What follows belongs to an exercise in optimizing a design on an open flow for small area, a short achievable clock period and few clock cycles; a production flow would make more cautious choices.
In this exercise RTL edits were held to simulation tests only and were not proved equivalent to the original.
Not every run is shown, and edits may drop behaviour that the tests do not exercise.

### Supply voltage drop heat map, run 1

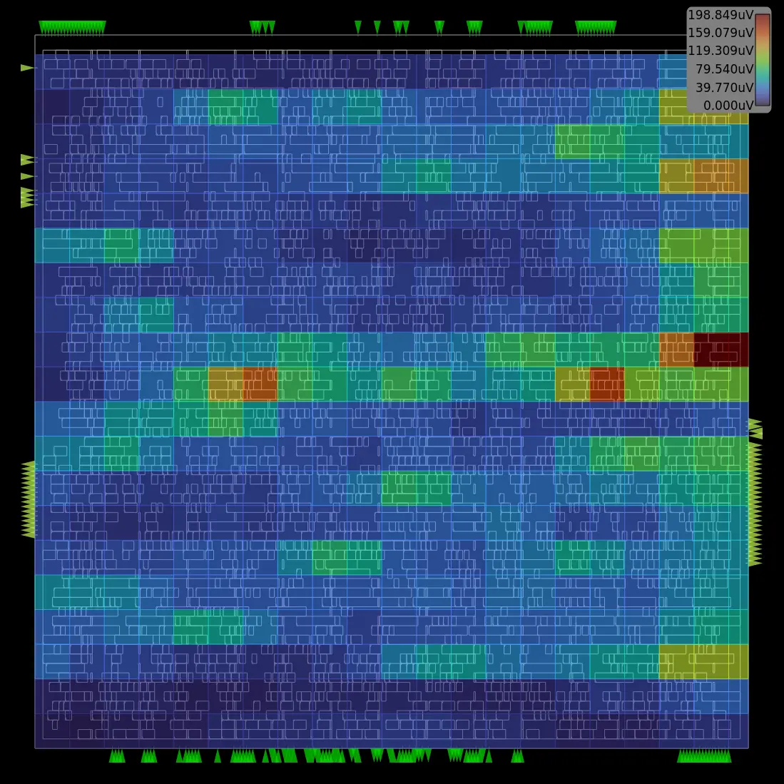
### Routed metal, one colour a layer, run 1

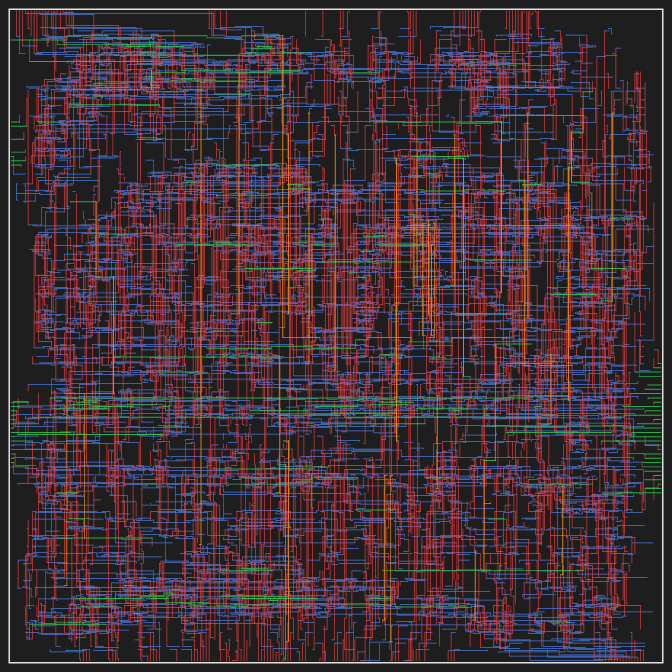
### Clock distribution, run 1

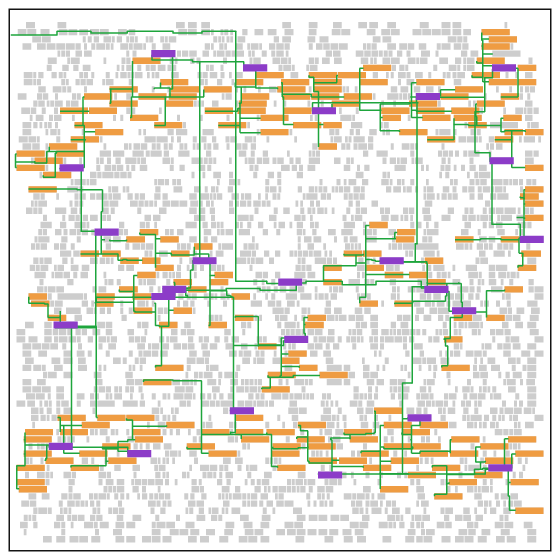
## config.mk

```make
export PLATFORM = sky130hd
export DESIGN_NAME = ysyx_040066_Div
export DESIGN_NICKNAME = ysyx_040066_Div
export VERILOG_FILES = /design/flow/design.v
export SDC_FILE = /design/flow/constraint.sdc
export NUM_CORES = 4
export LEC_CHECK = 0
export CAP_MARGIN = 20
export CORE_MARGIN = 2
export CORE_UTILIZATION = 45
export SLEW_MARGIN = 20
```

## constraint.sdc

```tcl
create_clock -name core_clock -period 7.5 [get_ports {clk}]
set_input_delay 1.5000 -clock core_clock [delete_from_list [all_inputs] [get_ports {clk}]]
set_output_delay 1.5000 -clock core_clock [all_outputs]
set_load 0.01 [all_outputs]
```

## design.v

```verilog
module ysyx_040066_Div(
    input clk,rst,
    input [63:0] src1_in,
    input [63:0] src2_in,
    input is_w,
    input [1:0] ALUctr_in,
    input in_valid,
    output reg in_ready,
    output out_valid,
    output [63:0] result
);
    wire [63:0] src1,src2,x_abs,y_abs;
    wire div_signed,x_sign,y_sign;
    assign div_signed=~ALUctr_in[0];
    assign src1={is_w?{32{src1_in[31]&&div_signed}}:src1_in[63:32],src1_in[31:0]};
    assign src2={is_w?{32{src2_in[31]&&div_signed}}:src2_in[63:32],src2_in[31:0]};
    assign x_sign=src1[63]&&div_signed;
    assign y_sign=src2[63]&&div_signed;
    assign x_abs=x_sign?(~src1+64'b1):src1;
    assign y_abs=y_sign?(~src2+64'b1):src2;
    reg doing;
    reg [5:0] count; 
    assign out_valid = doing && in_ready;
    wire ready_to_doing;
    assign ready_to_doing = in_ready&&in_valid;
    always @(posedge clk) begin
        if(rst||(&count)) in_ready<=1;
        else if(ready_to_doing) in_ready<=0;
    end
    always @(posedge clk) begin
        if(rst) doing<=0;
        else if(ready_to_doing) doing<=1;
        else if(out_valid) doing<=0;
    end
    always @(posedge clk) begin
        if(rst||ready_to_doing) count<=6'b0;
        else if(doing) count<=count+6'b1;
    end
    reg dividend_s,divisor_s,aluctr;
    always @(posedge clk) if(ready_to_doing) begin
        dividend_s<=x_sign;
        divisor_s<=y_sign;
        aluctr<=ALUctr_in[1];
    end
    reg [127:0] dividend;
    reg [63:0] divisor;
    wire sub_cout;
    wire [63:0] sub_result;
    assign {sub_cout,sub_result}=dividend[127:63]-{1'b0,divisor};
    always @(posedge clk) begin
        if(ready_to_doing) begin
            dividend <= {64'b0,x_abs};
            divisor <= y_abs;
        end else if(doing) begin
            dividend <= {sub_cout?dividend[126:63]:sub_result[63:0],dividend[62:0],~sub_cout};
        end
    end
    wire [63:0] qutient,remain,qutient_real,remain_real;
    assign {remain,qutient}=dividend;
    assign qutient_real=(dividend_s^divisor_s)?-qutient:qutient;
    assign remain_real=dividend_s?-remain:remain;
    assign result=aluctr?remain_real:qutient_real;
endmodule
```

## run.sh

```bash
#!/bin/bash
# synth_recipe.tcl (not shown) runs the flow's synth.tcl, then flattens the netlist and writes it again
# the make line also repeats each setting of config.mk as NAME=value (left out here)
make -C /OpenROAD-flow-scripts/flow DESIGN_CONFIG=/design/flow/config.mk WORK_HOME=/design/flow/orfs CLKGATE_MAP_FILE= SYNTH_SCRIPT=/design/flow/synth_recipe.tcl finish
```

==> key figures, run 1 <==
Status
  – Status: finished clean

Clock tree
  – Worst-Skew Late Latency: 540 ps
  – Post-CTS Resized: 0
  – Root buffer cell: clkbuf_16
  – Hold_buf cts: 0
  – Number of H-tree levels: 1
  – Post-CTS Setup Inserts: 0
  – Clock slew at reported path FFs: 60 ps
  – CTS sink cnt: slightly above 200
  – CTS Buf Count: 24
  – CTS tree: built

Global route
  – GRT Resource Usage Total: 0.2726
  – Largest net degree at the start of global routing: 120
  – GRT met3 Usage: 0.03104
  – M1 GR Usage: 0.3394
  – Vias in the first global route: between 15000 and 20000
  – Met2 usage: 0.4903
  – GRT overflow: 0
  – First-pass GRT wire length: 91530 um
  – Initial antenna violation count: 1

Setup path
  – CP Cell Sequence: or3_1, or4_1, nor4b_1, nand4_1, or3_1, nand2b_1, or4_1, o21ai_0, xor2_1, mux2i_1, clkdlybuf4s50_1
  – Max FO, Critical Path: 7
  – WP depth: 11
  – Reg-to-Reg End: dividend[0]
  – Crit path to: result[58]
  – Critical path launch point type: flip-flop
  – Reg-to-reg critical path startpoint: dividend[63]
  – Slowest CP cell: clkdlybuf4s50_1
  – CP required: ~6000 ps
  – Arrival @ worst endpoint: between 4000 and 5000 ps
  – Setup slack, reg-to-reg: 2590 ps
  – Largest delay share family, worst path: simple AND/OR/NAND/NOR gates
  – Worst Path Buf+Inv: 1
  – Worst Setup Path Type: flip-flop to output port
  – CP max stage delay: about 570 ps
  – Crit path launch: dividend[92]
  – CP Capture Type: output port

STA
  – Final Critical Period: 6456 ps
  – Final WS setup: approximately 1000 ps
  – Final Max Slew Viols: 0
  – RSZ-0062 raised after global routing: false
  – Period utilization: 0.8607
  – Max Fclk: approximately 150 MHz
  – Setup TNS: 0 ps
  – Clock skew: 8.906 ps
  – Final count of hold timing violations: 0
  – Worst-margin pin slew: 1075 ps
  – Fin Hold WS: approximately 500 ps
  – Final setup viols: 0
  – Slew margin rel.: 0.2824

Die
  – Height of the die: 205.7 um
  – Ports: 200
  – Full die area: 42290 um^2
  – Starting Density: 0.4584
  – # rows: 73
  – N_taps: 525
  – Placeable Area: between 30000 and 40000 um^2
  – Die X: 205.7 um

Layout
  – Fin nets: ~2700
  – Fillers: 3844
  – Leading registers by flop count: dividend x128, divisor x64, count x6
  – Non-clock buffer count: 219
  – Seq cells: 203
  – Commonest non-fill, non-tap cell in the layout: nand2_1
  – Cell area after layout: 21420 um^2
  – Inverters: 106
  – Multi-input logic area: 12070 um^2
  – Non-clock buffering overhead: 0.09994
  – N_diodes: 0
  – Sequential cell area share: 0.2510
  – Area Growth Syn to Fin: 17.06%
  – Top cell category: multi-input combinational cells
  – Largest register FFs: 128
  – Most frequent cells in the layout: nand2_1 (298), a21oi_1 (247), o21ai_0 (239)
  – Fin util: 0.5367
  – Clock buf/inv share: 0.03622
  – Finished Layout Cells: 3060
  – Multi-input gates: 1963
  – Multi-input combinational area share: 0.5636
  – FF+latch area: 5376 um^2
  – Clkbuf count: 31
  – Layout cells sized above 1: 0.03511

Job
  – Number of max-cap violations: 0

Synthesis
  – EDFF count, synth: 131
  – Syn Area/Cell: about 7.6 um^2
  – Area leader, netlist: edfxtp_1
  – Synth warn: 1
  – Simple-Gate Fraction of Synth Area: 0.2134
  – Largest family of logic cells by synthesized area: compound AO/OA/AOI/OAI gates
  – Synth Area in Adders: 0.04827
  – Mapped Nets: 2610
  – Compound-Gate Fraction of Synth Area: 0.2481
  – XOR/XNOR Fraction of Synth Area: 0.1378
  – Ys flop type: edfxtp_1
  – Post-synthesis register bit count: 203
  – Post-synth top area share: 0.2150
  – Most frequent cells after synthesis: nand2_1 (299), a21oi_1 (247), o21ai_0 (239)
  – Synth Instances: around 2400
  – Distinct cells, synth: 73
  – Mux cell area share after synthesis: 0.009299
  – Async SR Flop Fraction: 0
  – Post-synthesis sequential area ratio: 0.2937

Placement
  – Final GP Congestion: 0.9494
  – Placement Cell Area: just over 20000 um^2
  – Post-DP HPWL: 45930 um
  – Placed cells: 3016
  – Port bufs: approximately 200
  – Place WS: 1667 ps

Route
  – Vias per cell: a little under 6
  – DRT iter0 DRCs: 1329
  – Uppermost layer routed: met4
  – Met2 wire length: 29560 um
  – DRC: 0
  – M1 WL: about 25000 um
  – WL final: 59500 um
  – DR WL met3: 2932 um
  – Routed via count: 18160
  – WL/cell: 19.44 um

Min path
  – Worst Min Path Start: count[5]
  – Hold endpoint: count[5]
  – WHS Path Cells: 2
  – Hold WC Path Type: flip-flop to flip-flop
Testbench counts for the RTL of run 1, summed over its fixed seeds: cycles 156,000.
## Picture notes: 'Supply voltage drop heat map'

## Picture notes: 'Routed metal, one colour a layer'
colour	layer	wire length
orange	M4	1940 um
blue	M1	25.1 mm
green	M3	2930 um
red	M2	29.6 mm

## Picture notes: 'Clock distribution'
[purple] clock-net drivers | count: 24
[orange] flip-flops | count: 203
[green] clock wires | length: 3150 um
routed clock nets	25

### Where the registers sit, run 1

Scale bar: 50 um. Other sequential cells in the stronger grey, the rest of the logic in the fainter grey.
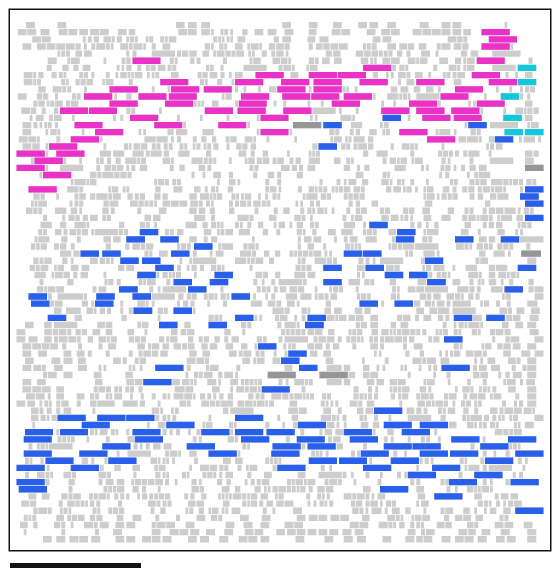

==> inputs of run 2 (changes only) <==
==> design.v (replaced) <==
module ysyx_040066_Div(
    input clk,rst,
    input [63:0] src1_in,
    input [63:0] src2_in,
    input is_w,
    input [1:0] ALUctr_in,
    input in_valid,
    output reg in_ready,
    output reg out_valid,
    output [63:0] result
);
    localparam S_IDLE=3'd0, S_CLZ=3'd1, S_SHIFT=3'd2, S_ITER=3'd3, S_POST=3'd4;
    wire div_signed = ~ALUctr_in[0];
    wire [63:0] src1 = {is_w ? {32{src1_in[31] & div_signed}} : src1_in[63:32], src1_in[31:0]};
    wire [63:0] src2 = {is_w ? {32{src2_in[31] & div_signed}} : src2_in[63:32], src2_in[31:0]};
    reg [2:0] state;
    reg [63:0] R;       
    reg [63:0] Q;       
    reg [64:0] D;       
    reg [6:0] count;
    reg xs, ys, aluctr;
    wire accept = in_ready & in_valid;
    function [6:0] bitlen;
        input [63:0] v;
        integer k;
        begin
            bitlen = 7'd0;
            for (k = 0; k < 64; k = k + 1)
                if (v[k]) bitlen = k + 1;
        end
    endfunction
    wire [6:0] la = bitlen(R ^ {64{xs}});
    wire [6:0] lb = bitlen(D[63:0] ^ {64{ys}});
    wire [6:0] la_est = la + {6'b0, xs};         
    wire d_zero = ~ys & (lb == 7'd0);
    wire [7:0] s_diff = {1'b0, la_est} - {1'b0, lb};    
    wire [63:0] neg_in = (state == S_POST && !aluctr) ? Q : R;
    wire [63:0] neg_out = -neg_in;
    wire [64:0] d_sh = {ys, D[63:0]} << count;
    wire [65:0] sum = {2'b00, R} + {D[64], D} + {65'b0, ~ys};
    wire qbit = ~sum[65];
    wire [63:0] sel = aluctr ? R : Q;
    wire do_neg = aluctr ? xs : (xs ^ ys);
    reg [2:0] nstate;
    always @(*) begin
        nstate = state;
        case (state)
            S_IDLE, S_POST: nstate = accept ? S_CLZ : S_IDLE;
            S_CLZ: nstate = (d_zero | ~s_diff[7]) ? S_SHIFT : S_POST;
            S_SHIFT: nstate = S_ITER;
            S_ITER: nstate = (count == 7'd0) ? S_POST : S_ITER;
            default: nstate = S_IDLE;
        endcase
    end
    always @(posedge clk) begin
        if (rst) begin
            state <= S_IDLE;
            in_ready <= 1'b1;
            out_valid <= 1'b0;
        end else begin
            state <= nstate;
            in_ready <= (nstate == S_IDLE) | (nstate == S_POST);
            out_valid <= (state == S_POST);
        end
    end
    always @(posedge clk) begin
        if (accept) begin
            R <= src1;
            D <= {1'b0, src2};
            xs <= src1[63] & div_signed;
            ys <= src2[63] & div_signed;
            aluctr <= ALUctr_in[1];
        end else if (state == S_CLZ) begin
            if (xs) R <= neg_out;
            count <= d_zero ? 7'd63 : s_diff[6:0];
        end else if (state == S_SHIFT) begin
            D <= d_sh ^ {65{~ys}};
        end else if (state == S_ITER) begin
            if (qbit) R <= sum[63:0];
            D <= {1'b1, D[64:1]};
            count <= count - 7'd1;
        end
    end
    always @(posedge clk) begin
        if (state == S_CLZ) Q <= 64'b0;
        else if (state == S_ITER) Q <= {Q[62:0], qbit};
        else if (state == S_POST) Q <= do_neg ? neg_out : sel;
    end
    assign result = Q;
endmodule
### Where the registers sit, run 2

Scale bar: 50 um. Other sequential cells in the stronger grey, the rest of the logic in the fainter grey.
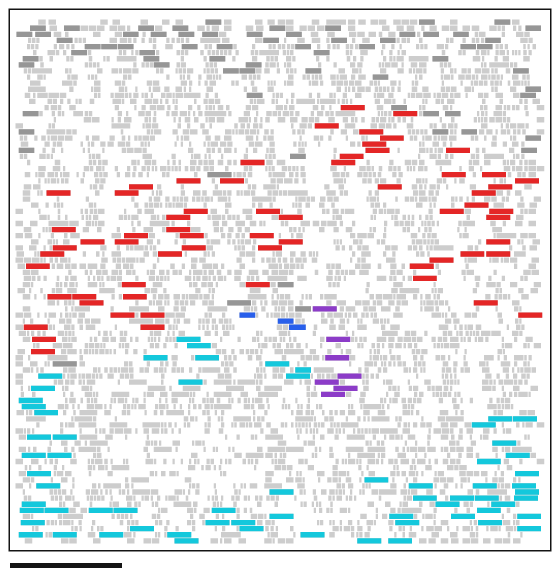
colour	name in the netlist	flops
purple	count	7
red	R	64
cyan	D	65
blue	state	3
not coloured	69

### Drive-strength map, run 2

Scale bar: 50 um.
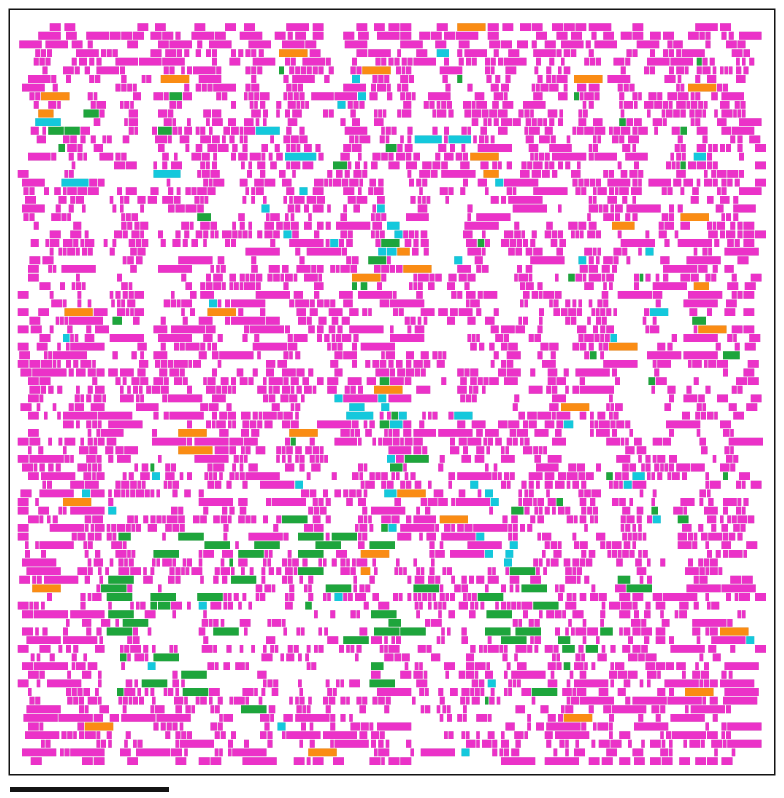
colour	size	cells
orange	x6 and larger	36
magenta	x1 and smaller	3340
green	x2	102
cyan	x3 and x4	63

### Clock distribution, run 2

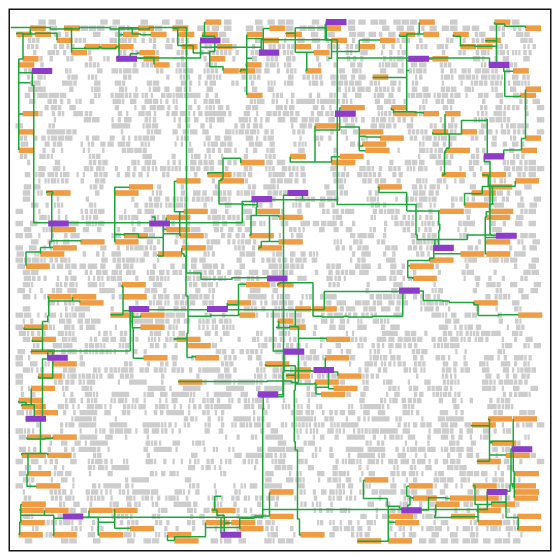
[orange] flip-flops | count: 208
[purple] clock-net drivers | count: 29
[green] clock wires | length: 4080 um
flops lie	all over the die
routed clock nets	30

### Supply voltage drop heat map, run 2

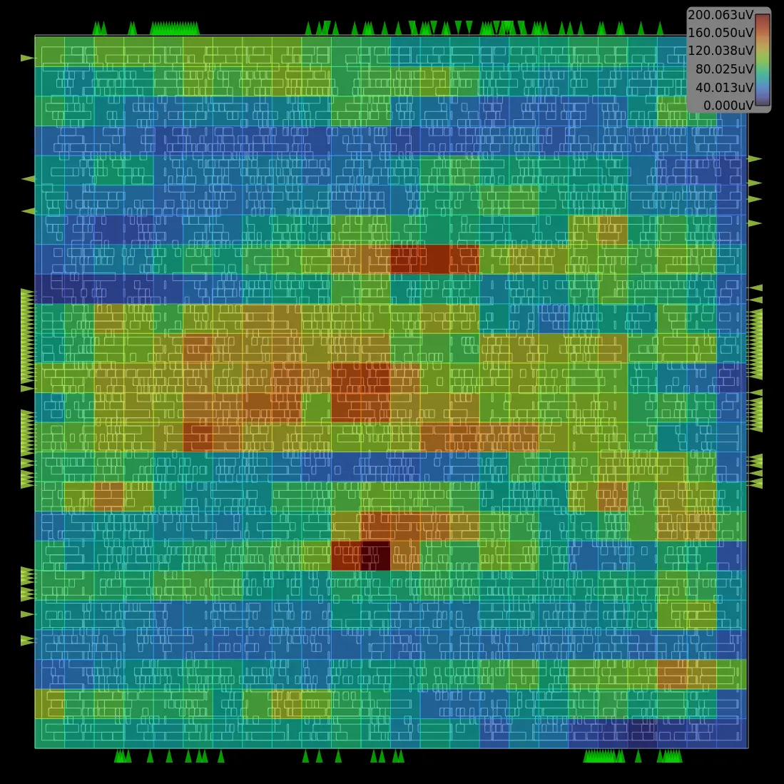

==> run 2 against run 1 <==
Worst hold slack improved by 9.2 ps. Critical endpoint is now state[2]. First-iteration DRC count increased by 130%. Clock skew up 9.0 ps.
==> key figures, run 2 <==
Min path
  – Hold endpoint: Q[58]

Route
  – WL/cell: around 24 um
  – Met2 wire length: 46440 um
  – DR WL met3: roughly 8200 um
  – WL final: around 100000 um
  – Routed via count: 27390

Synthesis
  – Syn Area/Cell: 7.048 um^2
  – XOR/XNOR Fraction of Synth Area: 0.06393
  – Post-synthesis sequential area ratio: 0.2200
  – Post-synthesis register bit count: 208
  – Async SR Flop Fraction: 0
  – Simple-Gate Fraction of Synth Area: 0.2471
  – Compound-Gate Fraction of Synth Area: 0.2877
  – Largest family of logic cells by synthesized area: compound AO/OA/AOI/OAI gates

Setup path
  – Largest delay share family, worst path: compound AO/OA/AOI/OAI gates
  – Reg-to-Reg End: state[2]
  – Setup slack, reg-to-reg: 1130 ps
  – CP Capture Type: flip-flop
  – WP depth: 26
  – Max FO, Critical Path: 67
  – Worst Path Buf+Inv: 1
  – Critical path launch point type: flip-flop
  – Slowest CP cell: buf_4
  – Reg-to-reg critical path startpoint: xs

Clock tree
  – Clock slew at reported path FFs: 60 ps
  – Worst-Skew Late Latency: ~600 ps
  – Post-CTS Setup Inserts: 0
  – Post-CTS Resized: 0
  – Number of H-tree levels: 1

Job
  – Number of max-cap violations: 0

Die
  – Placeable Area: 55200 um^2
  – Die X: around 240 um
  – # rows: 86
  – N_taps: 748

Layout
  – Finished Layout Cells: 4290
  – Multi-input logic area: ~18000 um^2
  – Fin nets: 3731
  – Clkbuf count: 35
  – Fin util: 0.5104
  – N_diodes: 1
  – Multi-input combinational area share: 0.6475
  – Area Growth Syn to Fin: 11.77%
  – Largest register FFs: 65
  – Top cell category: multi-input combinational cells
  – Layout cells sized above 1: 0.05676
  – Leading registers by flop count: D x65, Q x64, R x64

STA
  – RSZ-0062 raised after global routing: false
  – Fin Hold WS: 511.8 ps
  – Period utilization: 0.8490
  – Final Critical Period: 6367 ps

Placement
  – Post-DP HPWL: 74500 um
  – Final GP Congestion: 0.9605
  – Place WS: 1416 ps
  – Port bufs: 199

Status
  – Status: finished clean

Global route
  – GRT met3 Usage: 0.04964
  – First-pass GRT wire length: 151700 um
  – Vias in the first global route: 25070
Testbench counts for the RTL of run 2, summed over its fixed seeds: cycles 43,191.
## Run 3: files that changed since run 2, shown whole
==> design.v <==
module lzc64(input [63:0] x, output [6:0] z);
    wire [31:0] v1, p1;
    wire [15:0] v2; wire [31:0] p2;
    wire [7:0]  v3; wire [23:0] p3;
    wire [3:0]  v4; wire [15:0] p4;
    wire [1:0]  v5; wire [9:0]  p5;
    wire v6; wire [5:0] p6;
    genvar j;
    generate
        for (j = 0; j < 32; j = j + 1) begin : l1
            assign v1[j] = x[2*j+1] | x[2*j];
            assign p1[j] = ~x[2*j+1];
        end
        for (j = 0; j < 16; j = j + 1) begin : l2
            assign v2[j] = v1[2*j+1] | v1[2*j];
            assign p2[2*j+1:2*j] = v1[2*j+1] ? {1'b0, p1[2*j+1]} : {1'b1, p1[2*j]};
        end
        for (j = 0; j < 8; j = j + 1) begin : l3
            assign v3[j] = v2[2*j+1] | v2[2*j];
            assign p3[3*j+2:3*j] = v2[2*j+1] ? {1'b0, p2[4*j+3:4*j+2]} : {1'b1, p2[4*j+1:4*j]};
        end
        for (j = 0; j < 4; j = j + 1) begin : l4
            assign v4[j] = v3[2*j+1] | v3[2*j];
            assign p4[4*j+3:4*j] = v3[2*j+1] ? {1'b0, p3[6*j+5:6*j+3]} : {1'b1, p3[6*j+2:6*j]};
        end
        for (j = 0; j < 2; j = j + 1) begin : l5
            assign v5[j] = v4[2*j+1] | v4[2*j];
            assign p5[5*j+4:5*j] = v4[2*j+1] ? {1'b0, p4[8*j+7:8*j+4]} : {1'b1, p4[8*j+3:8*j]};
        end
    endgenerate
    assign v6 = v5[1] | v5[0];
    assign p6 = v5[1] ? {1'b0, p5[9:5]} : {1'b1, p5[4:0]};
    assign z = v6 ? {1'b0, p6} : 7'd64;
endmodule
module ks64(input [63:0] a, input [63:0] b, input cin, output [63:0] s, output cout);
    wire [64:0] g0 = {a & b, cin};
    wire [64:0] p0 = {a ^ b, 1'b0};
    wire [64:0] g1, p1, g2, p2, g3, p3, g4, p4, g5, p5, g6, p6, g7;
    genvar i;
    generate
        for (i = 0; i < 65; i = i + 1) begin : lv
            if (i >= 1) begin : a1 assign g1[i] = g0[i] | p0[i] & g0[i-1]; assign p1[i] = p0[i] & p0[i-1]; end
            else begin : b1 assign g1[i] = g0[i]; assign p1[i] = p0[i]; end
            if (i >= 2) begin : a2 assign g2[i] = g1[i] | p1[i] & g1[i-2]; assign p2[i] = p1[i] & p1[i-2]; end
            else begin : b2 assign g2[i] = g1[i]; assign p2[i] = p1[i]; end
            if (i >= 4) begin : a3 assign g3[i] = g2[i] | p2[i] & g2[i-4]; assign p3[i] = p2[i] & p2[i-4]; end
            else begin : b3 assign g3[i] = g2[i]; assign p3[i] = p2[i]; end
            if (i >= 8) begin : a4 assign g4[i] = g3[i] | p3[i] & g3[i-8]; assign p4[i] = p3[i] & p3[i-8]; end
            else begin : b4 assign g4[i] = g3[i]; assign p4[i] = p3[i]; end
            if (i >= 16) begin : a5 assign g5[i] = g4[i] | p4[i] & g4[i-16]; assign p5[i] = p4[i] & p4[i-16]; end
            else begin : b5 assign g5[i] = g4[i]; assign p5[i] = p4[i]; end
            if (i >= 32) begin : a6 assign g6[i] = g5[i] | p5[i] & g5[i-32]; assign p6[i] = p5[i] & p5[i-32]; end
            else begin : b6 assign g6[i] = g5[i]; assign p6[i] = p5[i]; end
            if (i >= 64) begin : a7 assign g7[i] = g6[i] | p6[i] & g6[i-64]; end
            else begin : b7 assign g7[i] = g6[i]; end
        end
    endgenerate
    assign s = p0[64:1] ^ g7[63:0];
    assign cout = g7[64];
endmodule
module ysyx_040066_Div(
    input clk,rst,
    input [63:0] src1_in,
    input [63:0] src2_in,
    input is_w,
    input [1:0] ALUctr_in,
    input in_valid,
    output reg in_ready,
    output reg out_valid,
    output [63:0] result
);
    wire div_signed = ~ALUctr_in[0];
    wire [63:0] src1 = {is_w ? {32{src1_in[31] & div_signed}} : src1_in[63:32], src1_in[31:0]};
    wire [63:0] src2 = {is_w ? {32{src2_in[31] & div_signed}} : src2_in[63:32], src2_in[31:0]};
    wire sx = src1[63] & div_signed;
    wire sy = src2[63] & div_signed;
    reg st_clz, st_shift, st_iter, st_post;
    reg [63:0] R;       
    reg [63:0] Q;       
    reg [63:0] D;       
    reg [5:0] count;
    reg xs, ys, aluctr;
    wire accept = in_ready & in_valid;
    wire [6:0] za, zb;
    lzc64 u_lza(.x(R), .z(za));
    lzc64 u_lzb(.x(D), .z(zb));
    wire [7:0] s_diff = {1'b0, zb} - {1'b0, za} + {7'b0, xs};
    wire b_zero = zb[6] & ~ys;            
    wire q_zero = s_diff[7];              
    wire do_neg = aluctr ? xs : (xs ^ ys);
    wire [63:0] inc_in = ((st_post & ~aluctr) ? Q : R) ^ {64{st_post & do_neg}};
    wire inc_c = st_post ? do_neg : xs;
    wire [63:0] inc_out = inc_in + {63'b0, inc_c};
    wire [63:0] d_sh = ~((D << count) | ({64{ys}} >> (7'd64 - {1'b0, count})));
    wire [63:0] sum;
    wire qbit;
    ks64 u_add(.a(R), .b(D), .cin(~ys), .s(sum), .cout(qbit));
    wire last = st_iter & (count == 6'd0);
    wire to_post = (st_clz & q_zero) | last;
    always @(posedge clk) begin
        if (rst) begin
            st_clz <= 1'b0; st_shift <= 1'b0; st_iter <= 1'b0; st_post <= 1'b0;
            in_ready <= 1'b1;
            out_valid <= 1'b0;
        end else begin
            st_clz <= accept;
            st_shift <= st_clz & ~q_zero;
            st_iter <= st_shift | (st_iter & ~last);
            st_post <= to_post;
            in_ready <= to_post | (in_ready & ~in_valid);
            out_valid <= st_post;
        end
    end
    always @(posedge clk) begin
        if (accept) begin
            R <= src1 ^ {64{sx}};
            D <= src2 ^ {64{sy}};
            xs <= sx;
            ys <= sy;
            aluctr <= ALUctr_in[1];
        end else begin
            if (st_clz) R <= inc_out;
            if (st_iter & qbit) R <= sum;
            if (st_shift) D <= d_sh;
            if (st_iter) D <= {1'b1, D[63:1]};
        end
        if (st_clz) count <= (b_zero | s_diff[6]) ? 6'd63 : s_diff[5:0];
        if (st_iter) count <= count - 6'd1;
    end
    always @(posedge clk) begin
        if (st_clz) Q <= 64'b0;
        if (st_iter) Q <= {Q[62:0], qbit};
        if (st_post) Q <= inc_out;
    end
    assign result = Q;
endmodule
==> config.mk <==
export PLATFORM = sky130hd
export DESIGN_NAME = ysyx_040066_Div
export DESIGN_NICKNAME = ysyx_040066_Div
export VERILOG_FILES = /design/flow/design.v
export SDC_FILE = /design/flow/constraint.sdc
export NUM_CORES = 4
export LEC_CHECK = 0
export CAP_MARGIN = 20
export CORE_MARGIN = 2
export CORE_UTILIZATION = 55
export SETUP_SLACK_MARGIN = 5
export SLEW_MARGIN = 20
==> run 3 against run 2 <==
The run now fails in global routing (5_1_grt). Synthesized cell count fell by 18%. Synthesized area fell by 6.3%.
==> key figures, run 3 <==
Status
  – Status: stopped before the end
  – Fail Step: global routing (5_1_grt)
  – First error: [ERROR GRT-0232] Routing congestion too high. Check the congestion heatmap in the GUI.

STA
  – Worst EP kind: sequential cell input
  – Endpoint with the least setup slack after the last repair: st_post$_SDFF_PP0_/D

Global route
  – Met2 usage: 1.000
  – GRT Resource Usage Total: 0.8854
  – Largest net degree at the start of global routing: 99
  – GRT met3 Usage: 0.7930
  – GRT overflow: ~650
  – M1 GR Usage: 0.8629
  – Global routing's busiest layer: met2

Clock tree
  – CTS Buf Count: 26
  – Clock Path Buffers: 3
  – Hold_buf cts: 0
  – Number of H-tree levels: 1
  – Post-CTS Setup Inserts: 408
  – Post-CTS Resized: 1108
  – CTS sink cnt: 207
  – Root buffer cell: clkbuf_16

Synthesis
  – Syn Area/Cell: 8.100 um^2
  – Compound-Gate Fraction of Synth Area: 0.2436
  – Cell Area, Synth: 23620 um^2
  – EDFF count, synth: 201
  – Synth Area in Adders: 0.04460
  – Synth Instances: slightly below 3000
  – Post-synthesis register bit count: between 200 and 250
  – Post-synthesis sequential area ratio: 0.2606
  – Synth warn: 1
  – Post-synth top area share: 0.2555
  – Distinct cells, synth: 83
  – Most frequent cells after synthesis: nor2_1 (318), nand2_1 (311), a21oi_1 (236)
  – Most common cell in the netlist: nor2_1
  – XOR/XNOR Fraction of Synth Area: 0.1207
  – Simple-Gate Fraction of Synth Area: 0.1914
  – Mux cell area share after synthesis: 0.09206
  – Top cells by area, synth: edfxtp_1 (26%), xnor2_1 (7.8%), mux4_2 (5.2%), nor2_1 (5.1%), a21oi_1 (5.0%)
  – Ys flop type: edfxtp_1
  – Mapped Nets: 3133
  – Area leader, netlist: edfxtp_1
  – Async SR Flop Fraction: 0
  – Largest family of logic cells by synthesized area: compound AO/OA/AOI/OAI gates

Placement
  – Final GP Congestion: 1.049
  – Placed cells: 3464
  – Post-DP HPWL: 70090 um
  – Port bufs: between 150 and 200
  – Place WS: 2060 ps
  – Placement Cell Area: 26560 um^2

Die
  – Die X: 211.2 um
  – Height of the die: 211.2 um
  – Ports: 200
  – Starting Density: 0.5606
  – # rows: 75
Testbench counts for the RTL of run 3, summed over its fixed seeds: cycles 43,191.
==> inputs of run 4 (changes only) <==
--- a/config.mk
+++ b/config.mk
@@ -7,6 +7,6 @@
 export LEC_CHECK = 0
 export CAP_MARGIN = 20
 export CORE_MARGIN = 2
-export CORE_UTILIZATION = 55
-export SETUP_SLACK_MARGIN = 5
+export CORE_UTILIZATION = 45
+export SETUP_SLACK_MARGIN = 4
 export SLEW_MARGIN = 20
### Routed metal, one colour a layer, run 4

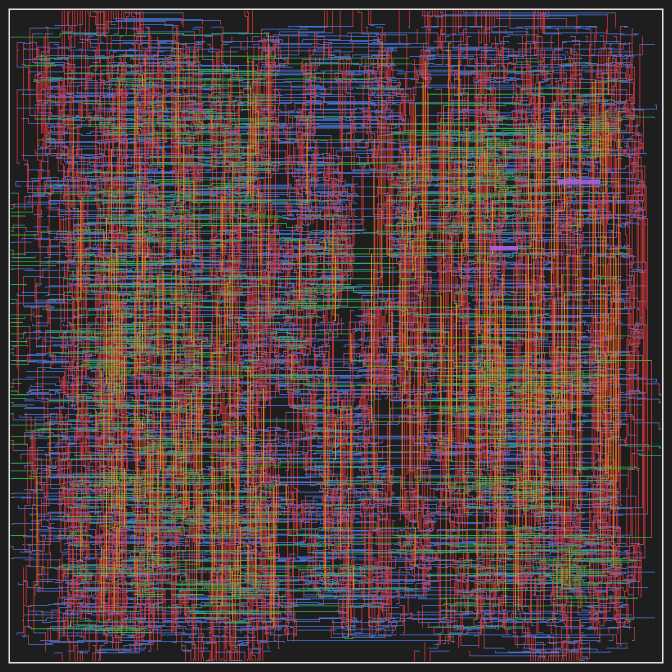
colour	layer	wire length
green	M3	15000 um
blue	M1	44.4 mm
purple	M5	22.1 um
red	M2	52.9 mm
orange	M4	9650 um

### Drive-strength map, run 4

Scale bar: 50 um.
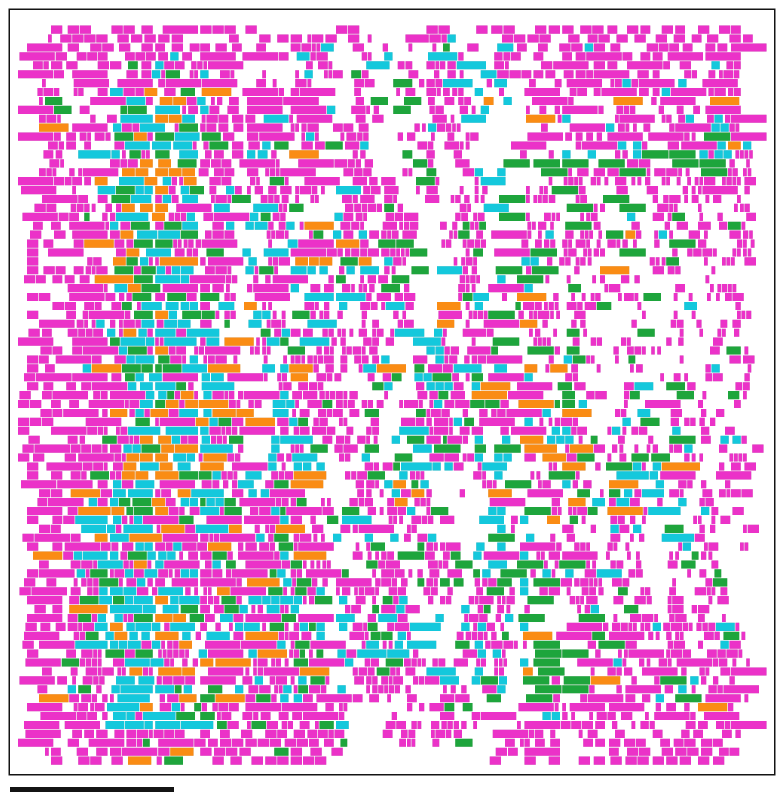
colour	size	cells
orange	x6 and larger	147
magenta	x1 and smaller	2440
green	x2	303
cyan	x3 and x4	467

==> run 4 against run 3 <==
Synthesized cell count unchanged. The run now finishes clean. Synthesized area did not move.
==> key figures, run 4 <==
Min path
  – Worst Min Path Start: Q[8]
  – Hold WC Path Type: flip-flop to flip-flop

STA
  – Fin Hold WS: 629.2 ps
  – RSZ-0062 raised after global routing: true
  – Setup TNS: 0 ps
  – Final Critical Period: around 4400 ps
  – Worst-margin pin slew: between 1000 and 1500 ps
  – Final Max Slew Viols: 0

Clock tree
  – Worst-Skew Late Latency: 610 ps
  – Post-CTS Resized: around 420
  – CTS tree: built
  – Clock slew at reported path FFs: 60 ps
  – Number of H-tree levels: 1
  – Post-CTS Setup Inserts: 240
  – Root buffer cell: clkbuf_16
  – CTS sink cnt: 207

Layout
  – Fillers: 4125
  – Fin util: 0.6470
  – Multi-input logic area: about 19000 um^2
  – Multi-input gates: 2436
  – Inverters: 58
  – Most frequent cells in the layout: buf_4 (298), nor2_1 (288), nand2_1 (284)
  – Area Growth Syn to Fin: 41.38%
  – N_diodes: 1
  – Finished Layout Cells: 4038
  – Layout cells sized above 1: 0.2732
  – Clock buf/inv share: 0.02563
  – Non-clock buffering overhead: 0.1777
  – Multi-input combinational area share: 0.5794
  – Seq cells: 207
  – Clkbuf count: 30
  – FF+latch area: 6163 um^2
  – Leading registers by flop count: D x64, Q x64, R x64

Setup path
  – Crit path to: count[3]
  – CP max stage delay: roughly 560 ps
  – Reg-to-Reg End: count[3]
  – CP Capture Type: flip-flop
  – Reg-to-reg critical path startpoint: D[44]
  – WP depth: 20
  – CP required: between 7000 and 8000 ps
  – Worst Path Buf+Inv: 4
  – Slowest CP cell: or4b_4
  – Critical path launch point type: flip-flop

Route
  – DRC: 0
  – M1 WL: 44390 um
  – WL/cell: 30.21 um
  – Uppermost layer routed: met5
  – Routed via count: 28220
  – WL final: between 100000 and 150000 um
  – Vias per cell: 6.989
  – Met2 wire length: roughly 53000 um

Die
  – Placeable Area: slightly above 50000 um^2
  – Ports: 200
  – Die X: between 200 and 250 um
  – Height of the die: 233.1 um
  – Full die area: 54340 um^2
  – # rows: 83
  – N_taps: 680

Synthesis
  – Top cells by area, synth: edfxtp_1 (26%), xnor2_1 (7.8%), mux4_2 (5.2%), nor2_1 (5.1%), a21oi_1 (5.0%)
  – Syn Area/Cell: about 8.1 um^2
  – Post-synthesis sequential area ratio: 0.2606
  – XOR/XNOR Fraction of Synth Area: 0.1207
  – Most common cell in the netlist: nor2_1
  – Mux cell area share after synthesis: 0.09206
  – Area leader, netlist: edfxtp_1
  – Simple-Gate Fraction of Synth Area: 0.1914
  – Ys flop type: edfxtp_1
  – Cell Area, Synth: 23620 um^2
  – Most frequent cells after synthesis: nor2_1 (318), nand2_1 (311), a21oi_1 (236)
  – Async SR Flop Fraction: 0

Job
  – Number of max-cap violations: 0

Status
  – Status: finished clean

Global route
  – Largest net degree at the start of global routing: 74
  – Met2 usage: 0.6465
  – First-pass GRT wire length: 170800 um
  – GRT met3 Usage: 0.1005
  – M1 GR Usage: 0.5443

Placement
  – Place WS: 2410 ps
  – Placed cells: 3614
  – Placement Cell Area: 26180 um^2
  – Post-DP HPWL: around 78000 um
  – Final GP Congestion: 1.013
### Where the registers sit, run 4

Scale bar: 50 um. Other sequential cells in the stronger grey, the rest of the logic in the fainter grey.
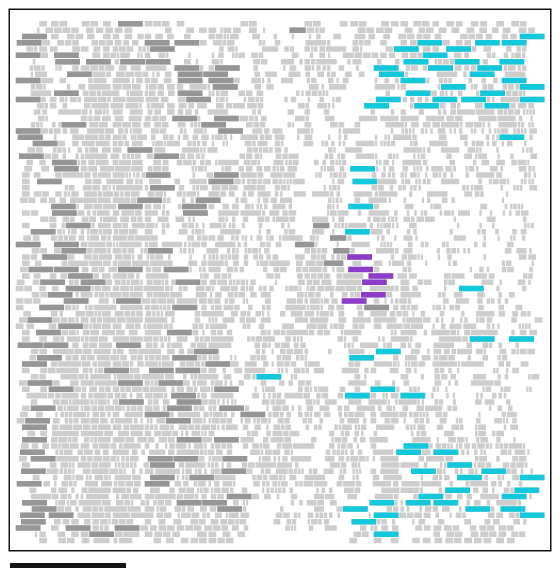
colour	name in the netlist	flops
purple	count	6
cyan	D	64
not coloured	137

### Clock distribution, run 4

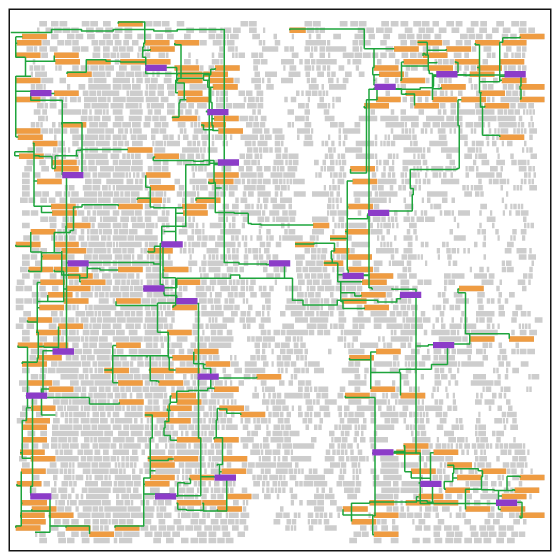
[purple] clock-net drivers | count: 26
[green] clock wires | length: 3870 um
[orange] flip-flops | count: 207
routed clock nets	27
flops lie	all over the die

### Supply voltage drop heat map, run 4

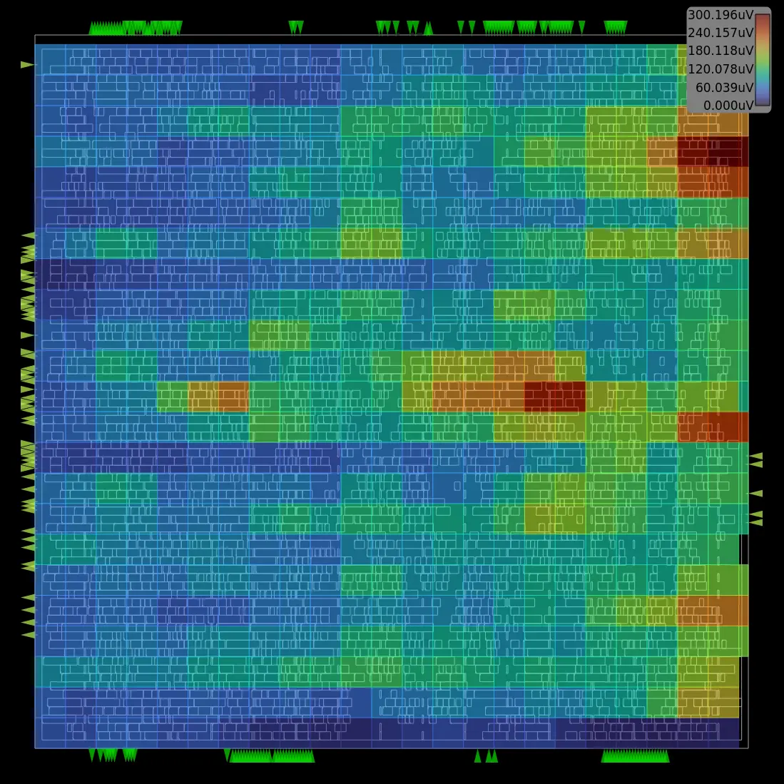

==> inputs of run 5 (changes only) <==
--- a/design.v
+++ b/design.v
@@ -92,10 +92,21 @@
     wire inc_c = st_post ? do_neg : xs;
     wire [63:0] inc_out = inc_in + {63'b0, inc_c};
     wire [63:0] d_sh = ~((D << count) | ({64{ys}} >> (7'd64 - {1'b0, count})));
-    wire [63:0] sum;
-    wire qbit;
-    ks64 u_add(.a(R), .b(D), .cin(~ys), .s(sum), .cout(qbit));
-    wire last = st_iter & (count == 6'd0);
+    wire [63:0] Dh = {1'b1, D[63:1]};
+    wire [63:0] t1, t2, t3;
+    wire c1, c2, c3o;
+    ks64 u_add1(.a(R), .b(D), .cin(~ys), .s(t1), .cout(c1));
+    ks64 u_add2(.a(R), .b(Dh), .cin(~ys), .s(t2), .cout(c2));
+    wire [63:0] cs_s = R ^ D ^ Dh;
+    wire [64:0] cs_c = {(R & D) | (R & Dh) | (D & Dh), ~ys};
+    ks64 u_add3(.a(cs_s), .b(cs_c[63:0]), .cin(~ys), .s(t3), .cout(c3o));
+    wire c3 = cs_c[64] & c3o;
+    wire q1 = c1;
+    wire q0 = c1 ? c3 : c2;
+    wire last = st_iter & (count[5:1] == 5'd0);
+    wire single = last & ~count[0];
+    wire [63:0] r_next = single ? (c1 ? t1 : R) :
+                         q1 ? (q0 ? t3 : t1) : (q0 ? t2 : R);
     wire to_post = (st_clz & q_zero) | last;
     always @(posedge clk) begin
         if (rst) begin
@@ -120,16 +131,16 @@
             aluctr <= ALUctr_in[1];
         end else begin
             if (st_clz) R <= inc_out;
-            if (st_iter & qbit) R <= sum;
+            if (st_iter) R <= r_next;
             if (st_shift) D <= d_sh;
-            if (st_iter) D <= {1'b1, D[63:1]};
+            if (st_iter) D <= {2'b11, D[63:2]};
         end
         if (st_clz) count <= (b_zero | s_diff[6]) ? 6'd63 : s_diff[5:0];
-        if (st_iter) count <= count - 6'd1;
+        if (st_iter) count <= count - 6'd2;
     end
     always @(posedge clk) begin
         if (st_clz) Q <= 64'b0;
-        if (st_iter) Q <= {Q[62:0], qbit};
+        if (st_iter) Q <= single ? {Q[62:0], c1} : {Q[61:0], q1, q0};
         if (st_post) Q <= inc_out;
     end
     assign result = Q;
### Supply voltage drop heat map, run 5

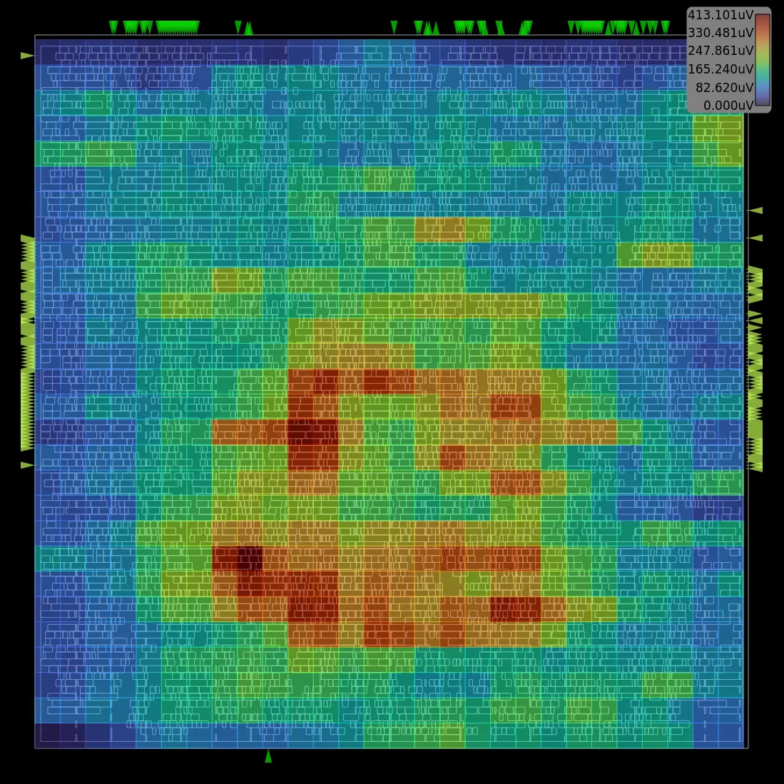

### Where the registers sit, run 5

Scale bar: 100 um. Other sequential cells in the stronger grey, the rest of the logic in the fainter grey.
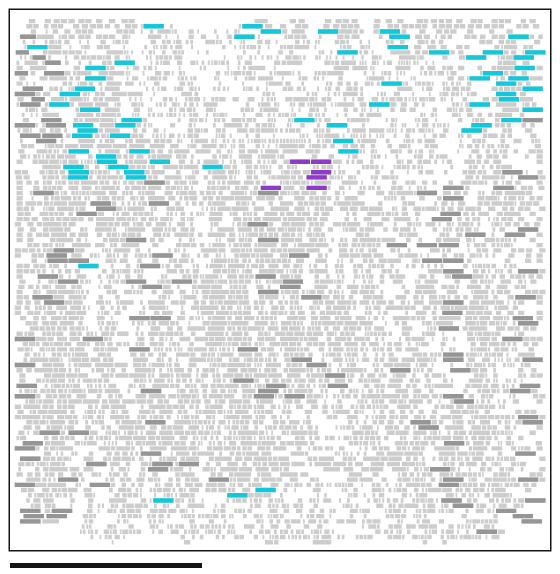
colour	name in the netlist	flops
purple	count	6
cyan	D	64
not coloured	137

### Drive-strength map, run 5

Scale bar: 100 um.
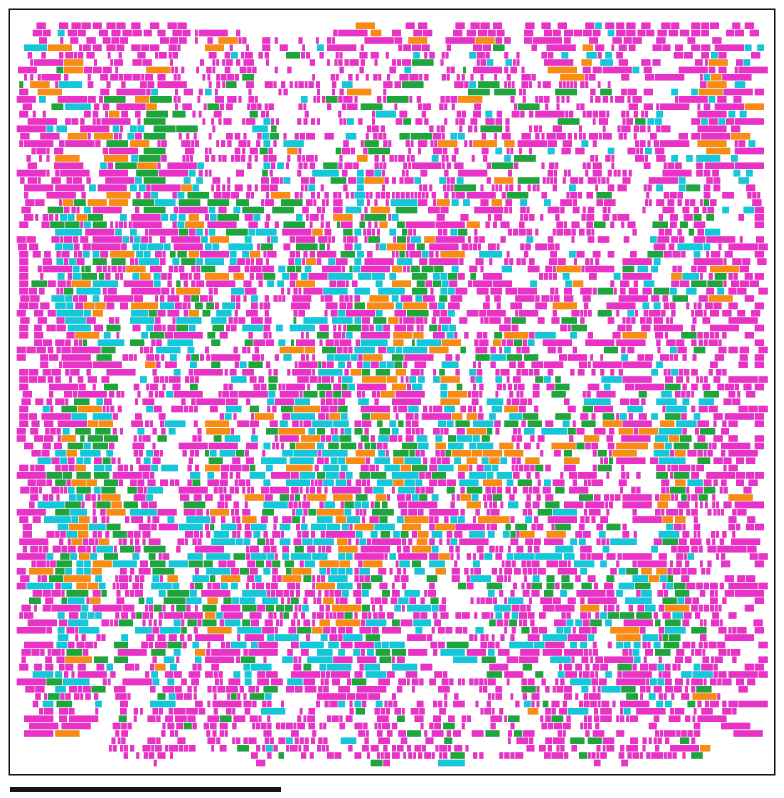
colour	size	cells
cyan	x3 and x4	720
green	x2	457
magenta	x1 and smaller	3764
orange	x6 and larger	239

### Routed metal, one colour a layer, run 5

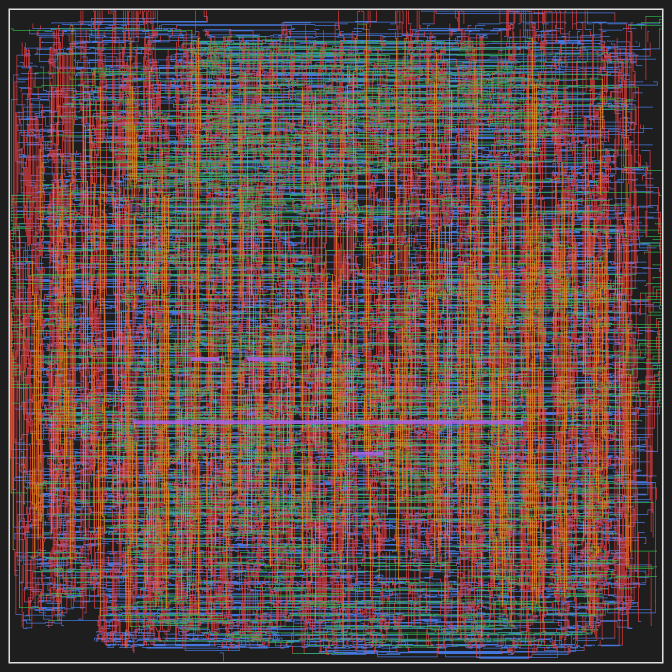
colour	layer	wire length
green	M3	32.5 mm
purple	M5	208 um
orange	M4	21.5 mm
blue	M1	73.2 mm
red	M2	83.9 mm

==> run 5 against run 4 <==
Still clean on timing, DRC and antenna. Synthesized area up 47%. Core utilization fell by 0.050 points. Clock-buffer cell count up 9. Global-route usage rose by 8.0 points. Wire length rose by 73%. First-iteration DRC count up 83%. Maximum frequency fell by 5.4%. Sequential share of layout area is 5.9 points lower. Worst hold slack worse by 150 ps. Final area is 48% higher. Largest cell class unchanged. Highest routed layer unchanged.
==> key figures, run 5 <==
Synthesis
  – Synth warn: 1
  – Cell Area, Synth: between 30000 and 40000 um^2
  – Mux cell area share after synthesis: 0.07231
  – XOR/XNOR Fraction of Synth Area: 0.1106
  – Most common cell in the netlist: nand2_1
  – Syn Area/Cell: 7.633 um^2
  – Post-synth top area share: 0.1737
  – Ys flop type: edfxtp_1
  – Top cells by area, synth: edfxtp_1 (17%), ha_1 (7.6%), xnor2_1 (7.2%), a21oi_1 (6.1%), o21ai_0 (6.1%)
  – Post-synthesis sequential area ratio: 0.1772
  – Post-synthesis register bit count: 207
  – Compound-Gate Fraction of Synth Area: 0.2870
  – Mapped Nets: 4964

Setup path
  – Setup slack, reg-to-reg: ~2900 ps
  – Worst Path Buf+Inv: 3
  – Arrival @ worst endpoint: roughly 5000 ps
  – Critical path launch point type: flip-flop

Route
  – Met2 wire length: 83880 um
  – Routed via count: around 44000
  – Vias per cell: 7.106
  – DRT iter0 DRCs: ~7200
  – Uppermost layer routed: met5
  – WL/cell: ~34 um

Clock tree
  – CTS Buf Count: 34
  – Clock slew at reported path FFs: 70 ps
  – Root buffer cell: clkbuf_16
  – Post-CTS Setup Inserts: 368
  – Number of H-tree levels: 2

STA
  – Period utilization: 0.6159
  – Final WS setup: 2881 ps
  – Final Max Slew Viols: 0
  – Setup TNS: 0 ps
  – Final setup viols: 0
  – Fin Hold WS: between 400 and 500 ps

Job
  – Number of max-cap violations: 0

Layout
  – Fillers: 6495
  – FF+latch area: 6163 um^2
  – Fin util: 0.6465
  – Clock buf/inv share: 0.02357
  – Commonest non-fill, non-tap cell in the layout: nand2_1
  – Seq cells: ~210
  – Multi-input combinational area share: 0.6486
  – Layout cells sized above 1: 0.2734
  – Inverters: 121
  – Top cell category: multi-input combinational cells
  – N_diodes: 12
  – Non-clock buffering overhead: 0.1663

Global route
  – GRT Resource Usage Total: 0.5023
  – Largest net degree at the start of global routing: 73
  – First-pass GRT wire length: 288000 um
  – M1 GR Usage: 0.6084

Placement
  – Port bufs: between 150 and 200
  – Place WS: 1658 ps
  – Final GP Congestion: 1.066

Status
  – Status: finished clean

Die
  – Starting Density: 0.4560
  – Placeable Area: approximately 76000 um^2

Min path
  – Hold endpoint: st_iter
Testbench counts for the RTL of run 5, summed over its fixed seeds: cycles 25,698.
### Clock distribution, run 5

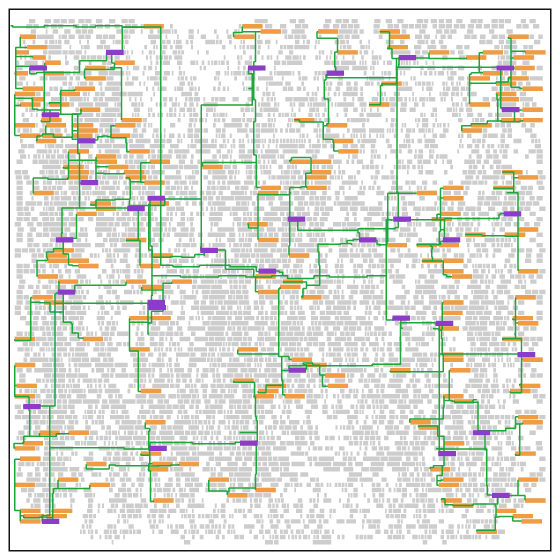

==> inputs of run 6 (changes only) <==
--- a/design.v
+++ b/design.v
@@ -74,24 +74,28 @@
     wire [63:0] src2 = {is_w ? {32{src2_in[31] & div_signed}} : src2_in[63:32], src2_in[31:0]};
     wire sx = src1[63] & div_signed;
     wire sy = src2[63] & div_signed;
-    reg st_clz, st_shift, st_iter, st_post;
+    reg [63:0] Ain;     
+    reg [63:0] Bin;     
+    reg xs_i, ys_i, al_i;
+    reg iv;             
+    reg sv;             
+    reg [5:0] cnt_i;    
+    reg qz_i;           
+    wire [6:0] za, zb;
+    lzc64 u_lza(.x(Ain), .z(za));
+    lzc64 u_lzb(.x(Bin), .z(zb));
+    wire [7:0] s_diff = {1'b0, zb} - {1'b0, za} + {7'b0, xs_i};
+    wire b_zero = zb[6] & ~ys_i;          
+    reg st_iter, st_post, first;
     reg [63:0] R;       
     reg [63:0] Q;       
     reg [63:0] D;       
     reg [5:0] count;
-    reg xs, ys, aluctr;
+    reg xs, ys, aluctr, qz;
+    wire handoff = iv & sv & ~st_iter;
     wire accept = in_ready & in_valid;
-    wire [6:0] za, zb;
-    lzc64 u_lza(.x(R), .z(za));
-    lzc64 u_lzb(.x(D), .z(zb));
-    wire [7:0] s_diff = {1'b0, zb} - {1'b0, za} + {7'b0, xs};
-    wire b_zero = zb[6] & ~ys;            
-    wire q_zero = s_diff[7];              
-    wire do_neg = aluctr ? xs : (xs ^ ys);
-    wire [63:0] inc_in = ((st_post & ~aluctr) ? Q : R) ^ {64{st_post & do_neg}};
-    wire inc_c = st_post ? do_neg : xs;
-    wire [63:0] inc_out = inc_in + {63'b0, inc_c};
-    wire [63:0] d_sh = ~((D << count) | ({64{ys}} >> (7'd64 - {1'b0, count})));
+    wire [63:0] a_abs = Ain + {63'b0, xs_i};
+    wire [63:0] d_sh = ~((Bin << cnt_i) | ({64{ys_i}} >> (7'd64 - {1'b0, cnt_i})));
     wire [63:0] Dh = {1'b1, D[63:1]};
     wire [63:0] t1, t2, t3;
     wire c1, c2, c3o;
@@ -107,41 +111,57 @@
     wire single = last & ~count[0];
     wire [63:0] r_next = single ? (c1 ? t1 : R) :
                          q1 ? (q0 ? t3 : t1) : (q0 ? t2 : R);
-    wire to_post = (st_clz & q_zero) | last;
+    wire [63:0] q_base = first ? 64'b0 : Q;
+    wire [63:0] q_next = single ? {q_base[62:0], c1} : {q_base[61:0], q1, q0};
+    wire do_neg = aluctr ? xs : (xs ^ ys);
+    wire [63:0] sel = aluctr ? R : (Q & {64{~qz}});
+    wire [63:0] res = (sel ^ {64{do_neg}}) + {63'b0, do_neg};
+    wire iv_n = accept | (iv & ~handoff);
+    wire sv_n = iv & ~handoff;
+    wire st_iter_n = (st_iter & ~last) | (handoff & ~qz_i);
+    wire st_post_n = last | (handoff & qz_i);
     always @(posedge clk) begin
         if (rst) begin
-            st_clz <= 1'b0; st_shift <= 1'b0; st_iter <= 1'b0; st_post <= 1'b0;
+            iv <= 1'b0; sv <= 1'b0;
+            st_iter <= 1'b0; st_post <= 1'b0;
             in_ready <= 1'b1;
             out_valid <= 1'b0;
         end else begin
-            st_clz <= accept;
-            st_shift <= st_clz & ~q_zero;
-            st_iter <= st_shift | (st_iter & ~last);
-            st_post <= to_post;
-            in_ready <= to_post | (in_ready & ~in_valid);
+            iv <= iv_n; sv <= sv_n;
+            st_iter <= st_iter_n; st_post <= st_post_n;
+            in_ready <= ~iv_n | (sv_n & ~st_iter_n);
             out_valid <= st_post;
         end
     end
     always @(posedge clk) begin
         if (accept) begin
-            R <= src1 ^ {64{sx}};
-            D <= src2 ^ {64{sy}};
-            xs <= sx;
-            ys <= sy;
-            aluctr <= ALUctr_in[1];
-        end else begin
-            if (st_clz) R <= inc_out;
-            if (st_iter) R <= r_next;
-            if (st_shift) D <= d_sh;
-            if (st_iter) D <= {2'b11, D[63:2]};
+            Ain <= src1 ^ {64{sx}};
+            Bin <= src2 ^ {64{sy}};
+            xs_i <= sx;
+            ys_i <= sy;
+            al_i <= ALUctr_in[1];
         end
-        if (st_clz) count <= (b_zero | s_diff[6]) ? 6'd63 : s_diff[5:0];
-        if (st_iter) count <= count - 6'd2;
-    end
-    always @(posedge clk) begin
-        if (st_clz) Q <= 64'b0;
-        if (st_iter) Q <= single ? {Q[62:0], c1} : {Q[61:0], q1, q0};
-        if (st_post) Q <= inc_out;
+        if (iv & ~sv) begin
+            cnt_i <= (b_zero | s_diff[6]) ? 6'd63 : s_diff[5:0];
+            qz_i <= s_diff[7];
+        end
+        if (handoff) begin
+            R <= a_abs;
+            D <= d_sh;
+            count <= cnt_i;
+            xs <= xs_i;
+            ys <= ys_i;
+            aluctr <= al_i;
+            qz <= qz_i;
+            first <= 1'b1;
+        end else if (st_iter) begin
+            R <= r_next;
+            D <= {2'b11, D[63:2]};
+            count <= count - 6'd2;
+            first <= 1'b0;
+        end
+        if (st_iter) Q <= q_next;
+        else if (st_post) Q <= res;
     end
     assign result = Q;
 endmodule
### Clock distribution, run 6

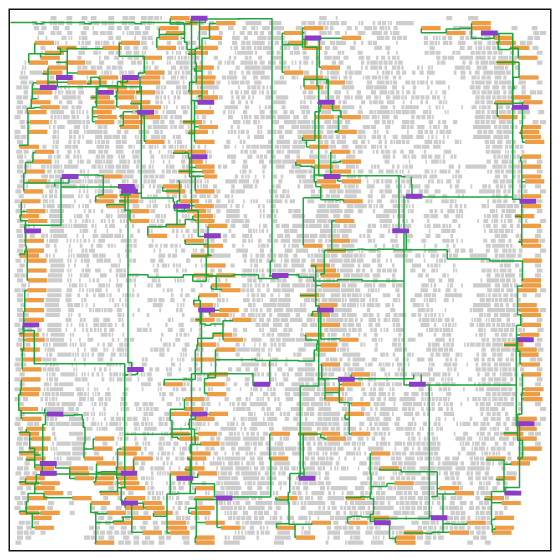
[green] clock wires | length: 5880 um
[purple] clock-net drivers | count: 44
[orange] flip-flops | count: 347
flops lie	all over the die

### Nets reached from selected ports, run 6

Scale bar: 100 um.
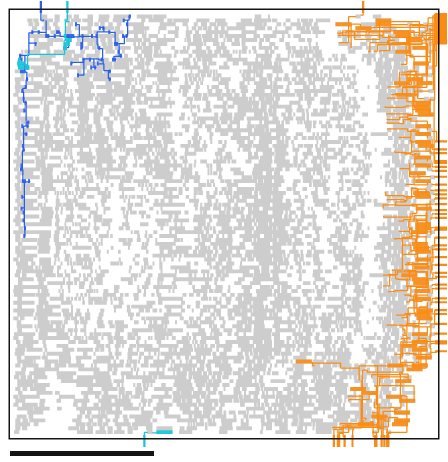
colour	port	bits	direction	end cells	buffers	wire
blue	is_w	1	input	69	2	467 um
cyan	ALUctr_in	2	input	9	2	93.8 um
orange	result	64	output	64	64	4060 um

==> run 6 against run 5 <==
Critical endpoint is now R[13]. Flip-flop and latch count up 140. Wire length fell by 25%. Final area increased by 1.9%. Global-route usage fell by 16 points. Maximum frequency up 8.3%. Synthesized area is 11% higher. Clock-buffer cell count increased by 9. Critical path type unchanged. Worst hold slack worse by 37 ps.
==> key figures, run 6 <==
Setup path
  – Slowest CP cell: fa_1
  – Arrival @ worst endpoint: around 4600 ps
  – Reg-to-Reg End: R[13]
  – Critical path launch point type: flip-flop
  – WP depth: 18
  – CP Capture Type: flip-flop
  – CP required: 7840 ps
  – Largest delay share family, worst path: compound AO/OA/AOI/OAI gates
  – CP max stage delay: 530 ps
  – R2r worst-path depth: 18
  – Setup slack, reg-to-reg: 3240 ps
  – Max FO, Critical Path: 8
  – Reg-to-reg critical path startpoint: D[1]
  – CP Cell Sequence: fa_1, buf_4, ha_4, nor2_1, a21oi_4, o2111ai_4, nand4b_1, a31oi_4, o21bai_4, a21o_4, a22oi_4, a31o_4, buf_12, buf_16, buf_6, mux2i_1, a21oi_1, a21oi_1
  – Worst Setup Path Type: flip-flop to flip-flop
  – Crit path launch: D[1]
  – Worst Path Buf+Inv: 4
  – Crit path to: R[13]

Layout
  – Multi-input logic area: 29710 um^2
  – Fillers: 7646
  – Seq cells: roughly 350
  – FF+latch area: 10350 um^2
  – Non-clock buffer count: around 660
  – Area Growth Syn to Fin: 30.02%
  – Multi-input combinational area share: 0.5920
  – Top cell category: multi-input combinational cells
  – Sequential cell area share: 0.2063
  – Layout cells sized above 1: 0.2143
  – Clock buf/inv share: 0.03024
  – Commonest non-fill, non-tap cell in the layout: nand2_1
  – N_diodes: 0
  – Non-clock buffering overhead: 0.1328
  – Most frequent cells in the layout: nand2_1 (522), nor2_1 (360), edfxtp_1 (340)
  – Fin nets: ~5400
  – Inverters: 132
  – Multi-input gates: about 3800
  – Fin util: 0.5895
  – Clkbuf count: between 40 and 50
  – Cell area after layout: 50190 um^2
  – Finished Layout Cells: between 6000 and 7000

Clock tree
  – Number of H-tree levels: 2
  – Post-CTS Setup Inserts: 279
  – Root buffer cell: clkbuf_16
  – CTS tree: built
  – Worst-Skew Late Latency: about 630 ps
  – Clock slew at reported path FFs: 60 ps
  – Post-CTS Resized: approximately 440
  – CTS sink cnt: 347
  – CTS Buf Count: 44
  – Clock Path Buffers: 3
  – Hold_buf cts: 0

Job
  – Number of max-cap violations: 0

Min path
  – Hold WC Path Type: flip-flop to flip-flop
  – WHS Path Cells: 0
  – Worst Min Path Start: al_i
  – Hold endpoint: aluctr

Placement
  – Placement Cell Area: about 42000 um^2
  – Final GP Congestion: 1.025
  – Place WS: 2204 ps
  – Placed cells: approximately 5700
  – Post-DP HPWL: 118000 um
  – Port bufs: ~200

Synthesis
  – Synth Instances: 4608
  – Post-synthesis sequential area ratio: 0.2681
  – Post-synth top area share: 0.2645
  – EDFF count, synth: between 300 and 400
  – Simple-Gate Fraction of Synth Area: 0.1744
  – Compound-Gate Fraction of Synth Area: 0.2311
  – Area leader, netlist: edfxtp_1
  – Async SR Flop Fraction: 0
  – Ys flop type: edfxtp_1
  – Post-synthesis register bit count: around 350
  – Most common cell in the netlist: nand2_1
  – Most frequent cells after synthesis: nand2_1 (543), nor2_1 (395), a21oi_1 (383)
  – Distinct cells, synth: 101
  – Mux cell area share after synthesis: 0.05426
  – Largest family of logic cells by synthesized area: compound AO/OA/AOI/OAI gates
  – Top cells by area, synth: edfxtp_1 (26%), xnor2_1 (7.9%), ha_1 (6.9%), nand2_1 (5.3%), a21oi_1 (5.0%)
  – Syn Area/Cell: 8.377 um^2
  – Mapped Nets: 5021
  – Synth Area in Adders: 0.1033
  – XOR/XNOR Fraction of Synth Area: 0.1241
  – Cell Area, Synth: 38600 um^2
  – Synth warn: 1

Global route
  – Vias in the first global route: 36250
  – Initial antenna violation count: 1
  – Largest net degree at the start of global routing: 158
  – M1 GR Usage: 0.4607
  – GRT overflow: 0
  – GRT met3 Usage: 0.04981
  – Global routing's busiest layer: met2
  – Met2 usage: 0.5397
  – GRT Resource Usage Total: 0.3407
  – First-pass GRT wire length: 229900 um

Route
  – DRC: 0
  – Uppermost layer routed: met5
  – M1 WL: around 65000 um
  – DR WL met3: 13090 um
  – WL/cell: 25.42 um
  – DR pass1 iterations: 7
  – Met2 wire length: between 70000 and 80000 um
  – DRT iter0 DRCs: 3693
  – Routed via count: between 30000 and 40000
  – Vias per cell: 6.218
  – WL final: 157800 um

Die
  – Full die area: 88140 um^2
  – # rows: 107
  – N_taps: approximately 1100
  – Starting Density: 0.4534
  – Height of the die: 296.9 um
  – Ports: 200
  – Die X: 296.9 um
  – Placeable Area: 85150 um^2

STA
  – RSZ-0062 raised after global routing: true
  – Clock skew: 32.09 ps
  – Slew margin rel.: 0.2494
  – Setup TNS: 0 ps
  – Worst-margin pin slew: 1126 ps
  – Final WS setup: between 3000 and 4000 ps
  – Final Max Slew Viols: 0
  – Max Fclk: 234.5 MHz
  – Final Critical Period: 4265 ps
  – Final setup viols: 0
  – Final count of hold timing violations: 0
  – Period utilization: 0.5686
  – Fin Hold WS: 438.5 ps

Status
  – Status: finished clean
Testbench counts for the RTL of run 6, summed over its fixed seeds: cycles 21,173.
### Supply voltage drop heat map, run 6

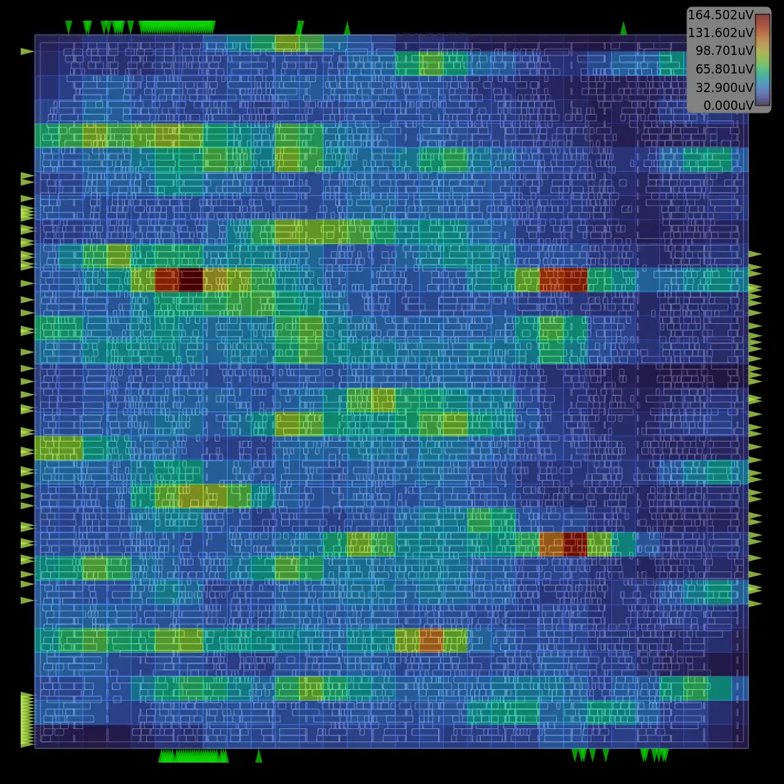

### Drive-strength map, run 6

Scale bar: 100 um.
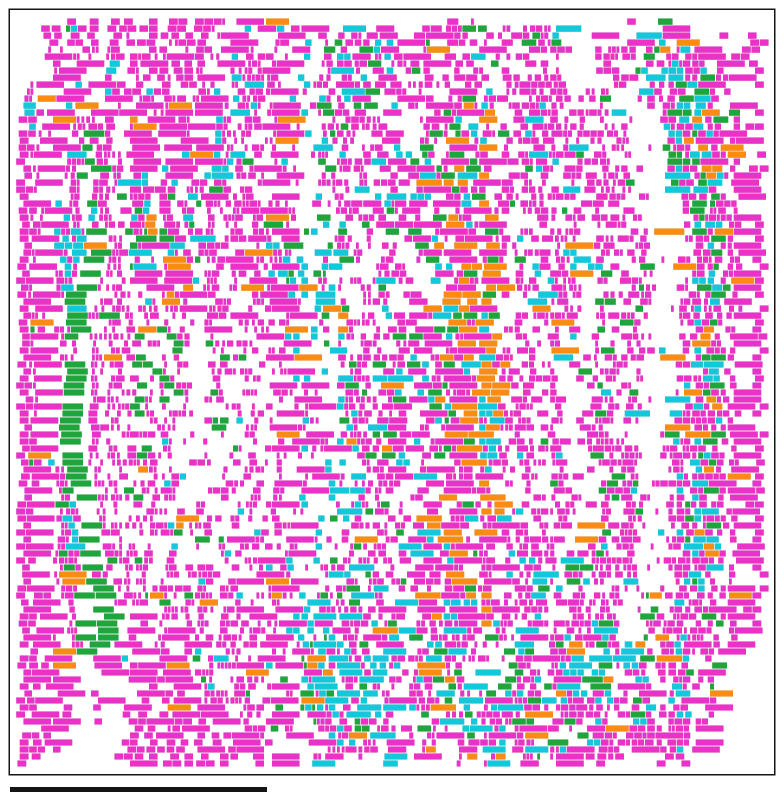
colour	size	cells
magenta	x1 and smaller	3979
cyan	x3 and x4	526
green	x2	366
orange	x6 and larger	193

### Routed metal, one colour a layer, run 6

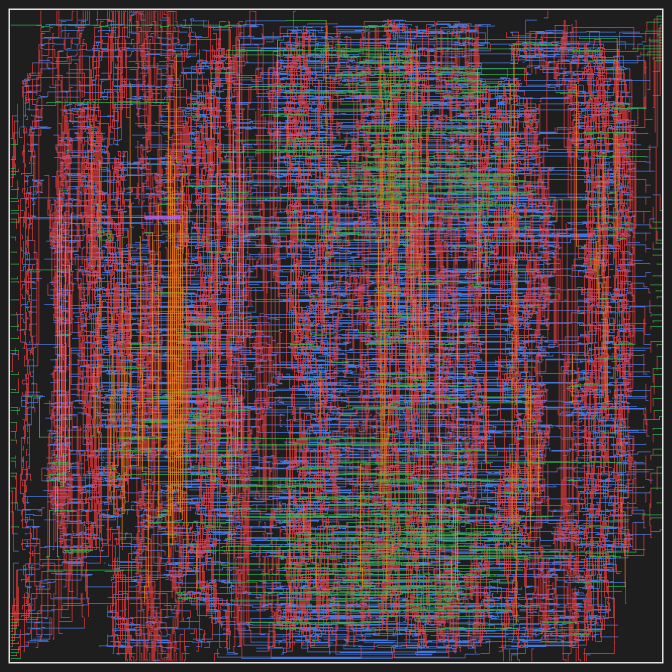

==> inputs of run 7 (changes only) <==
--- a/design.v
+++ b/design.v
@@ -80,7 +80,6 @@
     reg iv;             
     reg sv;             
     reg [5:0] cnt_i;    
-    reg qz_i;           
     wire [6:0] za, zb;
     lzc64 u_lza(.x(Ain), .z(za));
     lzc64 u_lzb(.x(Bin), .z(zb));
@@ -90,9 +89,12 @@
     reg [63:0] R;       
     reg [63:0] Q;       
     reg [63:0] D;       
+    reg [63:0] OUT;     
     reg [5:0] count;
-    reg xs, ys, aluctr, qz;
-    wire handoff = iv & sv & ~st_iter;
+    reg xs, ys, aluctr, neg_f;
+    wire last = st_iter & (count[5:1] == 5'd0);
+    wire single = last & ~count[0];
+    wire handoff = iv & sv & (~st_iter | last);
     wire accept = in_ready & in_valid;
     wire [63:0] a_abs = Ain + {63'b0, xs_i};
     wire [63:0] d_sh = ~((Bin << cnt_i) | ({64{ys_i}} >> (7'd64 - {1'b0, cnt_i})));
@@ -107,19 +109,17 @@
     wire c3 = cs_c[64] & c3o;
     wire q1 = c1;
     wire q0 = c1 ? c3 : c2;
-    wire last = st_iter & (count[5:1] == 5'd0);
-    wire single = last & ~count[0];
     wire [63:0] r_next = single ? (c1 ? t1 : R) :
                          q1 ? (q0 ? t3 : t1) : (q0 ? t2 : R);
     wire [63:0] q_base = first ? 64'b0 : Q;
     wire [63:0] q_next = single ? {q_base[62:0], c1} : {q_base[61:0], q1, q0};
     wire do_neg = aluctr ? xs : (xs ^ ys);
-    wire [63:0] sel = aluctr ? R : (Q & {64{~qz}});
-    wire [63:0] res = (sel ^ {64{do_neg}}) + {63'b0, do_neg};
+    wire [63:0] res = (Q ^ {64{neg_f}}) + {63'b0, neg_f};
     wire iv_n = accept | (iv & ~handoff);
     wire sv_n = iv & ~handoff;
-    wire st_iter_n = (st_iter & ~last) | (handoff & ~qz_i);
-    wire st_post_n = last | (handoff & qz_i);
+    wire st_iter_n = (st_iter & ~last) | handoff;
+    wire [5:0] count_n = handoff ? cnt_i : count - 6'd2;
+    wire last_n = st_iter_n & (count_n[5:1] == 5'd0);
     always @(posedge clk) begin
         if (rst) begin
             iv <= 1'b0; sv <= 1'b0;
@@ -128,8 +128,8 @@
             out_valid <= 1'b0;
         end else begin
             iv <= iv_n; sv <= sv_n;
-            st_iter <= st_iter_n; st_post <= st_post_n;
-            in_ready <= ~iv_n | (sv_n & ~st_iter_n);
+            st_iter <= st_iter_n; st_post <= last;
+            in_ready <= ~iv_n | (sv_n & (~st_iter_n | last_n));
             out_valid <= st_post;
         end
     end
@@ -141,27 +141,21 @@
             ys_i <= sy;
             al_i <= ALUctr_in[1];
         end
-        if (iv & ~sv) begin
-            cnt_i <= (b_zero | s_diff[6]) ? 6'd63 : s_diff[5:0];
-            qz_i <= s_diff[7];
-        end
+        if (iv & ~sv) cnt_i <= (s_diff[7] & ~b_zero) ? 6'd0 : (b_zero | s_diff[6]) ? 6'd63 : s_diff[5:0];
         if (handoff) begin
-            R <= a_abs;
-            D <= d_sh;
-            count <= cnt_i;
             xs <= xs_i;
             ys <= ys_i;
             aluctr <= al_i;
-            qz <= qz_i;
-            first <= 1'b1;
-        end else if (st_iter) begin
-            R <= r_next;
-            D <= {2'b11, D[63:2]};
-            count <= count - 6'd2;
-            first <= 1'b0;
         end
-        if (st_iter) Q <= q_next;
-        else if (st_post) Q <= res;
+        if (last) neg_f <= do_neg;
     end
-    assign result = Q;
+    always @(posedge clk) begin
+        R <= handoff ? a_abs : r_next;
+        D <= handoff ? d_sh : {2'b11, D[63:2]};
+        count <= count_n;
+        first <= handoff;
+        Q <= (last & aluctr) ? r_next : q_next;
+        OUT <= res;
+    end
+    assign result = OUT;
 endmodule
### Routed metal, one colour a layer, run 7

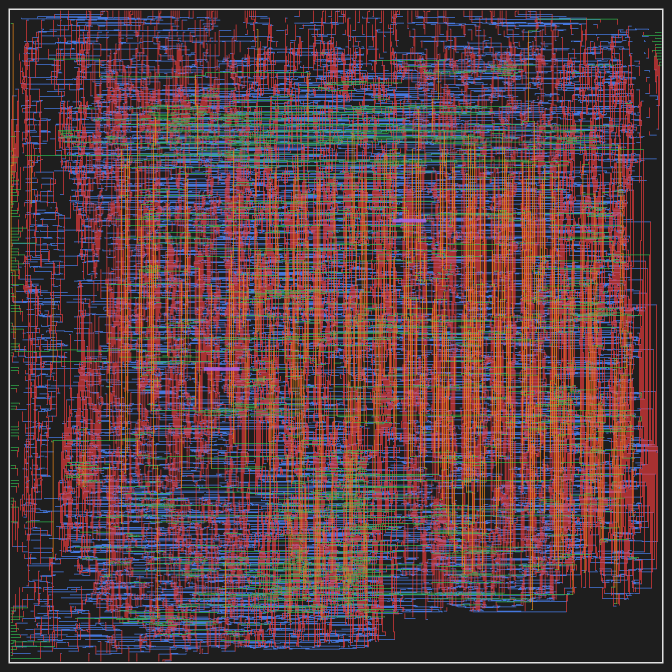
colour	layer	wire length
red	M2	76.8 mm
orange	M4	14500 um
purple	M5	28.5 um
green	M3	14700 um
blue	M1	67.3 mm

### Nets reached from selected ports, run 7

Scale bar: 100 um.
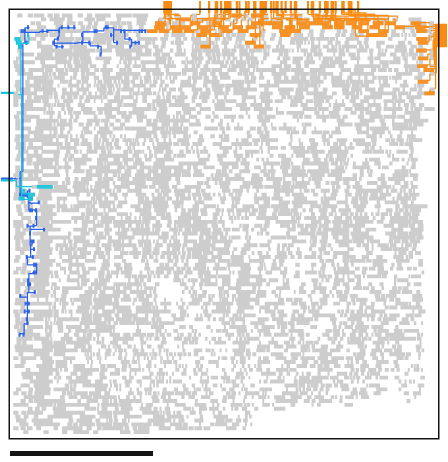
colour	port	bits	direction	end cells	buffers	wire
orange	result	64	output	64	64	1370 um
blue	is_w	1	input	69	2	527 um
cyan	ALUctr_in	2	input	9	2	165 um

==> run 7 against run 6 <==
Still clean on timing, DRC and antenna. First-iteration DRC count increased by 11%. Final area fell by 1.0%. Flip-flop and latch count up 63. Critical path type unchanged. Critical endpoint is now R[57].
==> key figures, run 7 <==
Synthesis
  – Syn Area/Cell: slightly above 8 um^2
  – EDFF count, synth: approximately 140
  – XOR/XNOR Fraction of Synth Area: 0.1025
  – Post-synth top area share: 0.1370
  – Compound-Gate Fraction of Synth Area: 0.2038
  – Largest family of logic cells by synthesized area: compound AO/OA/AOI/OAI gates
  – Synth Instances: 4857
  – Async SR Flop Fraction: 0
  – Synth warn: 1
  – Mapped Nets: 5270
  – Most common cell in the netlist: nand2_1
  – Simple-Gate Fraction of Synth Area: 0.1976
  – Synth Area in Adders: 0.1018
  – Post-synthesis sequential area ratio: 0.2459
  – Mux cell area share after synthesis: 0.1054
  – Cell Area, Synth: between 30000 and 40000 um^2
  – Top cells by area, synth: dfxtp_1 (14%), edfxtp_1 (11%), ha_1 (6.8%), xnor2_1 (6.0%), mux2i_1 (5.9%)
  – Ys flop type: dfxtp_1

Route
  – DR WL met3: 14700 um
  – WL/cell: 27.62 um
  – WL final: 173400 um
  – Routed via count: roughly 40000
  – DR pass1 iterations: 6
  – M1 WL: ~67000 um
  – Uppermost layer routed: met5
  – DRT iter0 DRCs: about 4100
  – DRC: 0
  – Met2 wire length: between 70000 and 80000 um

Layout
  – FF+latch area: 9829 um^2
  – Fin nets: 5492
  – Top cell category: multi-input combinational cells
  – Clock buf/inv share: 0.03481
  – Area Growth Syn to Fin: 26.89%
  – Inverters: 125
  – Fillers: 7858
  – Clkbuf count: 61
  – N_diodes: 4
  – Fin util: 0.5745
  – Multi-input logic area: 31100 um^2
  – Non-clock buffering overhead: 0.1024
  – Multi-input combinational area share: 0.6260
  – Most frequent cells in the layout: nand2_1 (544), nor2_1 (496), a21oi_1 (305)
  – Finished Layout Cells: 6276
  – Layout cells sized above 1: 0.2009
  – Seq cells: between 400 and 500
  – Non-clock buffer count: 473
  – Cell area after layout: 49680 um^2
  – Multi-input gates: 4020

Setup path
  – R2r worst-path depth: 19
  – Slowest CP cell: fa_1
  – Reg-to-Reg End: R[57]
  – Crit path to: R[57]
  – CP required: 8050 ps
  – Worst Setup Path Type: flip-flop to flip-flop
  – Crit path launch: D[10]
  – Worst Path Buf+Inv: 6
  – Max FO, Critical Path: 6
  – Critical path launch point type: flip-flop
  – Arrival @ worst endpoint: 4870 ps
  – Setup slack, reg-to-reg: 3170 ps
  – WP depth: 19
  – Reg-to-reg critical path startpoint: D[10]
  – CP Cell Sequence: inv_2, fa_1, inv_2, ha_4, a21oi_2, o21ai_2, a32oi_2, a21oi_2, o211ai_1, buf_4, a21oi_4, a41oi_4, buf_4, buf_6, buf_6, a21o_4, a311o_1, a32o_2, o21ai_4

STA
  – Final WS setup: ~3200 ps
  – Clock skew: 39.57 ps
  – Final Critical Period: roughly 4300 ps
  – Final setup viols: 0
  – RSZ-0062 raised after global routing: true
  – Slew margin rel.: 0.1949
  – Period utilization: 0.5770
  – Final Max Slew Viols: 0
  – Max Fclk: 231.1 MHz
  – Setup TNS: 0 ps
  – Fin Hold WS: between 400 and 500 ps
  – Final count of hold timing violations: 0

Die
  – Height of the die: 299.0 um
  – Starting Density: 0.4527
  – Full die area: 89380 um^2
  – # rows: 108
  – N_taps: 1155
  – Die X: approximately 300 um

Global route
  – GRT Resource Usage Total: 0.3762
  – M1 GR Usage: 0.4639
  – Global routing's busiest layer: met2
  – Met2 usage: 0.5921
  – First-pass GRT wire length: 252400 um
  – GRT overflow: 0
  – Initial antenna violation count: 10
  – Largest net degree at the start of global routing: 86

Clock tree
  – CTS Buf Count: 49
  – Worst-Skew Late Latency: 650 ps
  – CTS sink cnt: 410
  – Number of H-tree levels: 2
  – Post-CTS Setup Inserts: 162
  – CTS tree: built
  – Post-CTS Resized: 620
  – Clock Path Buffers: 3
  – Clock slew at reported path FFs: 70 ps
  – Hold_buf cts: 0

Placement
  – Final GP Congestion: 1.049
  – Placement Cell Area: 42090 um^2
  – Placed cells: 5942
  – Post-DP HPWL: between 100000 and 150000 um
  – Port bufs: 199
  – Place WS: 1195 ps

Status
  – Status: finished clean

Job
  – Number of max-cap violations: 0

Min path
  – Hold WC Path Type: flip-flop to flip-flop
  – Worst Min Path Start: al_i
  – WHS Path Cells: 0
Testbench counts for the RTL of run 7, summed over its fixed seeds: cycles 19,182.
### Supply voltage drop heat map, run 7

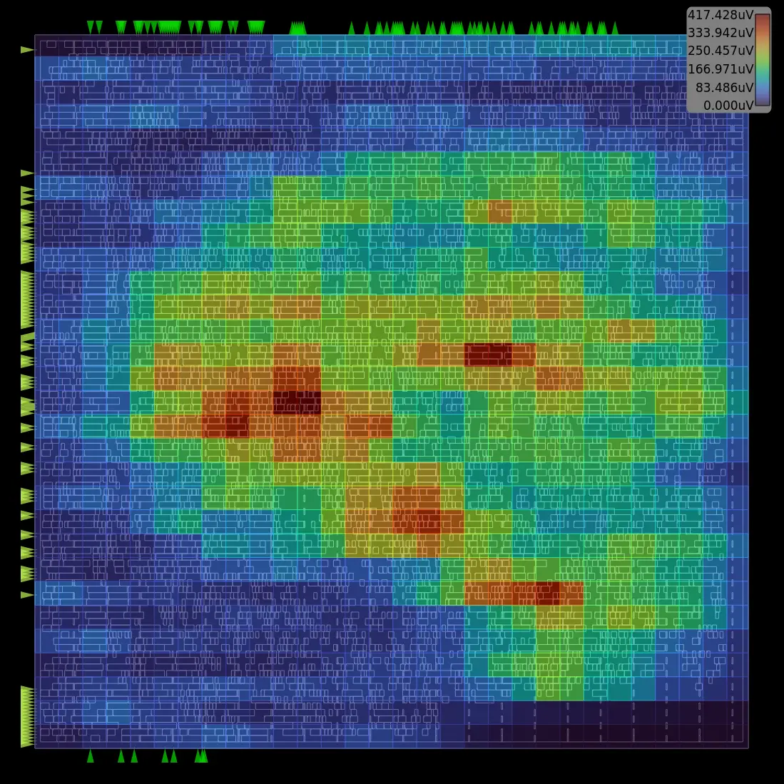

### Clock distribution, run 7

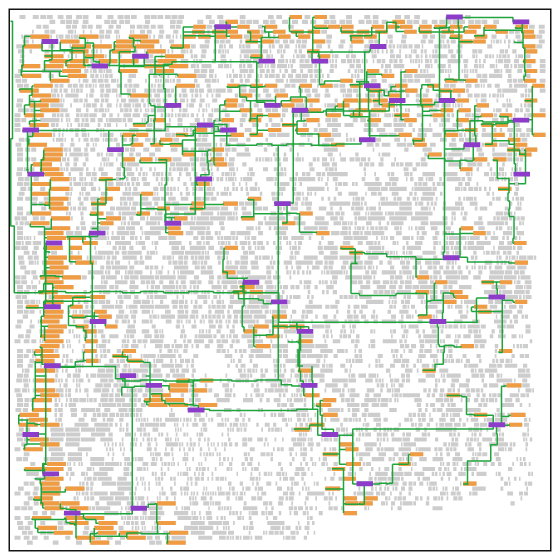
[purple] clock-net drivers | count: 49
[green] clock wires | length: 6560 um
[orange] flip-flops | count: 410
routed clock nets	50

### Drive-strength map, run 7

Scale bar: 100 um.
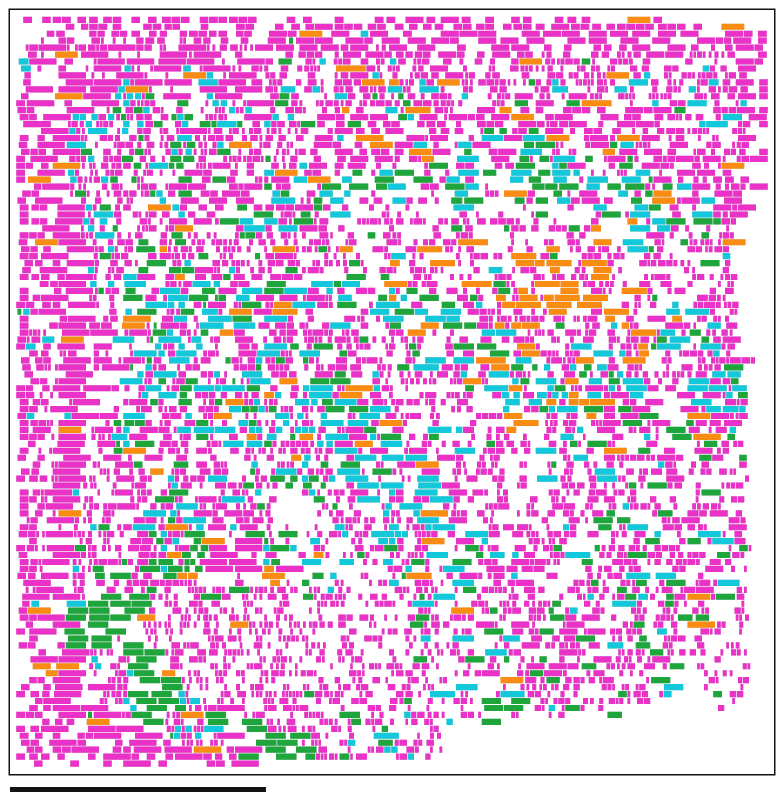

==> inputs of run 8 (changes only) <==
--- a/design.v
+++ b/design.v
@@ -35,28 +35,52 @@
 module ks64(input [63:0] a, input [63:0] b, input cin, output [63:0] s, output cout);
     wire [64:0] g0 = {a & b, cin};
     wire [64:0] p0 = {a ^ b, 1'b0};
-    wire [64:0] g1, p1, g2, p2, g3, p3, g4, p4, g5, p5, g6, p6, g7;
-    genvar i;
+    wire [64:0] g [0:7];
+    wire [64:0] p [0:7];
+    assign g[0] = g0; assign p[0] = p0;
+    genvar l, i;
     generate
-        for (i = 0; i < 65; i = i + 1) begin : lv
-            if (i >= 1) begin : a1 assign g1[i] = g0[i] | p0[i] & g0[i-1]; assign p1[i] = p0[i] & p0[i-1]; end
-            else begin : b1 assign g1[i] = g0[i]; assign p1[i] = p0[i]; end
-            if (i >= 2) begin : a2 assign g2[i] = g1[i] | p1[i] & g1[i-2]; assign p2[i] = p1[i] & p1[i-2]; end
-            else begin : b2 assign g2[i] = g1[i]; assign p2[i] = p1[i]; end
-            if (i >= 4) begin : a3 assign g3[i] = g2[i] | p2[i] & g2[i-4]; assign p3[i] = p2[i] & p2[i-4]; end
-            else begin : b3 assign g3[i] = g2[i]; assign p3[i] = p2[i]; end
-            if (i >= 8) begin : a4 assign g4[i] = g3[i] | p3[i] & g3[i-8]; assign p4[i] = p3[i] & p3[i-8]; end
-            else begin : b4 assign g4[i] = g3[i]; assign p4[i] = p3[i]; end
-            if (i >= 16) begin : a5 assign g5[i] = g4[i] | p4[i] & g4[i-16]; assign p5[i] = p4[i] & p4[i-16]; end
-            else begin : b5 assign g5[i] = g4[i]; assign p5[i] = p4[i]; end
-            if (i >= 32) begin : a6 assign g6[i] = g5[i] | p5[i] & g5[i-32]; assign p6[i] = p5[i] & p5[i-32]; end
-            else begin : b6 assign g6[i] = g5[i]; assign p6[i] = p5[i]; end
-            if (i >= 64) begin : a7 assign g7[i] = g6[i] | p6[i] & g6[i-64]; end
-            else begin : b7 assign g7[i] = g6[i]; end
+        for (l = 0; l < 7; l = l + 1) begin : lv
+            for (i = 0; i < 65; i = i + 1) begin : bt
+                if ((i >> l) & 1) begin : m
+                    assign g[l+1][i] = g[l][i] | p[l][i] & g[l][((i >> l) << l) - 1];
+                    assign p[l+1][i] = p[l][i] & p[l][((i >> l) << l) - 1];
+                end else begin : n
+                    assign g[l+1][i] = g[l][i];
+                    assign p[l+1][i] = p[l][i];
+                end
+            end
         end
     endgenerate
-    assign s = p0[64:1] ^ g7[63:0];
-    assign cout = g7[64];
+    assign s = p0[64:1] ^ g[7][63:0];
+    wire [63:0] tg0 = a & b, tp0 = a ^ b;
+    wire [31:0] tg1, tp1; wire [15:0] tg2, tp2; wire [7:0] tg3, tp3;
+    wire [3:0] tg4, tp4; wire [1:0] tg5, tp5; wire tg6, tp6;
+    generate
+        for (i = 0; i < 32; i = i + 1) begin : c1
+            assign tg1[i] = tg0[2*i+1] | tp0[2*i+1] & tg0[2*i];
+            assign tp1[i] = tp0[2*i+1] & tp0[2*i];
+        end
+        for (i = 0; i < 16; i = i + 1) begin : c2
+            assign tg2[i] = tg1[2*i+1] | tp1[2*i+1] & tg1[2*i];
+            assign tp2[i] = tp1[2*i+1] & tp1[2*i];
+        end
+        for (i = 0; i < 8; i = i + 1) begin : c3
+            assign tg3[i] = tg2[2*i+1] | tp2[2*i+1] & tg2[2*i];
+            assign tp3[i] = tp2[2*i+1] & tp2[2*i];
+        end
+        for (i = 0; i < 4; i = i + 1) begin : c4
+            assign tg4[i] = tg3[2*i+1] | tp3[2*i+1] & tg3[2*i];
+            assign tp4[i] = tp3[2*i+1] & tp3[2*i];
+        end
+        for (i = 0; i < 2; i = i + 1) begin : c5
+            assign tg5[i] = tg4[2*i+1] | tp4[2*i+1] & tg4[2*i];
+            assign tp5[i] = tp4[2*i+1] & tp4[2*i];
+        end
+    endgenerate
+    assign tg6 = tg5[1] | tp5[1] & tg5[0];
+    assign tp6 = tp5[1] & tp5[0];
+    assign cout = tg6 | tp6 & cin;
 endmodule
 module ysyx_040066_Div(
     input clk,rst,
@@ -80,9 +104,12 @@
     reg iv;             
     reg sv;             
     reg [5:0] cnt_i;    
-    wire [6:0] za, zb;
-    lzc64 u_lza(.x(Ain), .z(za));
-    lzc64 u_lzb(.x(Bin), .z(zb));
+    wire [63:0] a_x = src1 ^ {64{sx}};
+    wire [63:0] b_x = src2 ^ {64{sy}};
+    wire [6:0] za_w, zb_w;
+    lzc64 u_lza(.x(a_x), .z(za_w));
+    lzc64 u_lzb(.x(b_x), .z(zb_w));
+    reg [6:0] za, zb;
     wire [7:0] s_diff = {1'b0, zb} - {1'b0, za} + {7'b0, xs_i};
     wire b_zero = zb[6] & ~ys_i;          
     reg st_iter, st_post, first;
@@ -135,8 +162,10 @@
     end
     always @(posedge clk) begin
         if (accept) begin
-            Ain <= src1 ^ {64{sx}};
-            Bin <= src2 ^ {64{sy}};
+            Ain <= a_x;
+            Bin <= b_x;
+            za <= za_w;
+            zb <= zb_w;
             xs_i <= sx;
             ys_i <= sy;
             al_i <= ALUctr_in[1];
### Drive-strength map, run 8

Scale bar: 100 um.
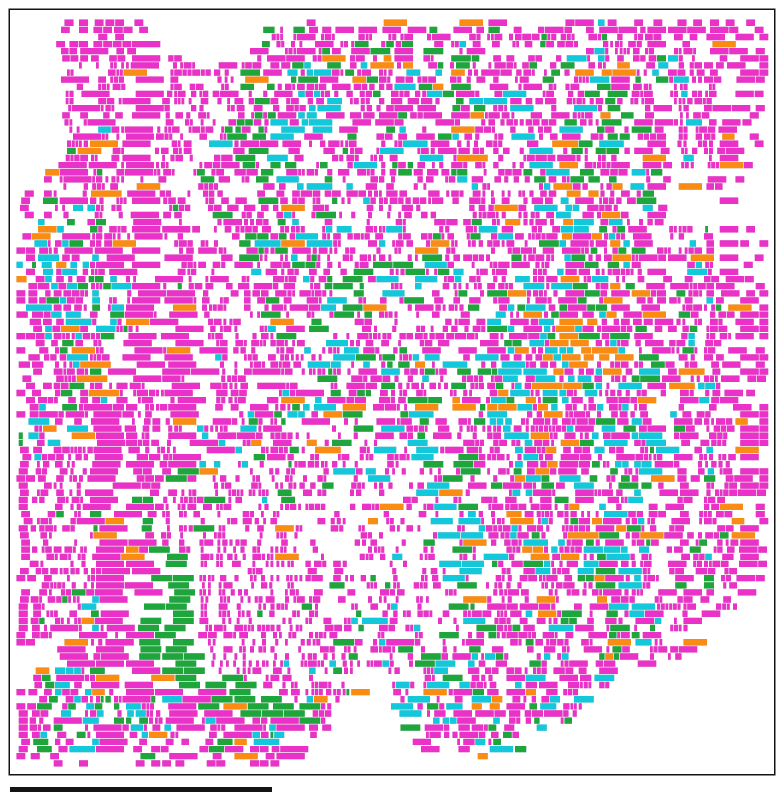
colour	size	cells
magenta	x1 and smaller	3843
orange	x6 and larger	173
cyan	x3 and x4	386
green	x2	413

### Supply voltage drop heat map, run 8

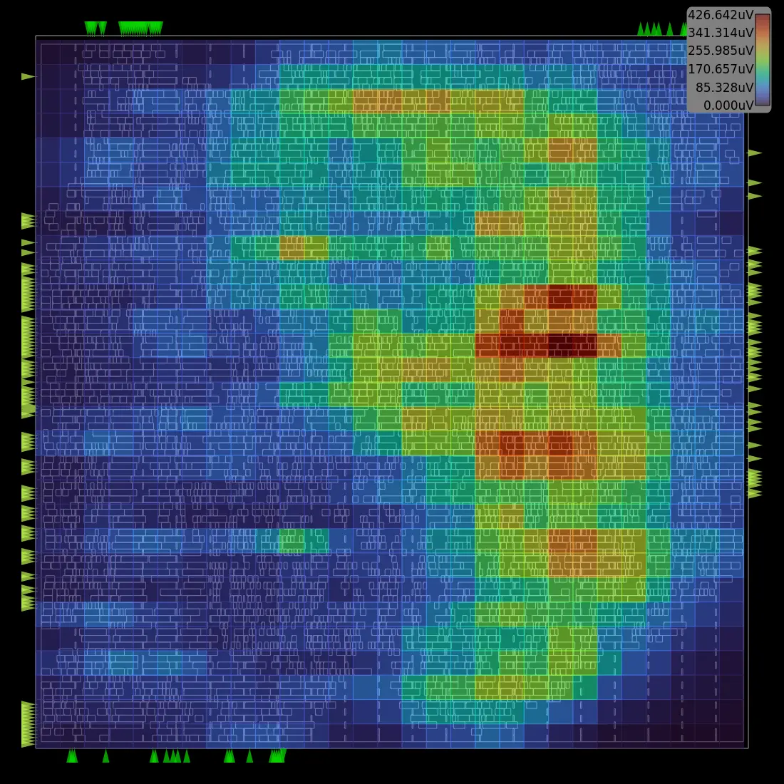

### Routed metal, one colour a layer, run 8

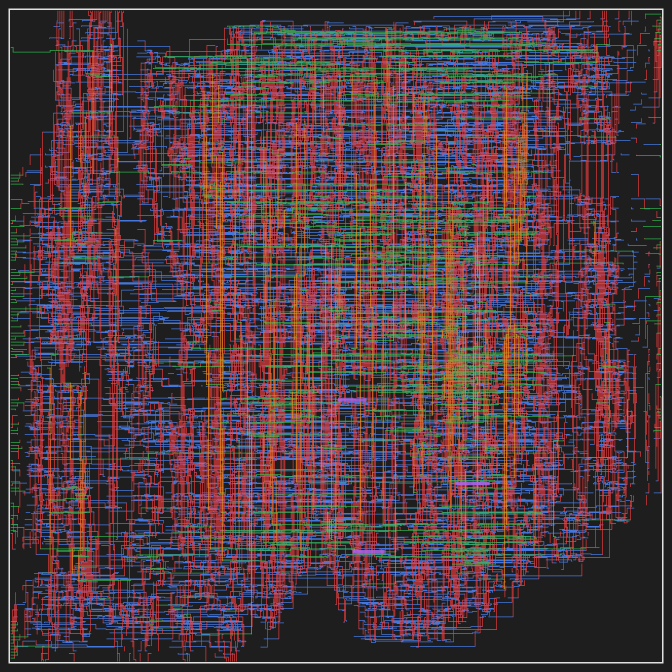
colour	layer	wire length
green	M3	13300 um
purple	M5	37.7 um
orange	M4	7230 um
red	M2	62.7 mm
blue	M1	60.0 mm

### Clock distribution, run 8

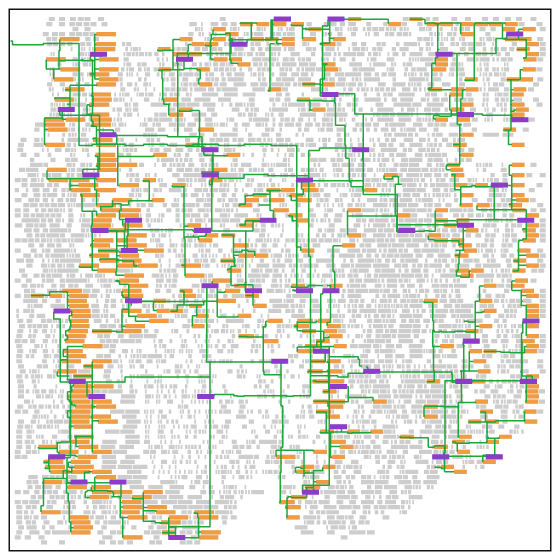
[purple] clock-net drivers | count: 51
[green] clock wires | length: 6520 um
[orange] flip-flops | count: 424
routed clock nets	52

==> run 8 against run 7 <==
Highest routed layer unchanged. Maximum frequency rose by 5.5%. Final area decreased by 4.6%. Critical endpoint is now Q[56]. Register-to-register slack improved by 230 ps. Non-clock buffer count is 27 lower. First-iteration DRC count fell by 12%. Clock-buffer cell count is 7 higher. Core utilization grew 0.25 points. Clock skew fell by 3.7 ps. Die area fell by 4.7%.
==> key figures, run 8 <==
Status
  – Status: finished clean

Layout
  – Most frequent cells in the layout: nand2_1 (520), nor2_1 (425), a21oi_1 (317)
  – Non-clock buffering overhead: 0.1014
  – Fin nets: approximately 5200
  – Multi-input logic area: 28780 um^2
  – Seq cells: between 400 and 500
  – Clkbuf count: 68
  – Non-clock buffer count: 446
  – Multi-input gates: approximately 3700
  – Finished Layout Cells: 5888
  – N_diodes: 3
  – Multi-input combinational area share: 0.6076
  – Clock buf/inv share: 0.03481
  – Fin util: 0.5769
  – Sequential cell area share: 0.2163

Setup path
  – Worst Path Buf+Inv: 2
  – Arrival @ worst endpoint: 4600 ps
  – CP Cell Sequence: fa_1, ha_4, and3_4, a221o_1, a211oi_2, o32ai_4, a2111oi_2, buf_4, a31oi_4, nand2b_4, and2_4, buf_12, mux2_2, mux2i_4, o22ai_2
  – WP depth: 15
  – Largest delay share family, worst path: compound AO/OA/AOI/OAI gates
  – CP required: 8000 ps
  – Slowest CP cell: fa_1
  – Reg-to-Reg End: Q[56]
  – CP Capture Type: flip-flop
  – R2r worst-path depth: 15

Global route
  – GRT Resource Usage Total: 0.3202
  – Initial antenna violation count: 9
  – First-pass GRT wire length: 210100 um
  – GRT met3 Usage: 0.06713
  – Met2 usage: 0.4969
  – M1 GR Usage: 0.4308
  – Largest net degree at the start of global routing: 90

Placement
  – Post-DP HPWL: a little over 100000 um
  – Placement Cell Area: 40340 um^2
  – Final GP Congestion: 1.001
  – Placed cells: 5568
  – Place WS: approximately 2100 ps

Synthesis
  – EDFF count, synth: 156
  – Most frequent cells after synthesis: nand2_1 (540), nor2_1 (441), a21oi_1 (363)
  – Post-synth top area share: 0.1439
  – Largest family of logic cells by synthesized area: compound AO/OA/AOI/OAI gates
  – Post-synthesis sequential area ratio: 0.2696
  – Mapped Nets: roughly 5000
  – Distinct cells, synth: 98
  – Simple-Gate Fraction of Synth Area: 0.1856
  – Most common cell in the netlist: nand2_1
  – Async SR Flop Fraction: 0
  – XOR/XNOR Fraction of Synth Area: 0.09891
  – Ys flop type: dfxtp_1
  – Top cells by area, synth: dfxtp_1 (14%), edfxtp_1 (13%), ha_1 (7.1%), xnor2_1 (6.6%), nand2_1 (5.4%)
  – Area leader, netlist: dfxtp_1
  – Mux cell area share after synthesis: 0.08153
  – Synth Instances: 4504

Route
  – Uppermost layer routed: met5
  – WL final: 143300 um
  – DR WL met3: 13310 um
  – DRC: 0
  – WL/cell: 24.33 um
  – Routed via count: about 36000
  – DR pass1 iterations: 6

Min path
  – Hold endpoint: out_valid
  – WHS Path Cells: 1
  – Hold WC Path Type: flip-flop to flip-flop
  – Worst Min Path Start: st_post

STA
  – Slew margin rel.: 0.2932
  – Final Critical Period: 4100 ps
  – Max Fclk: 243.9 MHz
  – Final setup viols: 0
  – Final Max Slew Viols: 0
  – Fin Hold WS: 465.8 ps
  – RSZ-0062 raised after global routing: true
  – Clock skew: 35.89 ps
  – Final count of hold timing violations: 0

Die
  – Starting Density: 0.4540
  – Full die area: 85160 um^2
  – Height of the die: around 300 um
  – Die X: between 200 and 300 um
  – Placeable Area: between 80000 and 90000 um^2
  – N_taps: 1070
  – # rows: between 100 and 150

Clock tree
  – CTS tree: built
  – Worst-Skew Late Latency: 640 ps
  – CTS Buf Count: 51
  – Post-CTS Resized: 500
  – CTS sink cnt: 424

Job
  – Number of max-cap violations: 0
Testbench counts for the RTL of run 8, summed over its fixed seeds: cycles 19,182.
### Nets reached from selected ports, run 8

Scale bar: 100 um.
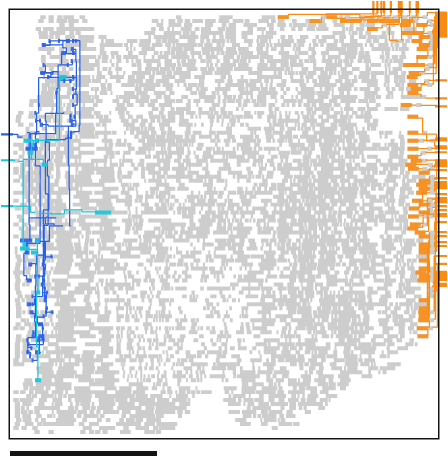

==> inputs of run 9 (changes only) <==
--- a/design.v
+++ b/design.v
@@ -136,8 +136,10 @@
     wire c3 = cs_c[64] & c3o;
     wire q1 = c1;
     wire q0 = c1 ? c3 : c2;
-    wire [63:0] r_next = single ? (c1 ? t1 : R) :
-                         q1 ? (q0 ? t3 : t1) : (q0 ? t2 : R);
+    wire q0e = q0 & ~single;
+    wire sel3 = q1 & q0e, sel1 = q1 & ~q0e, sel2 = ~q1 & q0e, selr = ~q1 & ~q0e;
+    wire [63:0] r_next = ({64{sel3}} & t3) | ({64{sel1}} & t1) | ({64{sel2}} & t2) | ({64{selr}} & R);
+    wire lastA = last & aluctr;
     wire [63:0] q_base = first ? 64'b0 : Q;
     wire [63:0] q_next = single ? {q_base[62:0], c1} : {q_base[61:0], q1, q0};
     wire do_neg = aluctr ? xs : (xs ^ ys);
@@ -179,11 +181,13 @@
         if (last) neg_f <= do_neg;
     end
     always @(posedge clk) begin
-        R <= handoff ? a_abs : r_next;
+        R <= ({64{handoff}} & a_abs) | ({64{~handoff & sel3}} & t3) | ({64{~handoff & sel1}} & t1) |
+             ({64{~handoff & sel2}} & t2) | ({64{~handoff & selr}} & R);
         D <= handoff ? d_sh : {2'b11, D[63:2]};
         count <= count_n;
         first <= handoff;
-        Q <= (last & aluctr) ? r_next : q_next;
+        Q <= ({64{~lastA}} & q_next) | ({64{lastA & sel3}} & t3) | ({64{lastA & sel1}} & t1) |
+             ({64{lastA & sel2}} & t2) | ({64{lastA & selr}} & R);
         OUT <= res;
     end
     assign result = OUT;
### Nets reached from selected ports, run 9

Scale bar: 100 um.
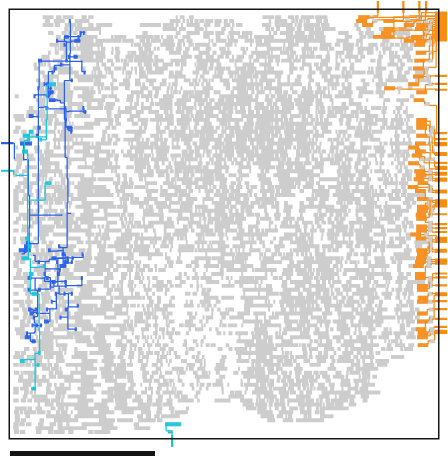
colour	port	bits	direction	end cells	buffers	wire
blue	is_w	1	input	95	3	1090 um
cyan	ALUctr_in	2	input	18	2	340 um
orange	result	64	output	64	64	924 um

### Drive-strength map, run 9

Scale bar: 100 um.
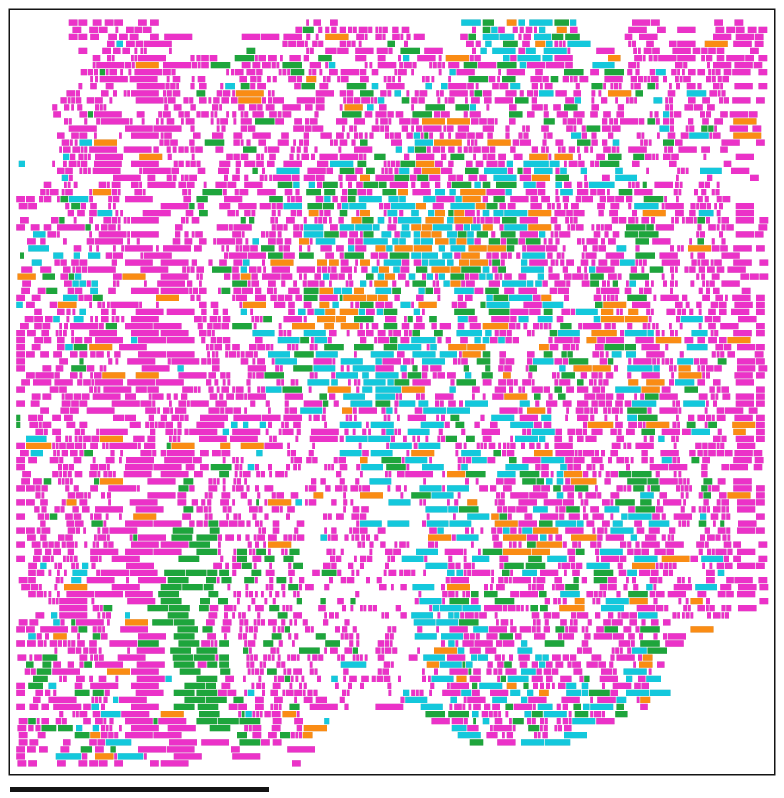
colour	size	cells
cyan	x3 and x4	445
orange	x6 and larger	180
green	x2	426
magenta	x1 and smaller	3758

==> run 9 against run 8 <==
Sequential share of layout area decreased by 0.26 points. Critical path type unchanged. Core utilization increased by 0.17 points. Wire length up 7.4%. Worst hold slack worse by 28 ps. Still clean. Highest routed layer unchanged. Clock skew grew 6.5 ps. Critical endpoint is now R[62]. Die area increased by 1.9%.
==> key figures, run 9 <==
Layout
  – Fin util: 0.5786
  – Fin nets: between 5000 and 6000
  – Inverters: 140
  – Multi-input gates: 3677
  – Seq cells: roughly 420
  – Cell area after layout: 48420 um^2
  – Non-clock buffer count: 476
  – Multi-input logic area: 29350 um^2
  – Fillers: 7437
  – Sequential cell area share: 0.2137
  – N_diodes: 4
  – Finished Layout Cells: 5947

Synthesis
  – EDFF count, synth: around 160
  – XOR/XNOR Fraction of Synth Area: 0.1021
  – Cell Area, Synth: 38000 um^2
  – Largest family of logic cells by synthesized area: compound AO/OA/AOI/OAI gates
  – Mux cell area share after synthesis: 0.06819
  – Most frequent cells after synthesis: nand2_1 (541), nor2_1 (353), a21oi_1 (351)
  – Post-synth top area share: 0.1412
  – Synth Instances: 4464

Global route
  – M1 GR Usage: 0.4555
  – Vias in the first global route: 34740
  – GRT Resource Usage Total: 0.3400
  – Global routing's busiest layer: met2

Clock tree
  – Hold_buf cts: 0
  – Root buffer cell: clkbuf_16
  – Clock Path Buffers: 3
  – CTS Buf Count: 49
  – Post-CTS Resized: 582

Setup path
  – Max FO, Critical Path: 6
  – R2r worst-path depth: 15
  – Arrival @ worst endpoint: between 4000 and 5000 ps
  – CP Capture Type: flip-flop
  – Worst Setup Path Type: flip-flop to flip-flop
  – CP Cell Sequence: fa_1, ha_1, nand2_1, o21ai_1, a21oi_2, o211ai_1, o211ai_1, buf_4, a21boi_4, buf_6, buf_6, a41oi_2, xnor2_2, a22oi_1, o211ai_1
  – Worst Path Buf+Inv: 3
  – WP depth: 15

Min path
  – Hold WC Path Type: flip-flop to flip-flop
  – Hold endpoint: aluctr

Job
  – Number of max-cap violations: 0

STA
  – Fin Hold WS: roughly 440 ps
  – Worst-margin pin slew: roughly 1000 ps
  – Final setup viols: 0
  – Final Max Slew Viols: 0
  – Final count of hold timing violations: 0
  – Max Fclk: 255.6 MHz
  – Slew margin rel.: 0.3186

Route
  – DR pass1 iterations: 9
  – Uppermost layer routed: met5
  – Vias per cell: between 6 and 7
  – WL final: ~150000 um

Die
  – Die X: 294.6 um
  – Placeable Area: 83690 um^2
  – # rows: 106

Placement
  – Placed cells: 5605
  – Port bufs: 199
  – Place WS: between 2000 and 2500 ps

Status
  – Status: finished clean
Testbench counts for the RTL of run 9, summed over its fixed seeds: cycles 19,182.
### Routed metal, one colour a layer, run 9

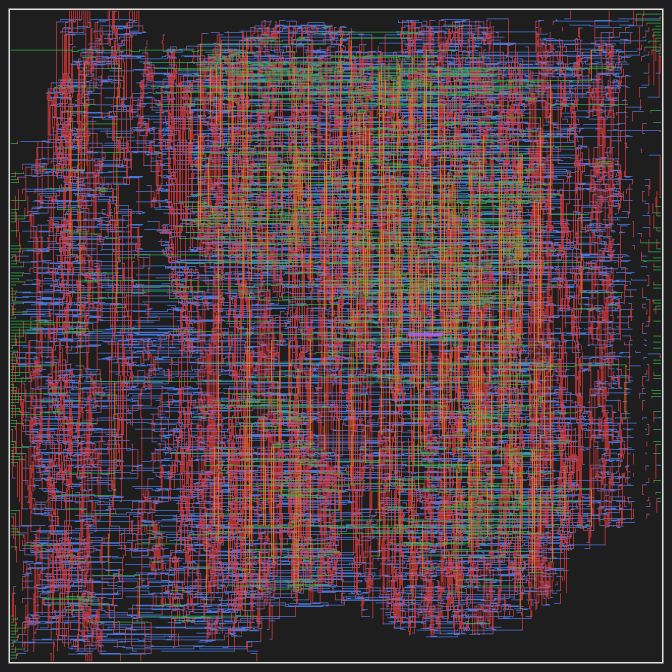
colour	layer	wire length
green	M3	15500 um
red	M2	66.4 mm
orange	M4	9000 um
purple	M5	13.8 um
blue	M1	63.0 mm

### Supply voltage drop heat map, run 9

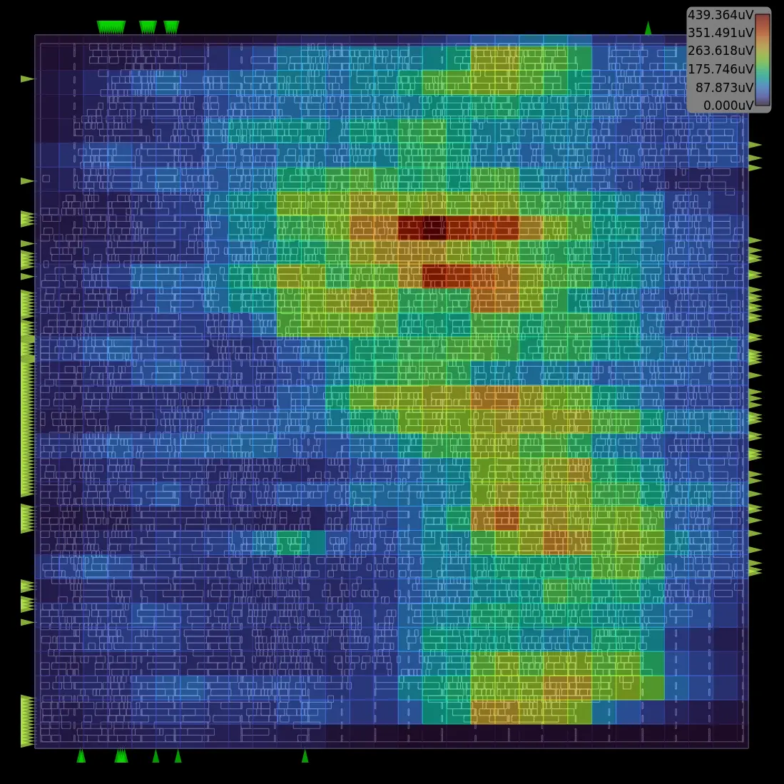

### Clock distribution, run 9

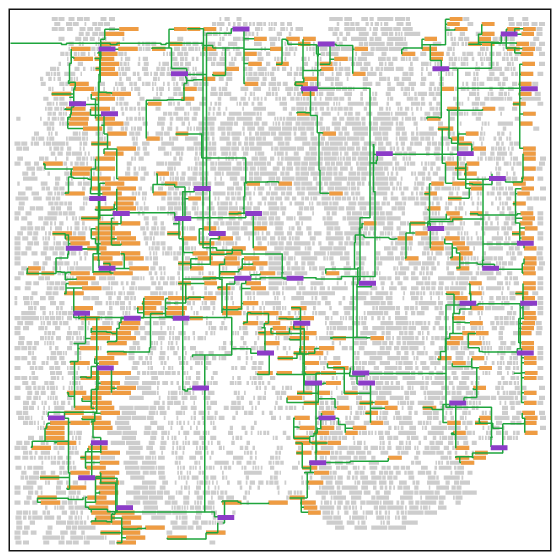

==> inputs of run 10 (changes only) <==
--- a/config.mk
+++ b/config.mk
@@ -5,6 +5,7 @@
 export SDC_FILE = /design/flow/constraint.sdc
 export NUM_CORES = 4
 export LEC_CHECK = 0
+export ABC_AREA = 1
 export CAP_MARGIN = 20
 export CORE_MARGIN = 2
 export CORE_UTILIZATION = 45
### Clock distribution, run 10

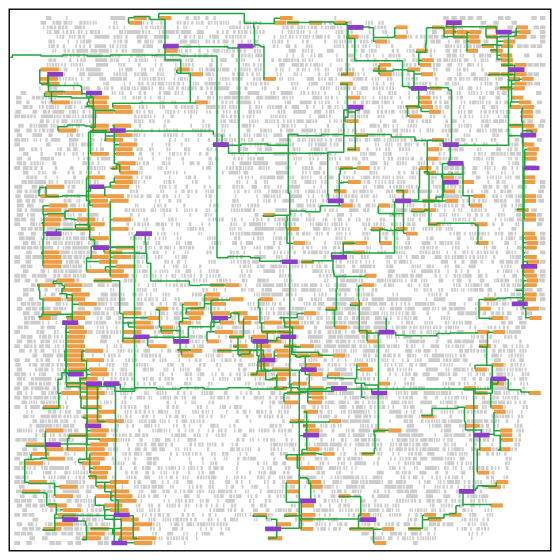
[orange] flip-flops | count: 424
[green] clock wires | length: 6890 um
[purple] clock-net drivers | count: 53
routed clock nets	54

### Supply voltage drop heat map, run 10

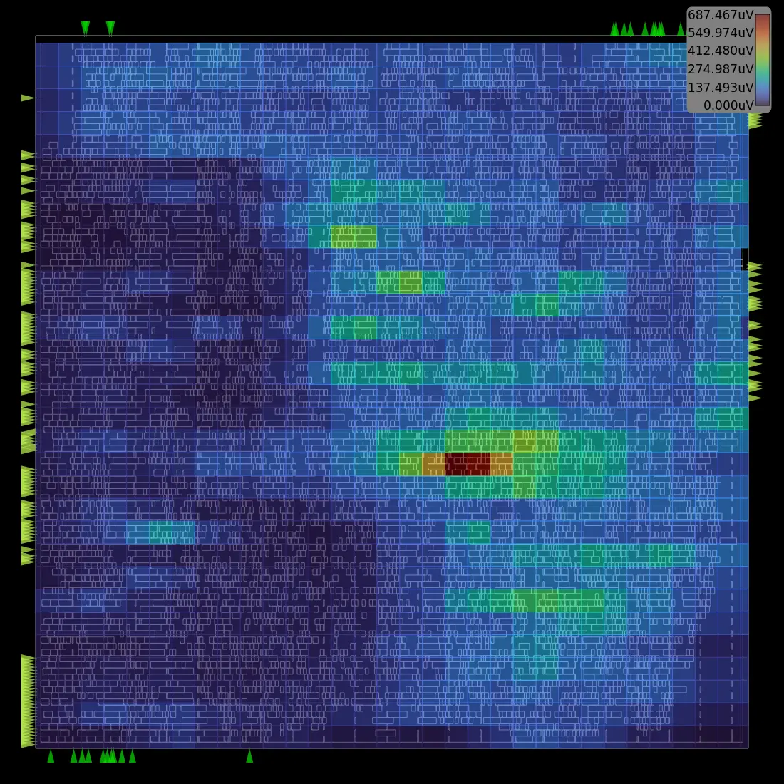

### Nets reached from selected ports, run 10

Scale bar: 100 um.
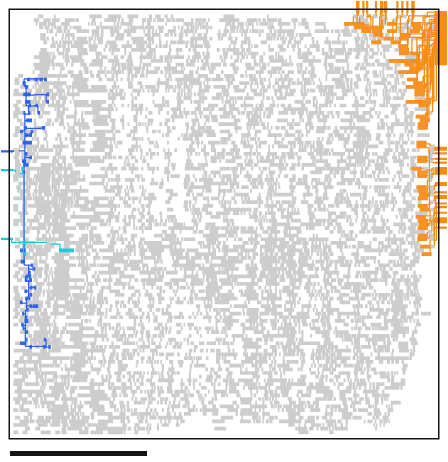
colour	port	bits	direction	end cells	buffers	wire
blue	is_w	1	input	69	1	389 um
cyan	ALUctr_in	2	input	4	2	113 um
orange	result	64	output	64	64	1580 um

### Routed metal, one colour a layer, run 10

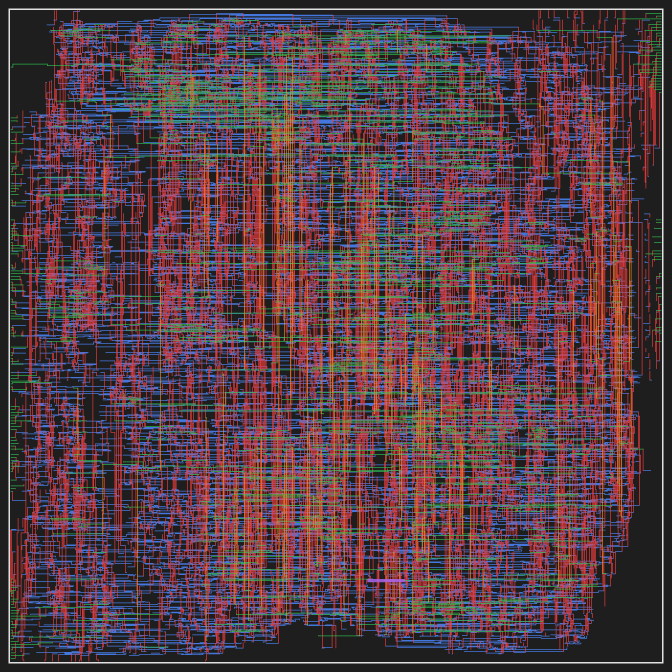
colour	layer	wire length
green	M3	16600 um
purple	M5	16.6 um
orange	M4	7700 um
red	M2	75.6 mm
blue	M1	74.6 mm

==> run 10 against run 9 <==
Still clean on timing, DRC and antenna. Critical path depth grew 2. Clock-buffer cell count shrank 7. Final cell count grew 39%. Wire length grew 13%. Critical endpoint is now R[35]. Highest routed layer unchanged.
==> key figures, run 10 <==
Route
  – Uppermost layer routed: met5
  – M1 WL: 74590 um
  – DR WL met3: between 15000 and 20000 um
  – DRT iter0 DRCs: between 5000 and 6000
  – WL/cell: 21.16 um
  – Met2 wire length: 75600 um
  – WL final: around 170000 um
  – Vias per cell: 5.696
  – Routed via count: 46980

Setup path
  – CP Cell Sequence: ha_1, nand2_1, a21oi_1, o21ai_0, nand2_1, a21oi_1, nand2_1, nor2_2, nand2_1, inv_2, nor2_4, buf_4, nor2_4, buf_4, buf_12, nand4_1, nand3_1
  – Worst Setup Path Type: flip-flop to flip-flop
  – Critical path launch point type: flip-flop
  – Largest delay share family, worst path: simple AND/OR/NAND/NOR gates
  – CP max stage delay: between 400 and 500 ps
  – CP required: between 8000 and 9000 ps
  – WP depth: 17
  – Crit path launch: D[60]
  – Crit path to: R[35]
  – Reg-to-Reg End: R[35]
  – R2r worst-path depth: 17
  – Reg-to-reg critical path startpoint: D[60]
  – Worst Path Buf+Inv: 4
  – Arrival @ worst endpoint: between 4000 and 5000 ps
  – CP Capture Type: flip-flop
  – Slowest CP cell: ha_1
  – Max FO, Critical Path: 20

Synthesis
  – Mapped Nets: ~7200
  – Largest family of logic cells by synthesized area: simple AND/OR/NAND/NOR gates
  – Ys flop type: dfxtp_1
  – XOR/XNOR Fraction of Synth Area: 0.06865
  – Syn Area/Cell: 6.330 um^2
  – Cell Area, Synth: 43070 um^2
  – Synth Instances: about 6800
  – Post-synthesis register bit count: between 400 and 500
  – Compound-Gate Fraction of Synth Area: 0.1303
  – Post-synth top area share: 0.1497
  – Most frequent cells after synthesis: nand2_1 (1718), nor2_1 (808), inv_1 (743)
  – Synth warn: 2
  – Async SR Flop Fraction: 0
  – Distinct cells, synth: 65
  – Most common cell in the netlist: nand2_1
  – EDFF count, synth: 156
  – Simple-Gate Fraction of Synth Area: 0.3629
  – Mux cell area share after synthesis: 0.009994
  – Area leader, netlist: nand2_1
  – Top cells by area, synth: nand2_1 (15%), dfxtp_1 (12%), edfxtp_1 (11%), nand3_1 (7.8%), nor2_1 (7.0%)

STA
  – Max Fclk: approximately 290 MHz
  – Period utilization: 0.4624
  – Final Max Slew Viols: 0
  – Final setup viols: 0
  – Clock skew: 25.21 ps
  – RSZ-0062 raised after global routing: true
  – Final WS setup: 4032 ps
  – Final count of hold timing violations: 0
  – Fin Hold WS: 474.8 ps
  – Final Critical Period: 3468 ps
  – Slew margin rel.: 0.2401
  – Setup TNS: 0 ps

Min path
  – WHS Path Cells: 2
  – Hold WC Path Type: flip-flop to flip-flop
  – Worst Min Path Start: st_post

Layout
  – Fin util: 0.5297
  – Layout cells sized above 1: 0.09084
  – Sequential cell area share: 0.2048
  – Seq cells: about 420
  – Fillers: 9698
  – FF+latch area: slightly above 10000 um^2
  – Fin nets: between 7000 and 8000
  – Non-clock buffer count: ~340
  – Multi-input logic area: 30110 um^2
  – Finished Layout Cells: 8247
  – Top cell category: multi-input combinational cells
  – Clock buf/inv share: 0.03523
  – Cell area after layout: 50250 um^2
  – Non-clock buffering overhead: 0.07131
  – Multi-input combinational area share: 0.5991

Placement
  – Port bufs: 199
  – Place WS: 1835 ps
  – Placed cells: 8046
  – Placement Cell Area: 45870 um^2
  – Post-DP HPWL: approximately 130000 um
  – Final GP Congestion: 1.009

Clock tree
  – CTS sink cnt: approximately 420
  – Post-CTS Resized: 220
  – Number of H-tree levels: 2
  – Post-CTS Setup Inserts: 26
  – CTS tree: built
  – CTS Buf Count: 53
  – Worst-Skew Late Latency: 660 ps
  – Root buffer cell: clkbuf_16

Die
  – Die X: 313.4 um
  – N_taps: 1265
  – # rows: 113
  – Placeable Area: 94870 um^2
  – Starting Density: 0.4540
  – Ports: 200
  – Full die area: approximately 100000 um^2

Global route
  – Initial antenna violation count: 5
  – Largest net degree at the start of global routing: 90
  – Vias in the first global route: approximately 43000
  – Global routing's busiest layer: met2
  – Met2 usage: 0.5282
  – First-pass GRT wire length: 257900 um
  – GRT met3 Usage: 0.06340
  – GRT Resource Usage Total: 0.3402
  – GRT overflow: 0
  – M1 GR Usage: 0.4693

Status
  – Status: finished clean

## re-timing with driven ports
In the flow no input, the clock included, has a driving cell. The finished layouts below were timed again as built, in two steps. Step 1 assumes that a clkbuf_16 drives the clock port and a buf_2 every other input. Step 2 adds t to the input delays and takes it off the output delays; t is the mean of the earliest and latest rising clock arrival at the registers after step 1. Input paths then give back, and output paths get back, about the clock's delay inside the block. Three values: ideal, step 1, step 2; two values: the first two.
| run | t (ns) | slack for setup (ns) | clock arrival spread, ns |
|---|---|---|---|
| run 1 | 0.599 | 1.044 / 0.985 / 1.584 | 0.011 / 0.010 |
| run 2 | 0.658 | 1.133 / 1.133 / 1.133 | 0.018 / 0.018 |
| run 4 | 0.647 | 3.131 / 3.131 / 3.131 | 0.047 / 0.047 |
| run 5 | 0.637 | 2.881 / 2.881 / 2.881 | 0.026 / 0.025 |
| run 6 | 0.690 | 3.235 / 3.235 / 3.235 | 0.034 / 0.034 |
| run 7 | 0.704 | 3.172 / 3.172 / 3.172 | 0.042 / 0.042 |
| run 8 | 0.702 | 3.400 / 3.400 / 3.349 | 0.038 / 0.038 |
| run 9 | 0.693 | 3.588 / 3.588 / 3.396 | 0.046 / 0.046 |
| run 10 | 0.719 | 4.032 / 4.032 / 3.431 | 0.025 / 0.026 |
After both steps setup and hold are still met in every run listed. The setup slack of run 10, which loses most, moves by 0.000 ns with the drivers and by -0.601 ns with both steps.
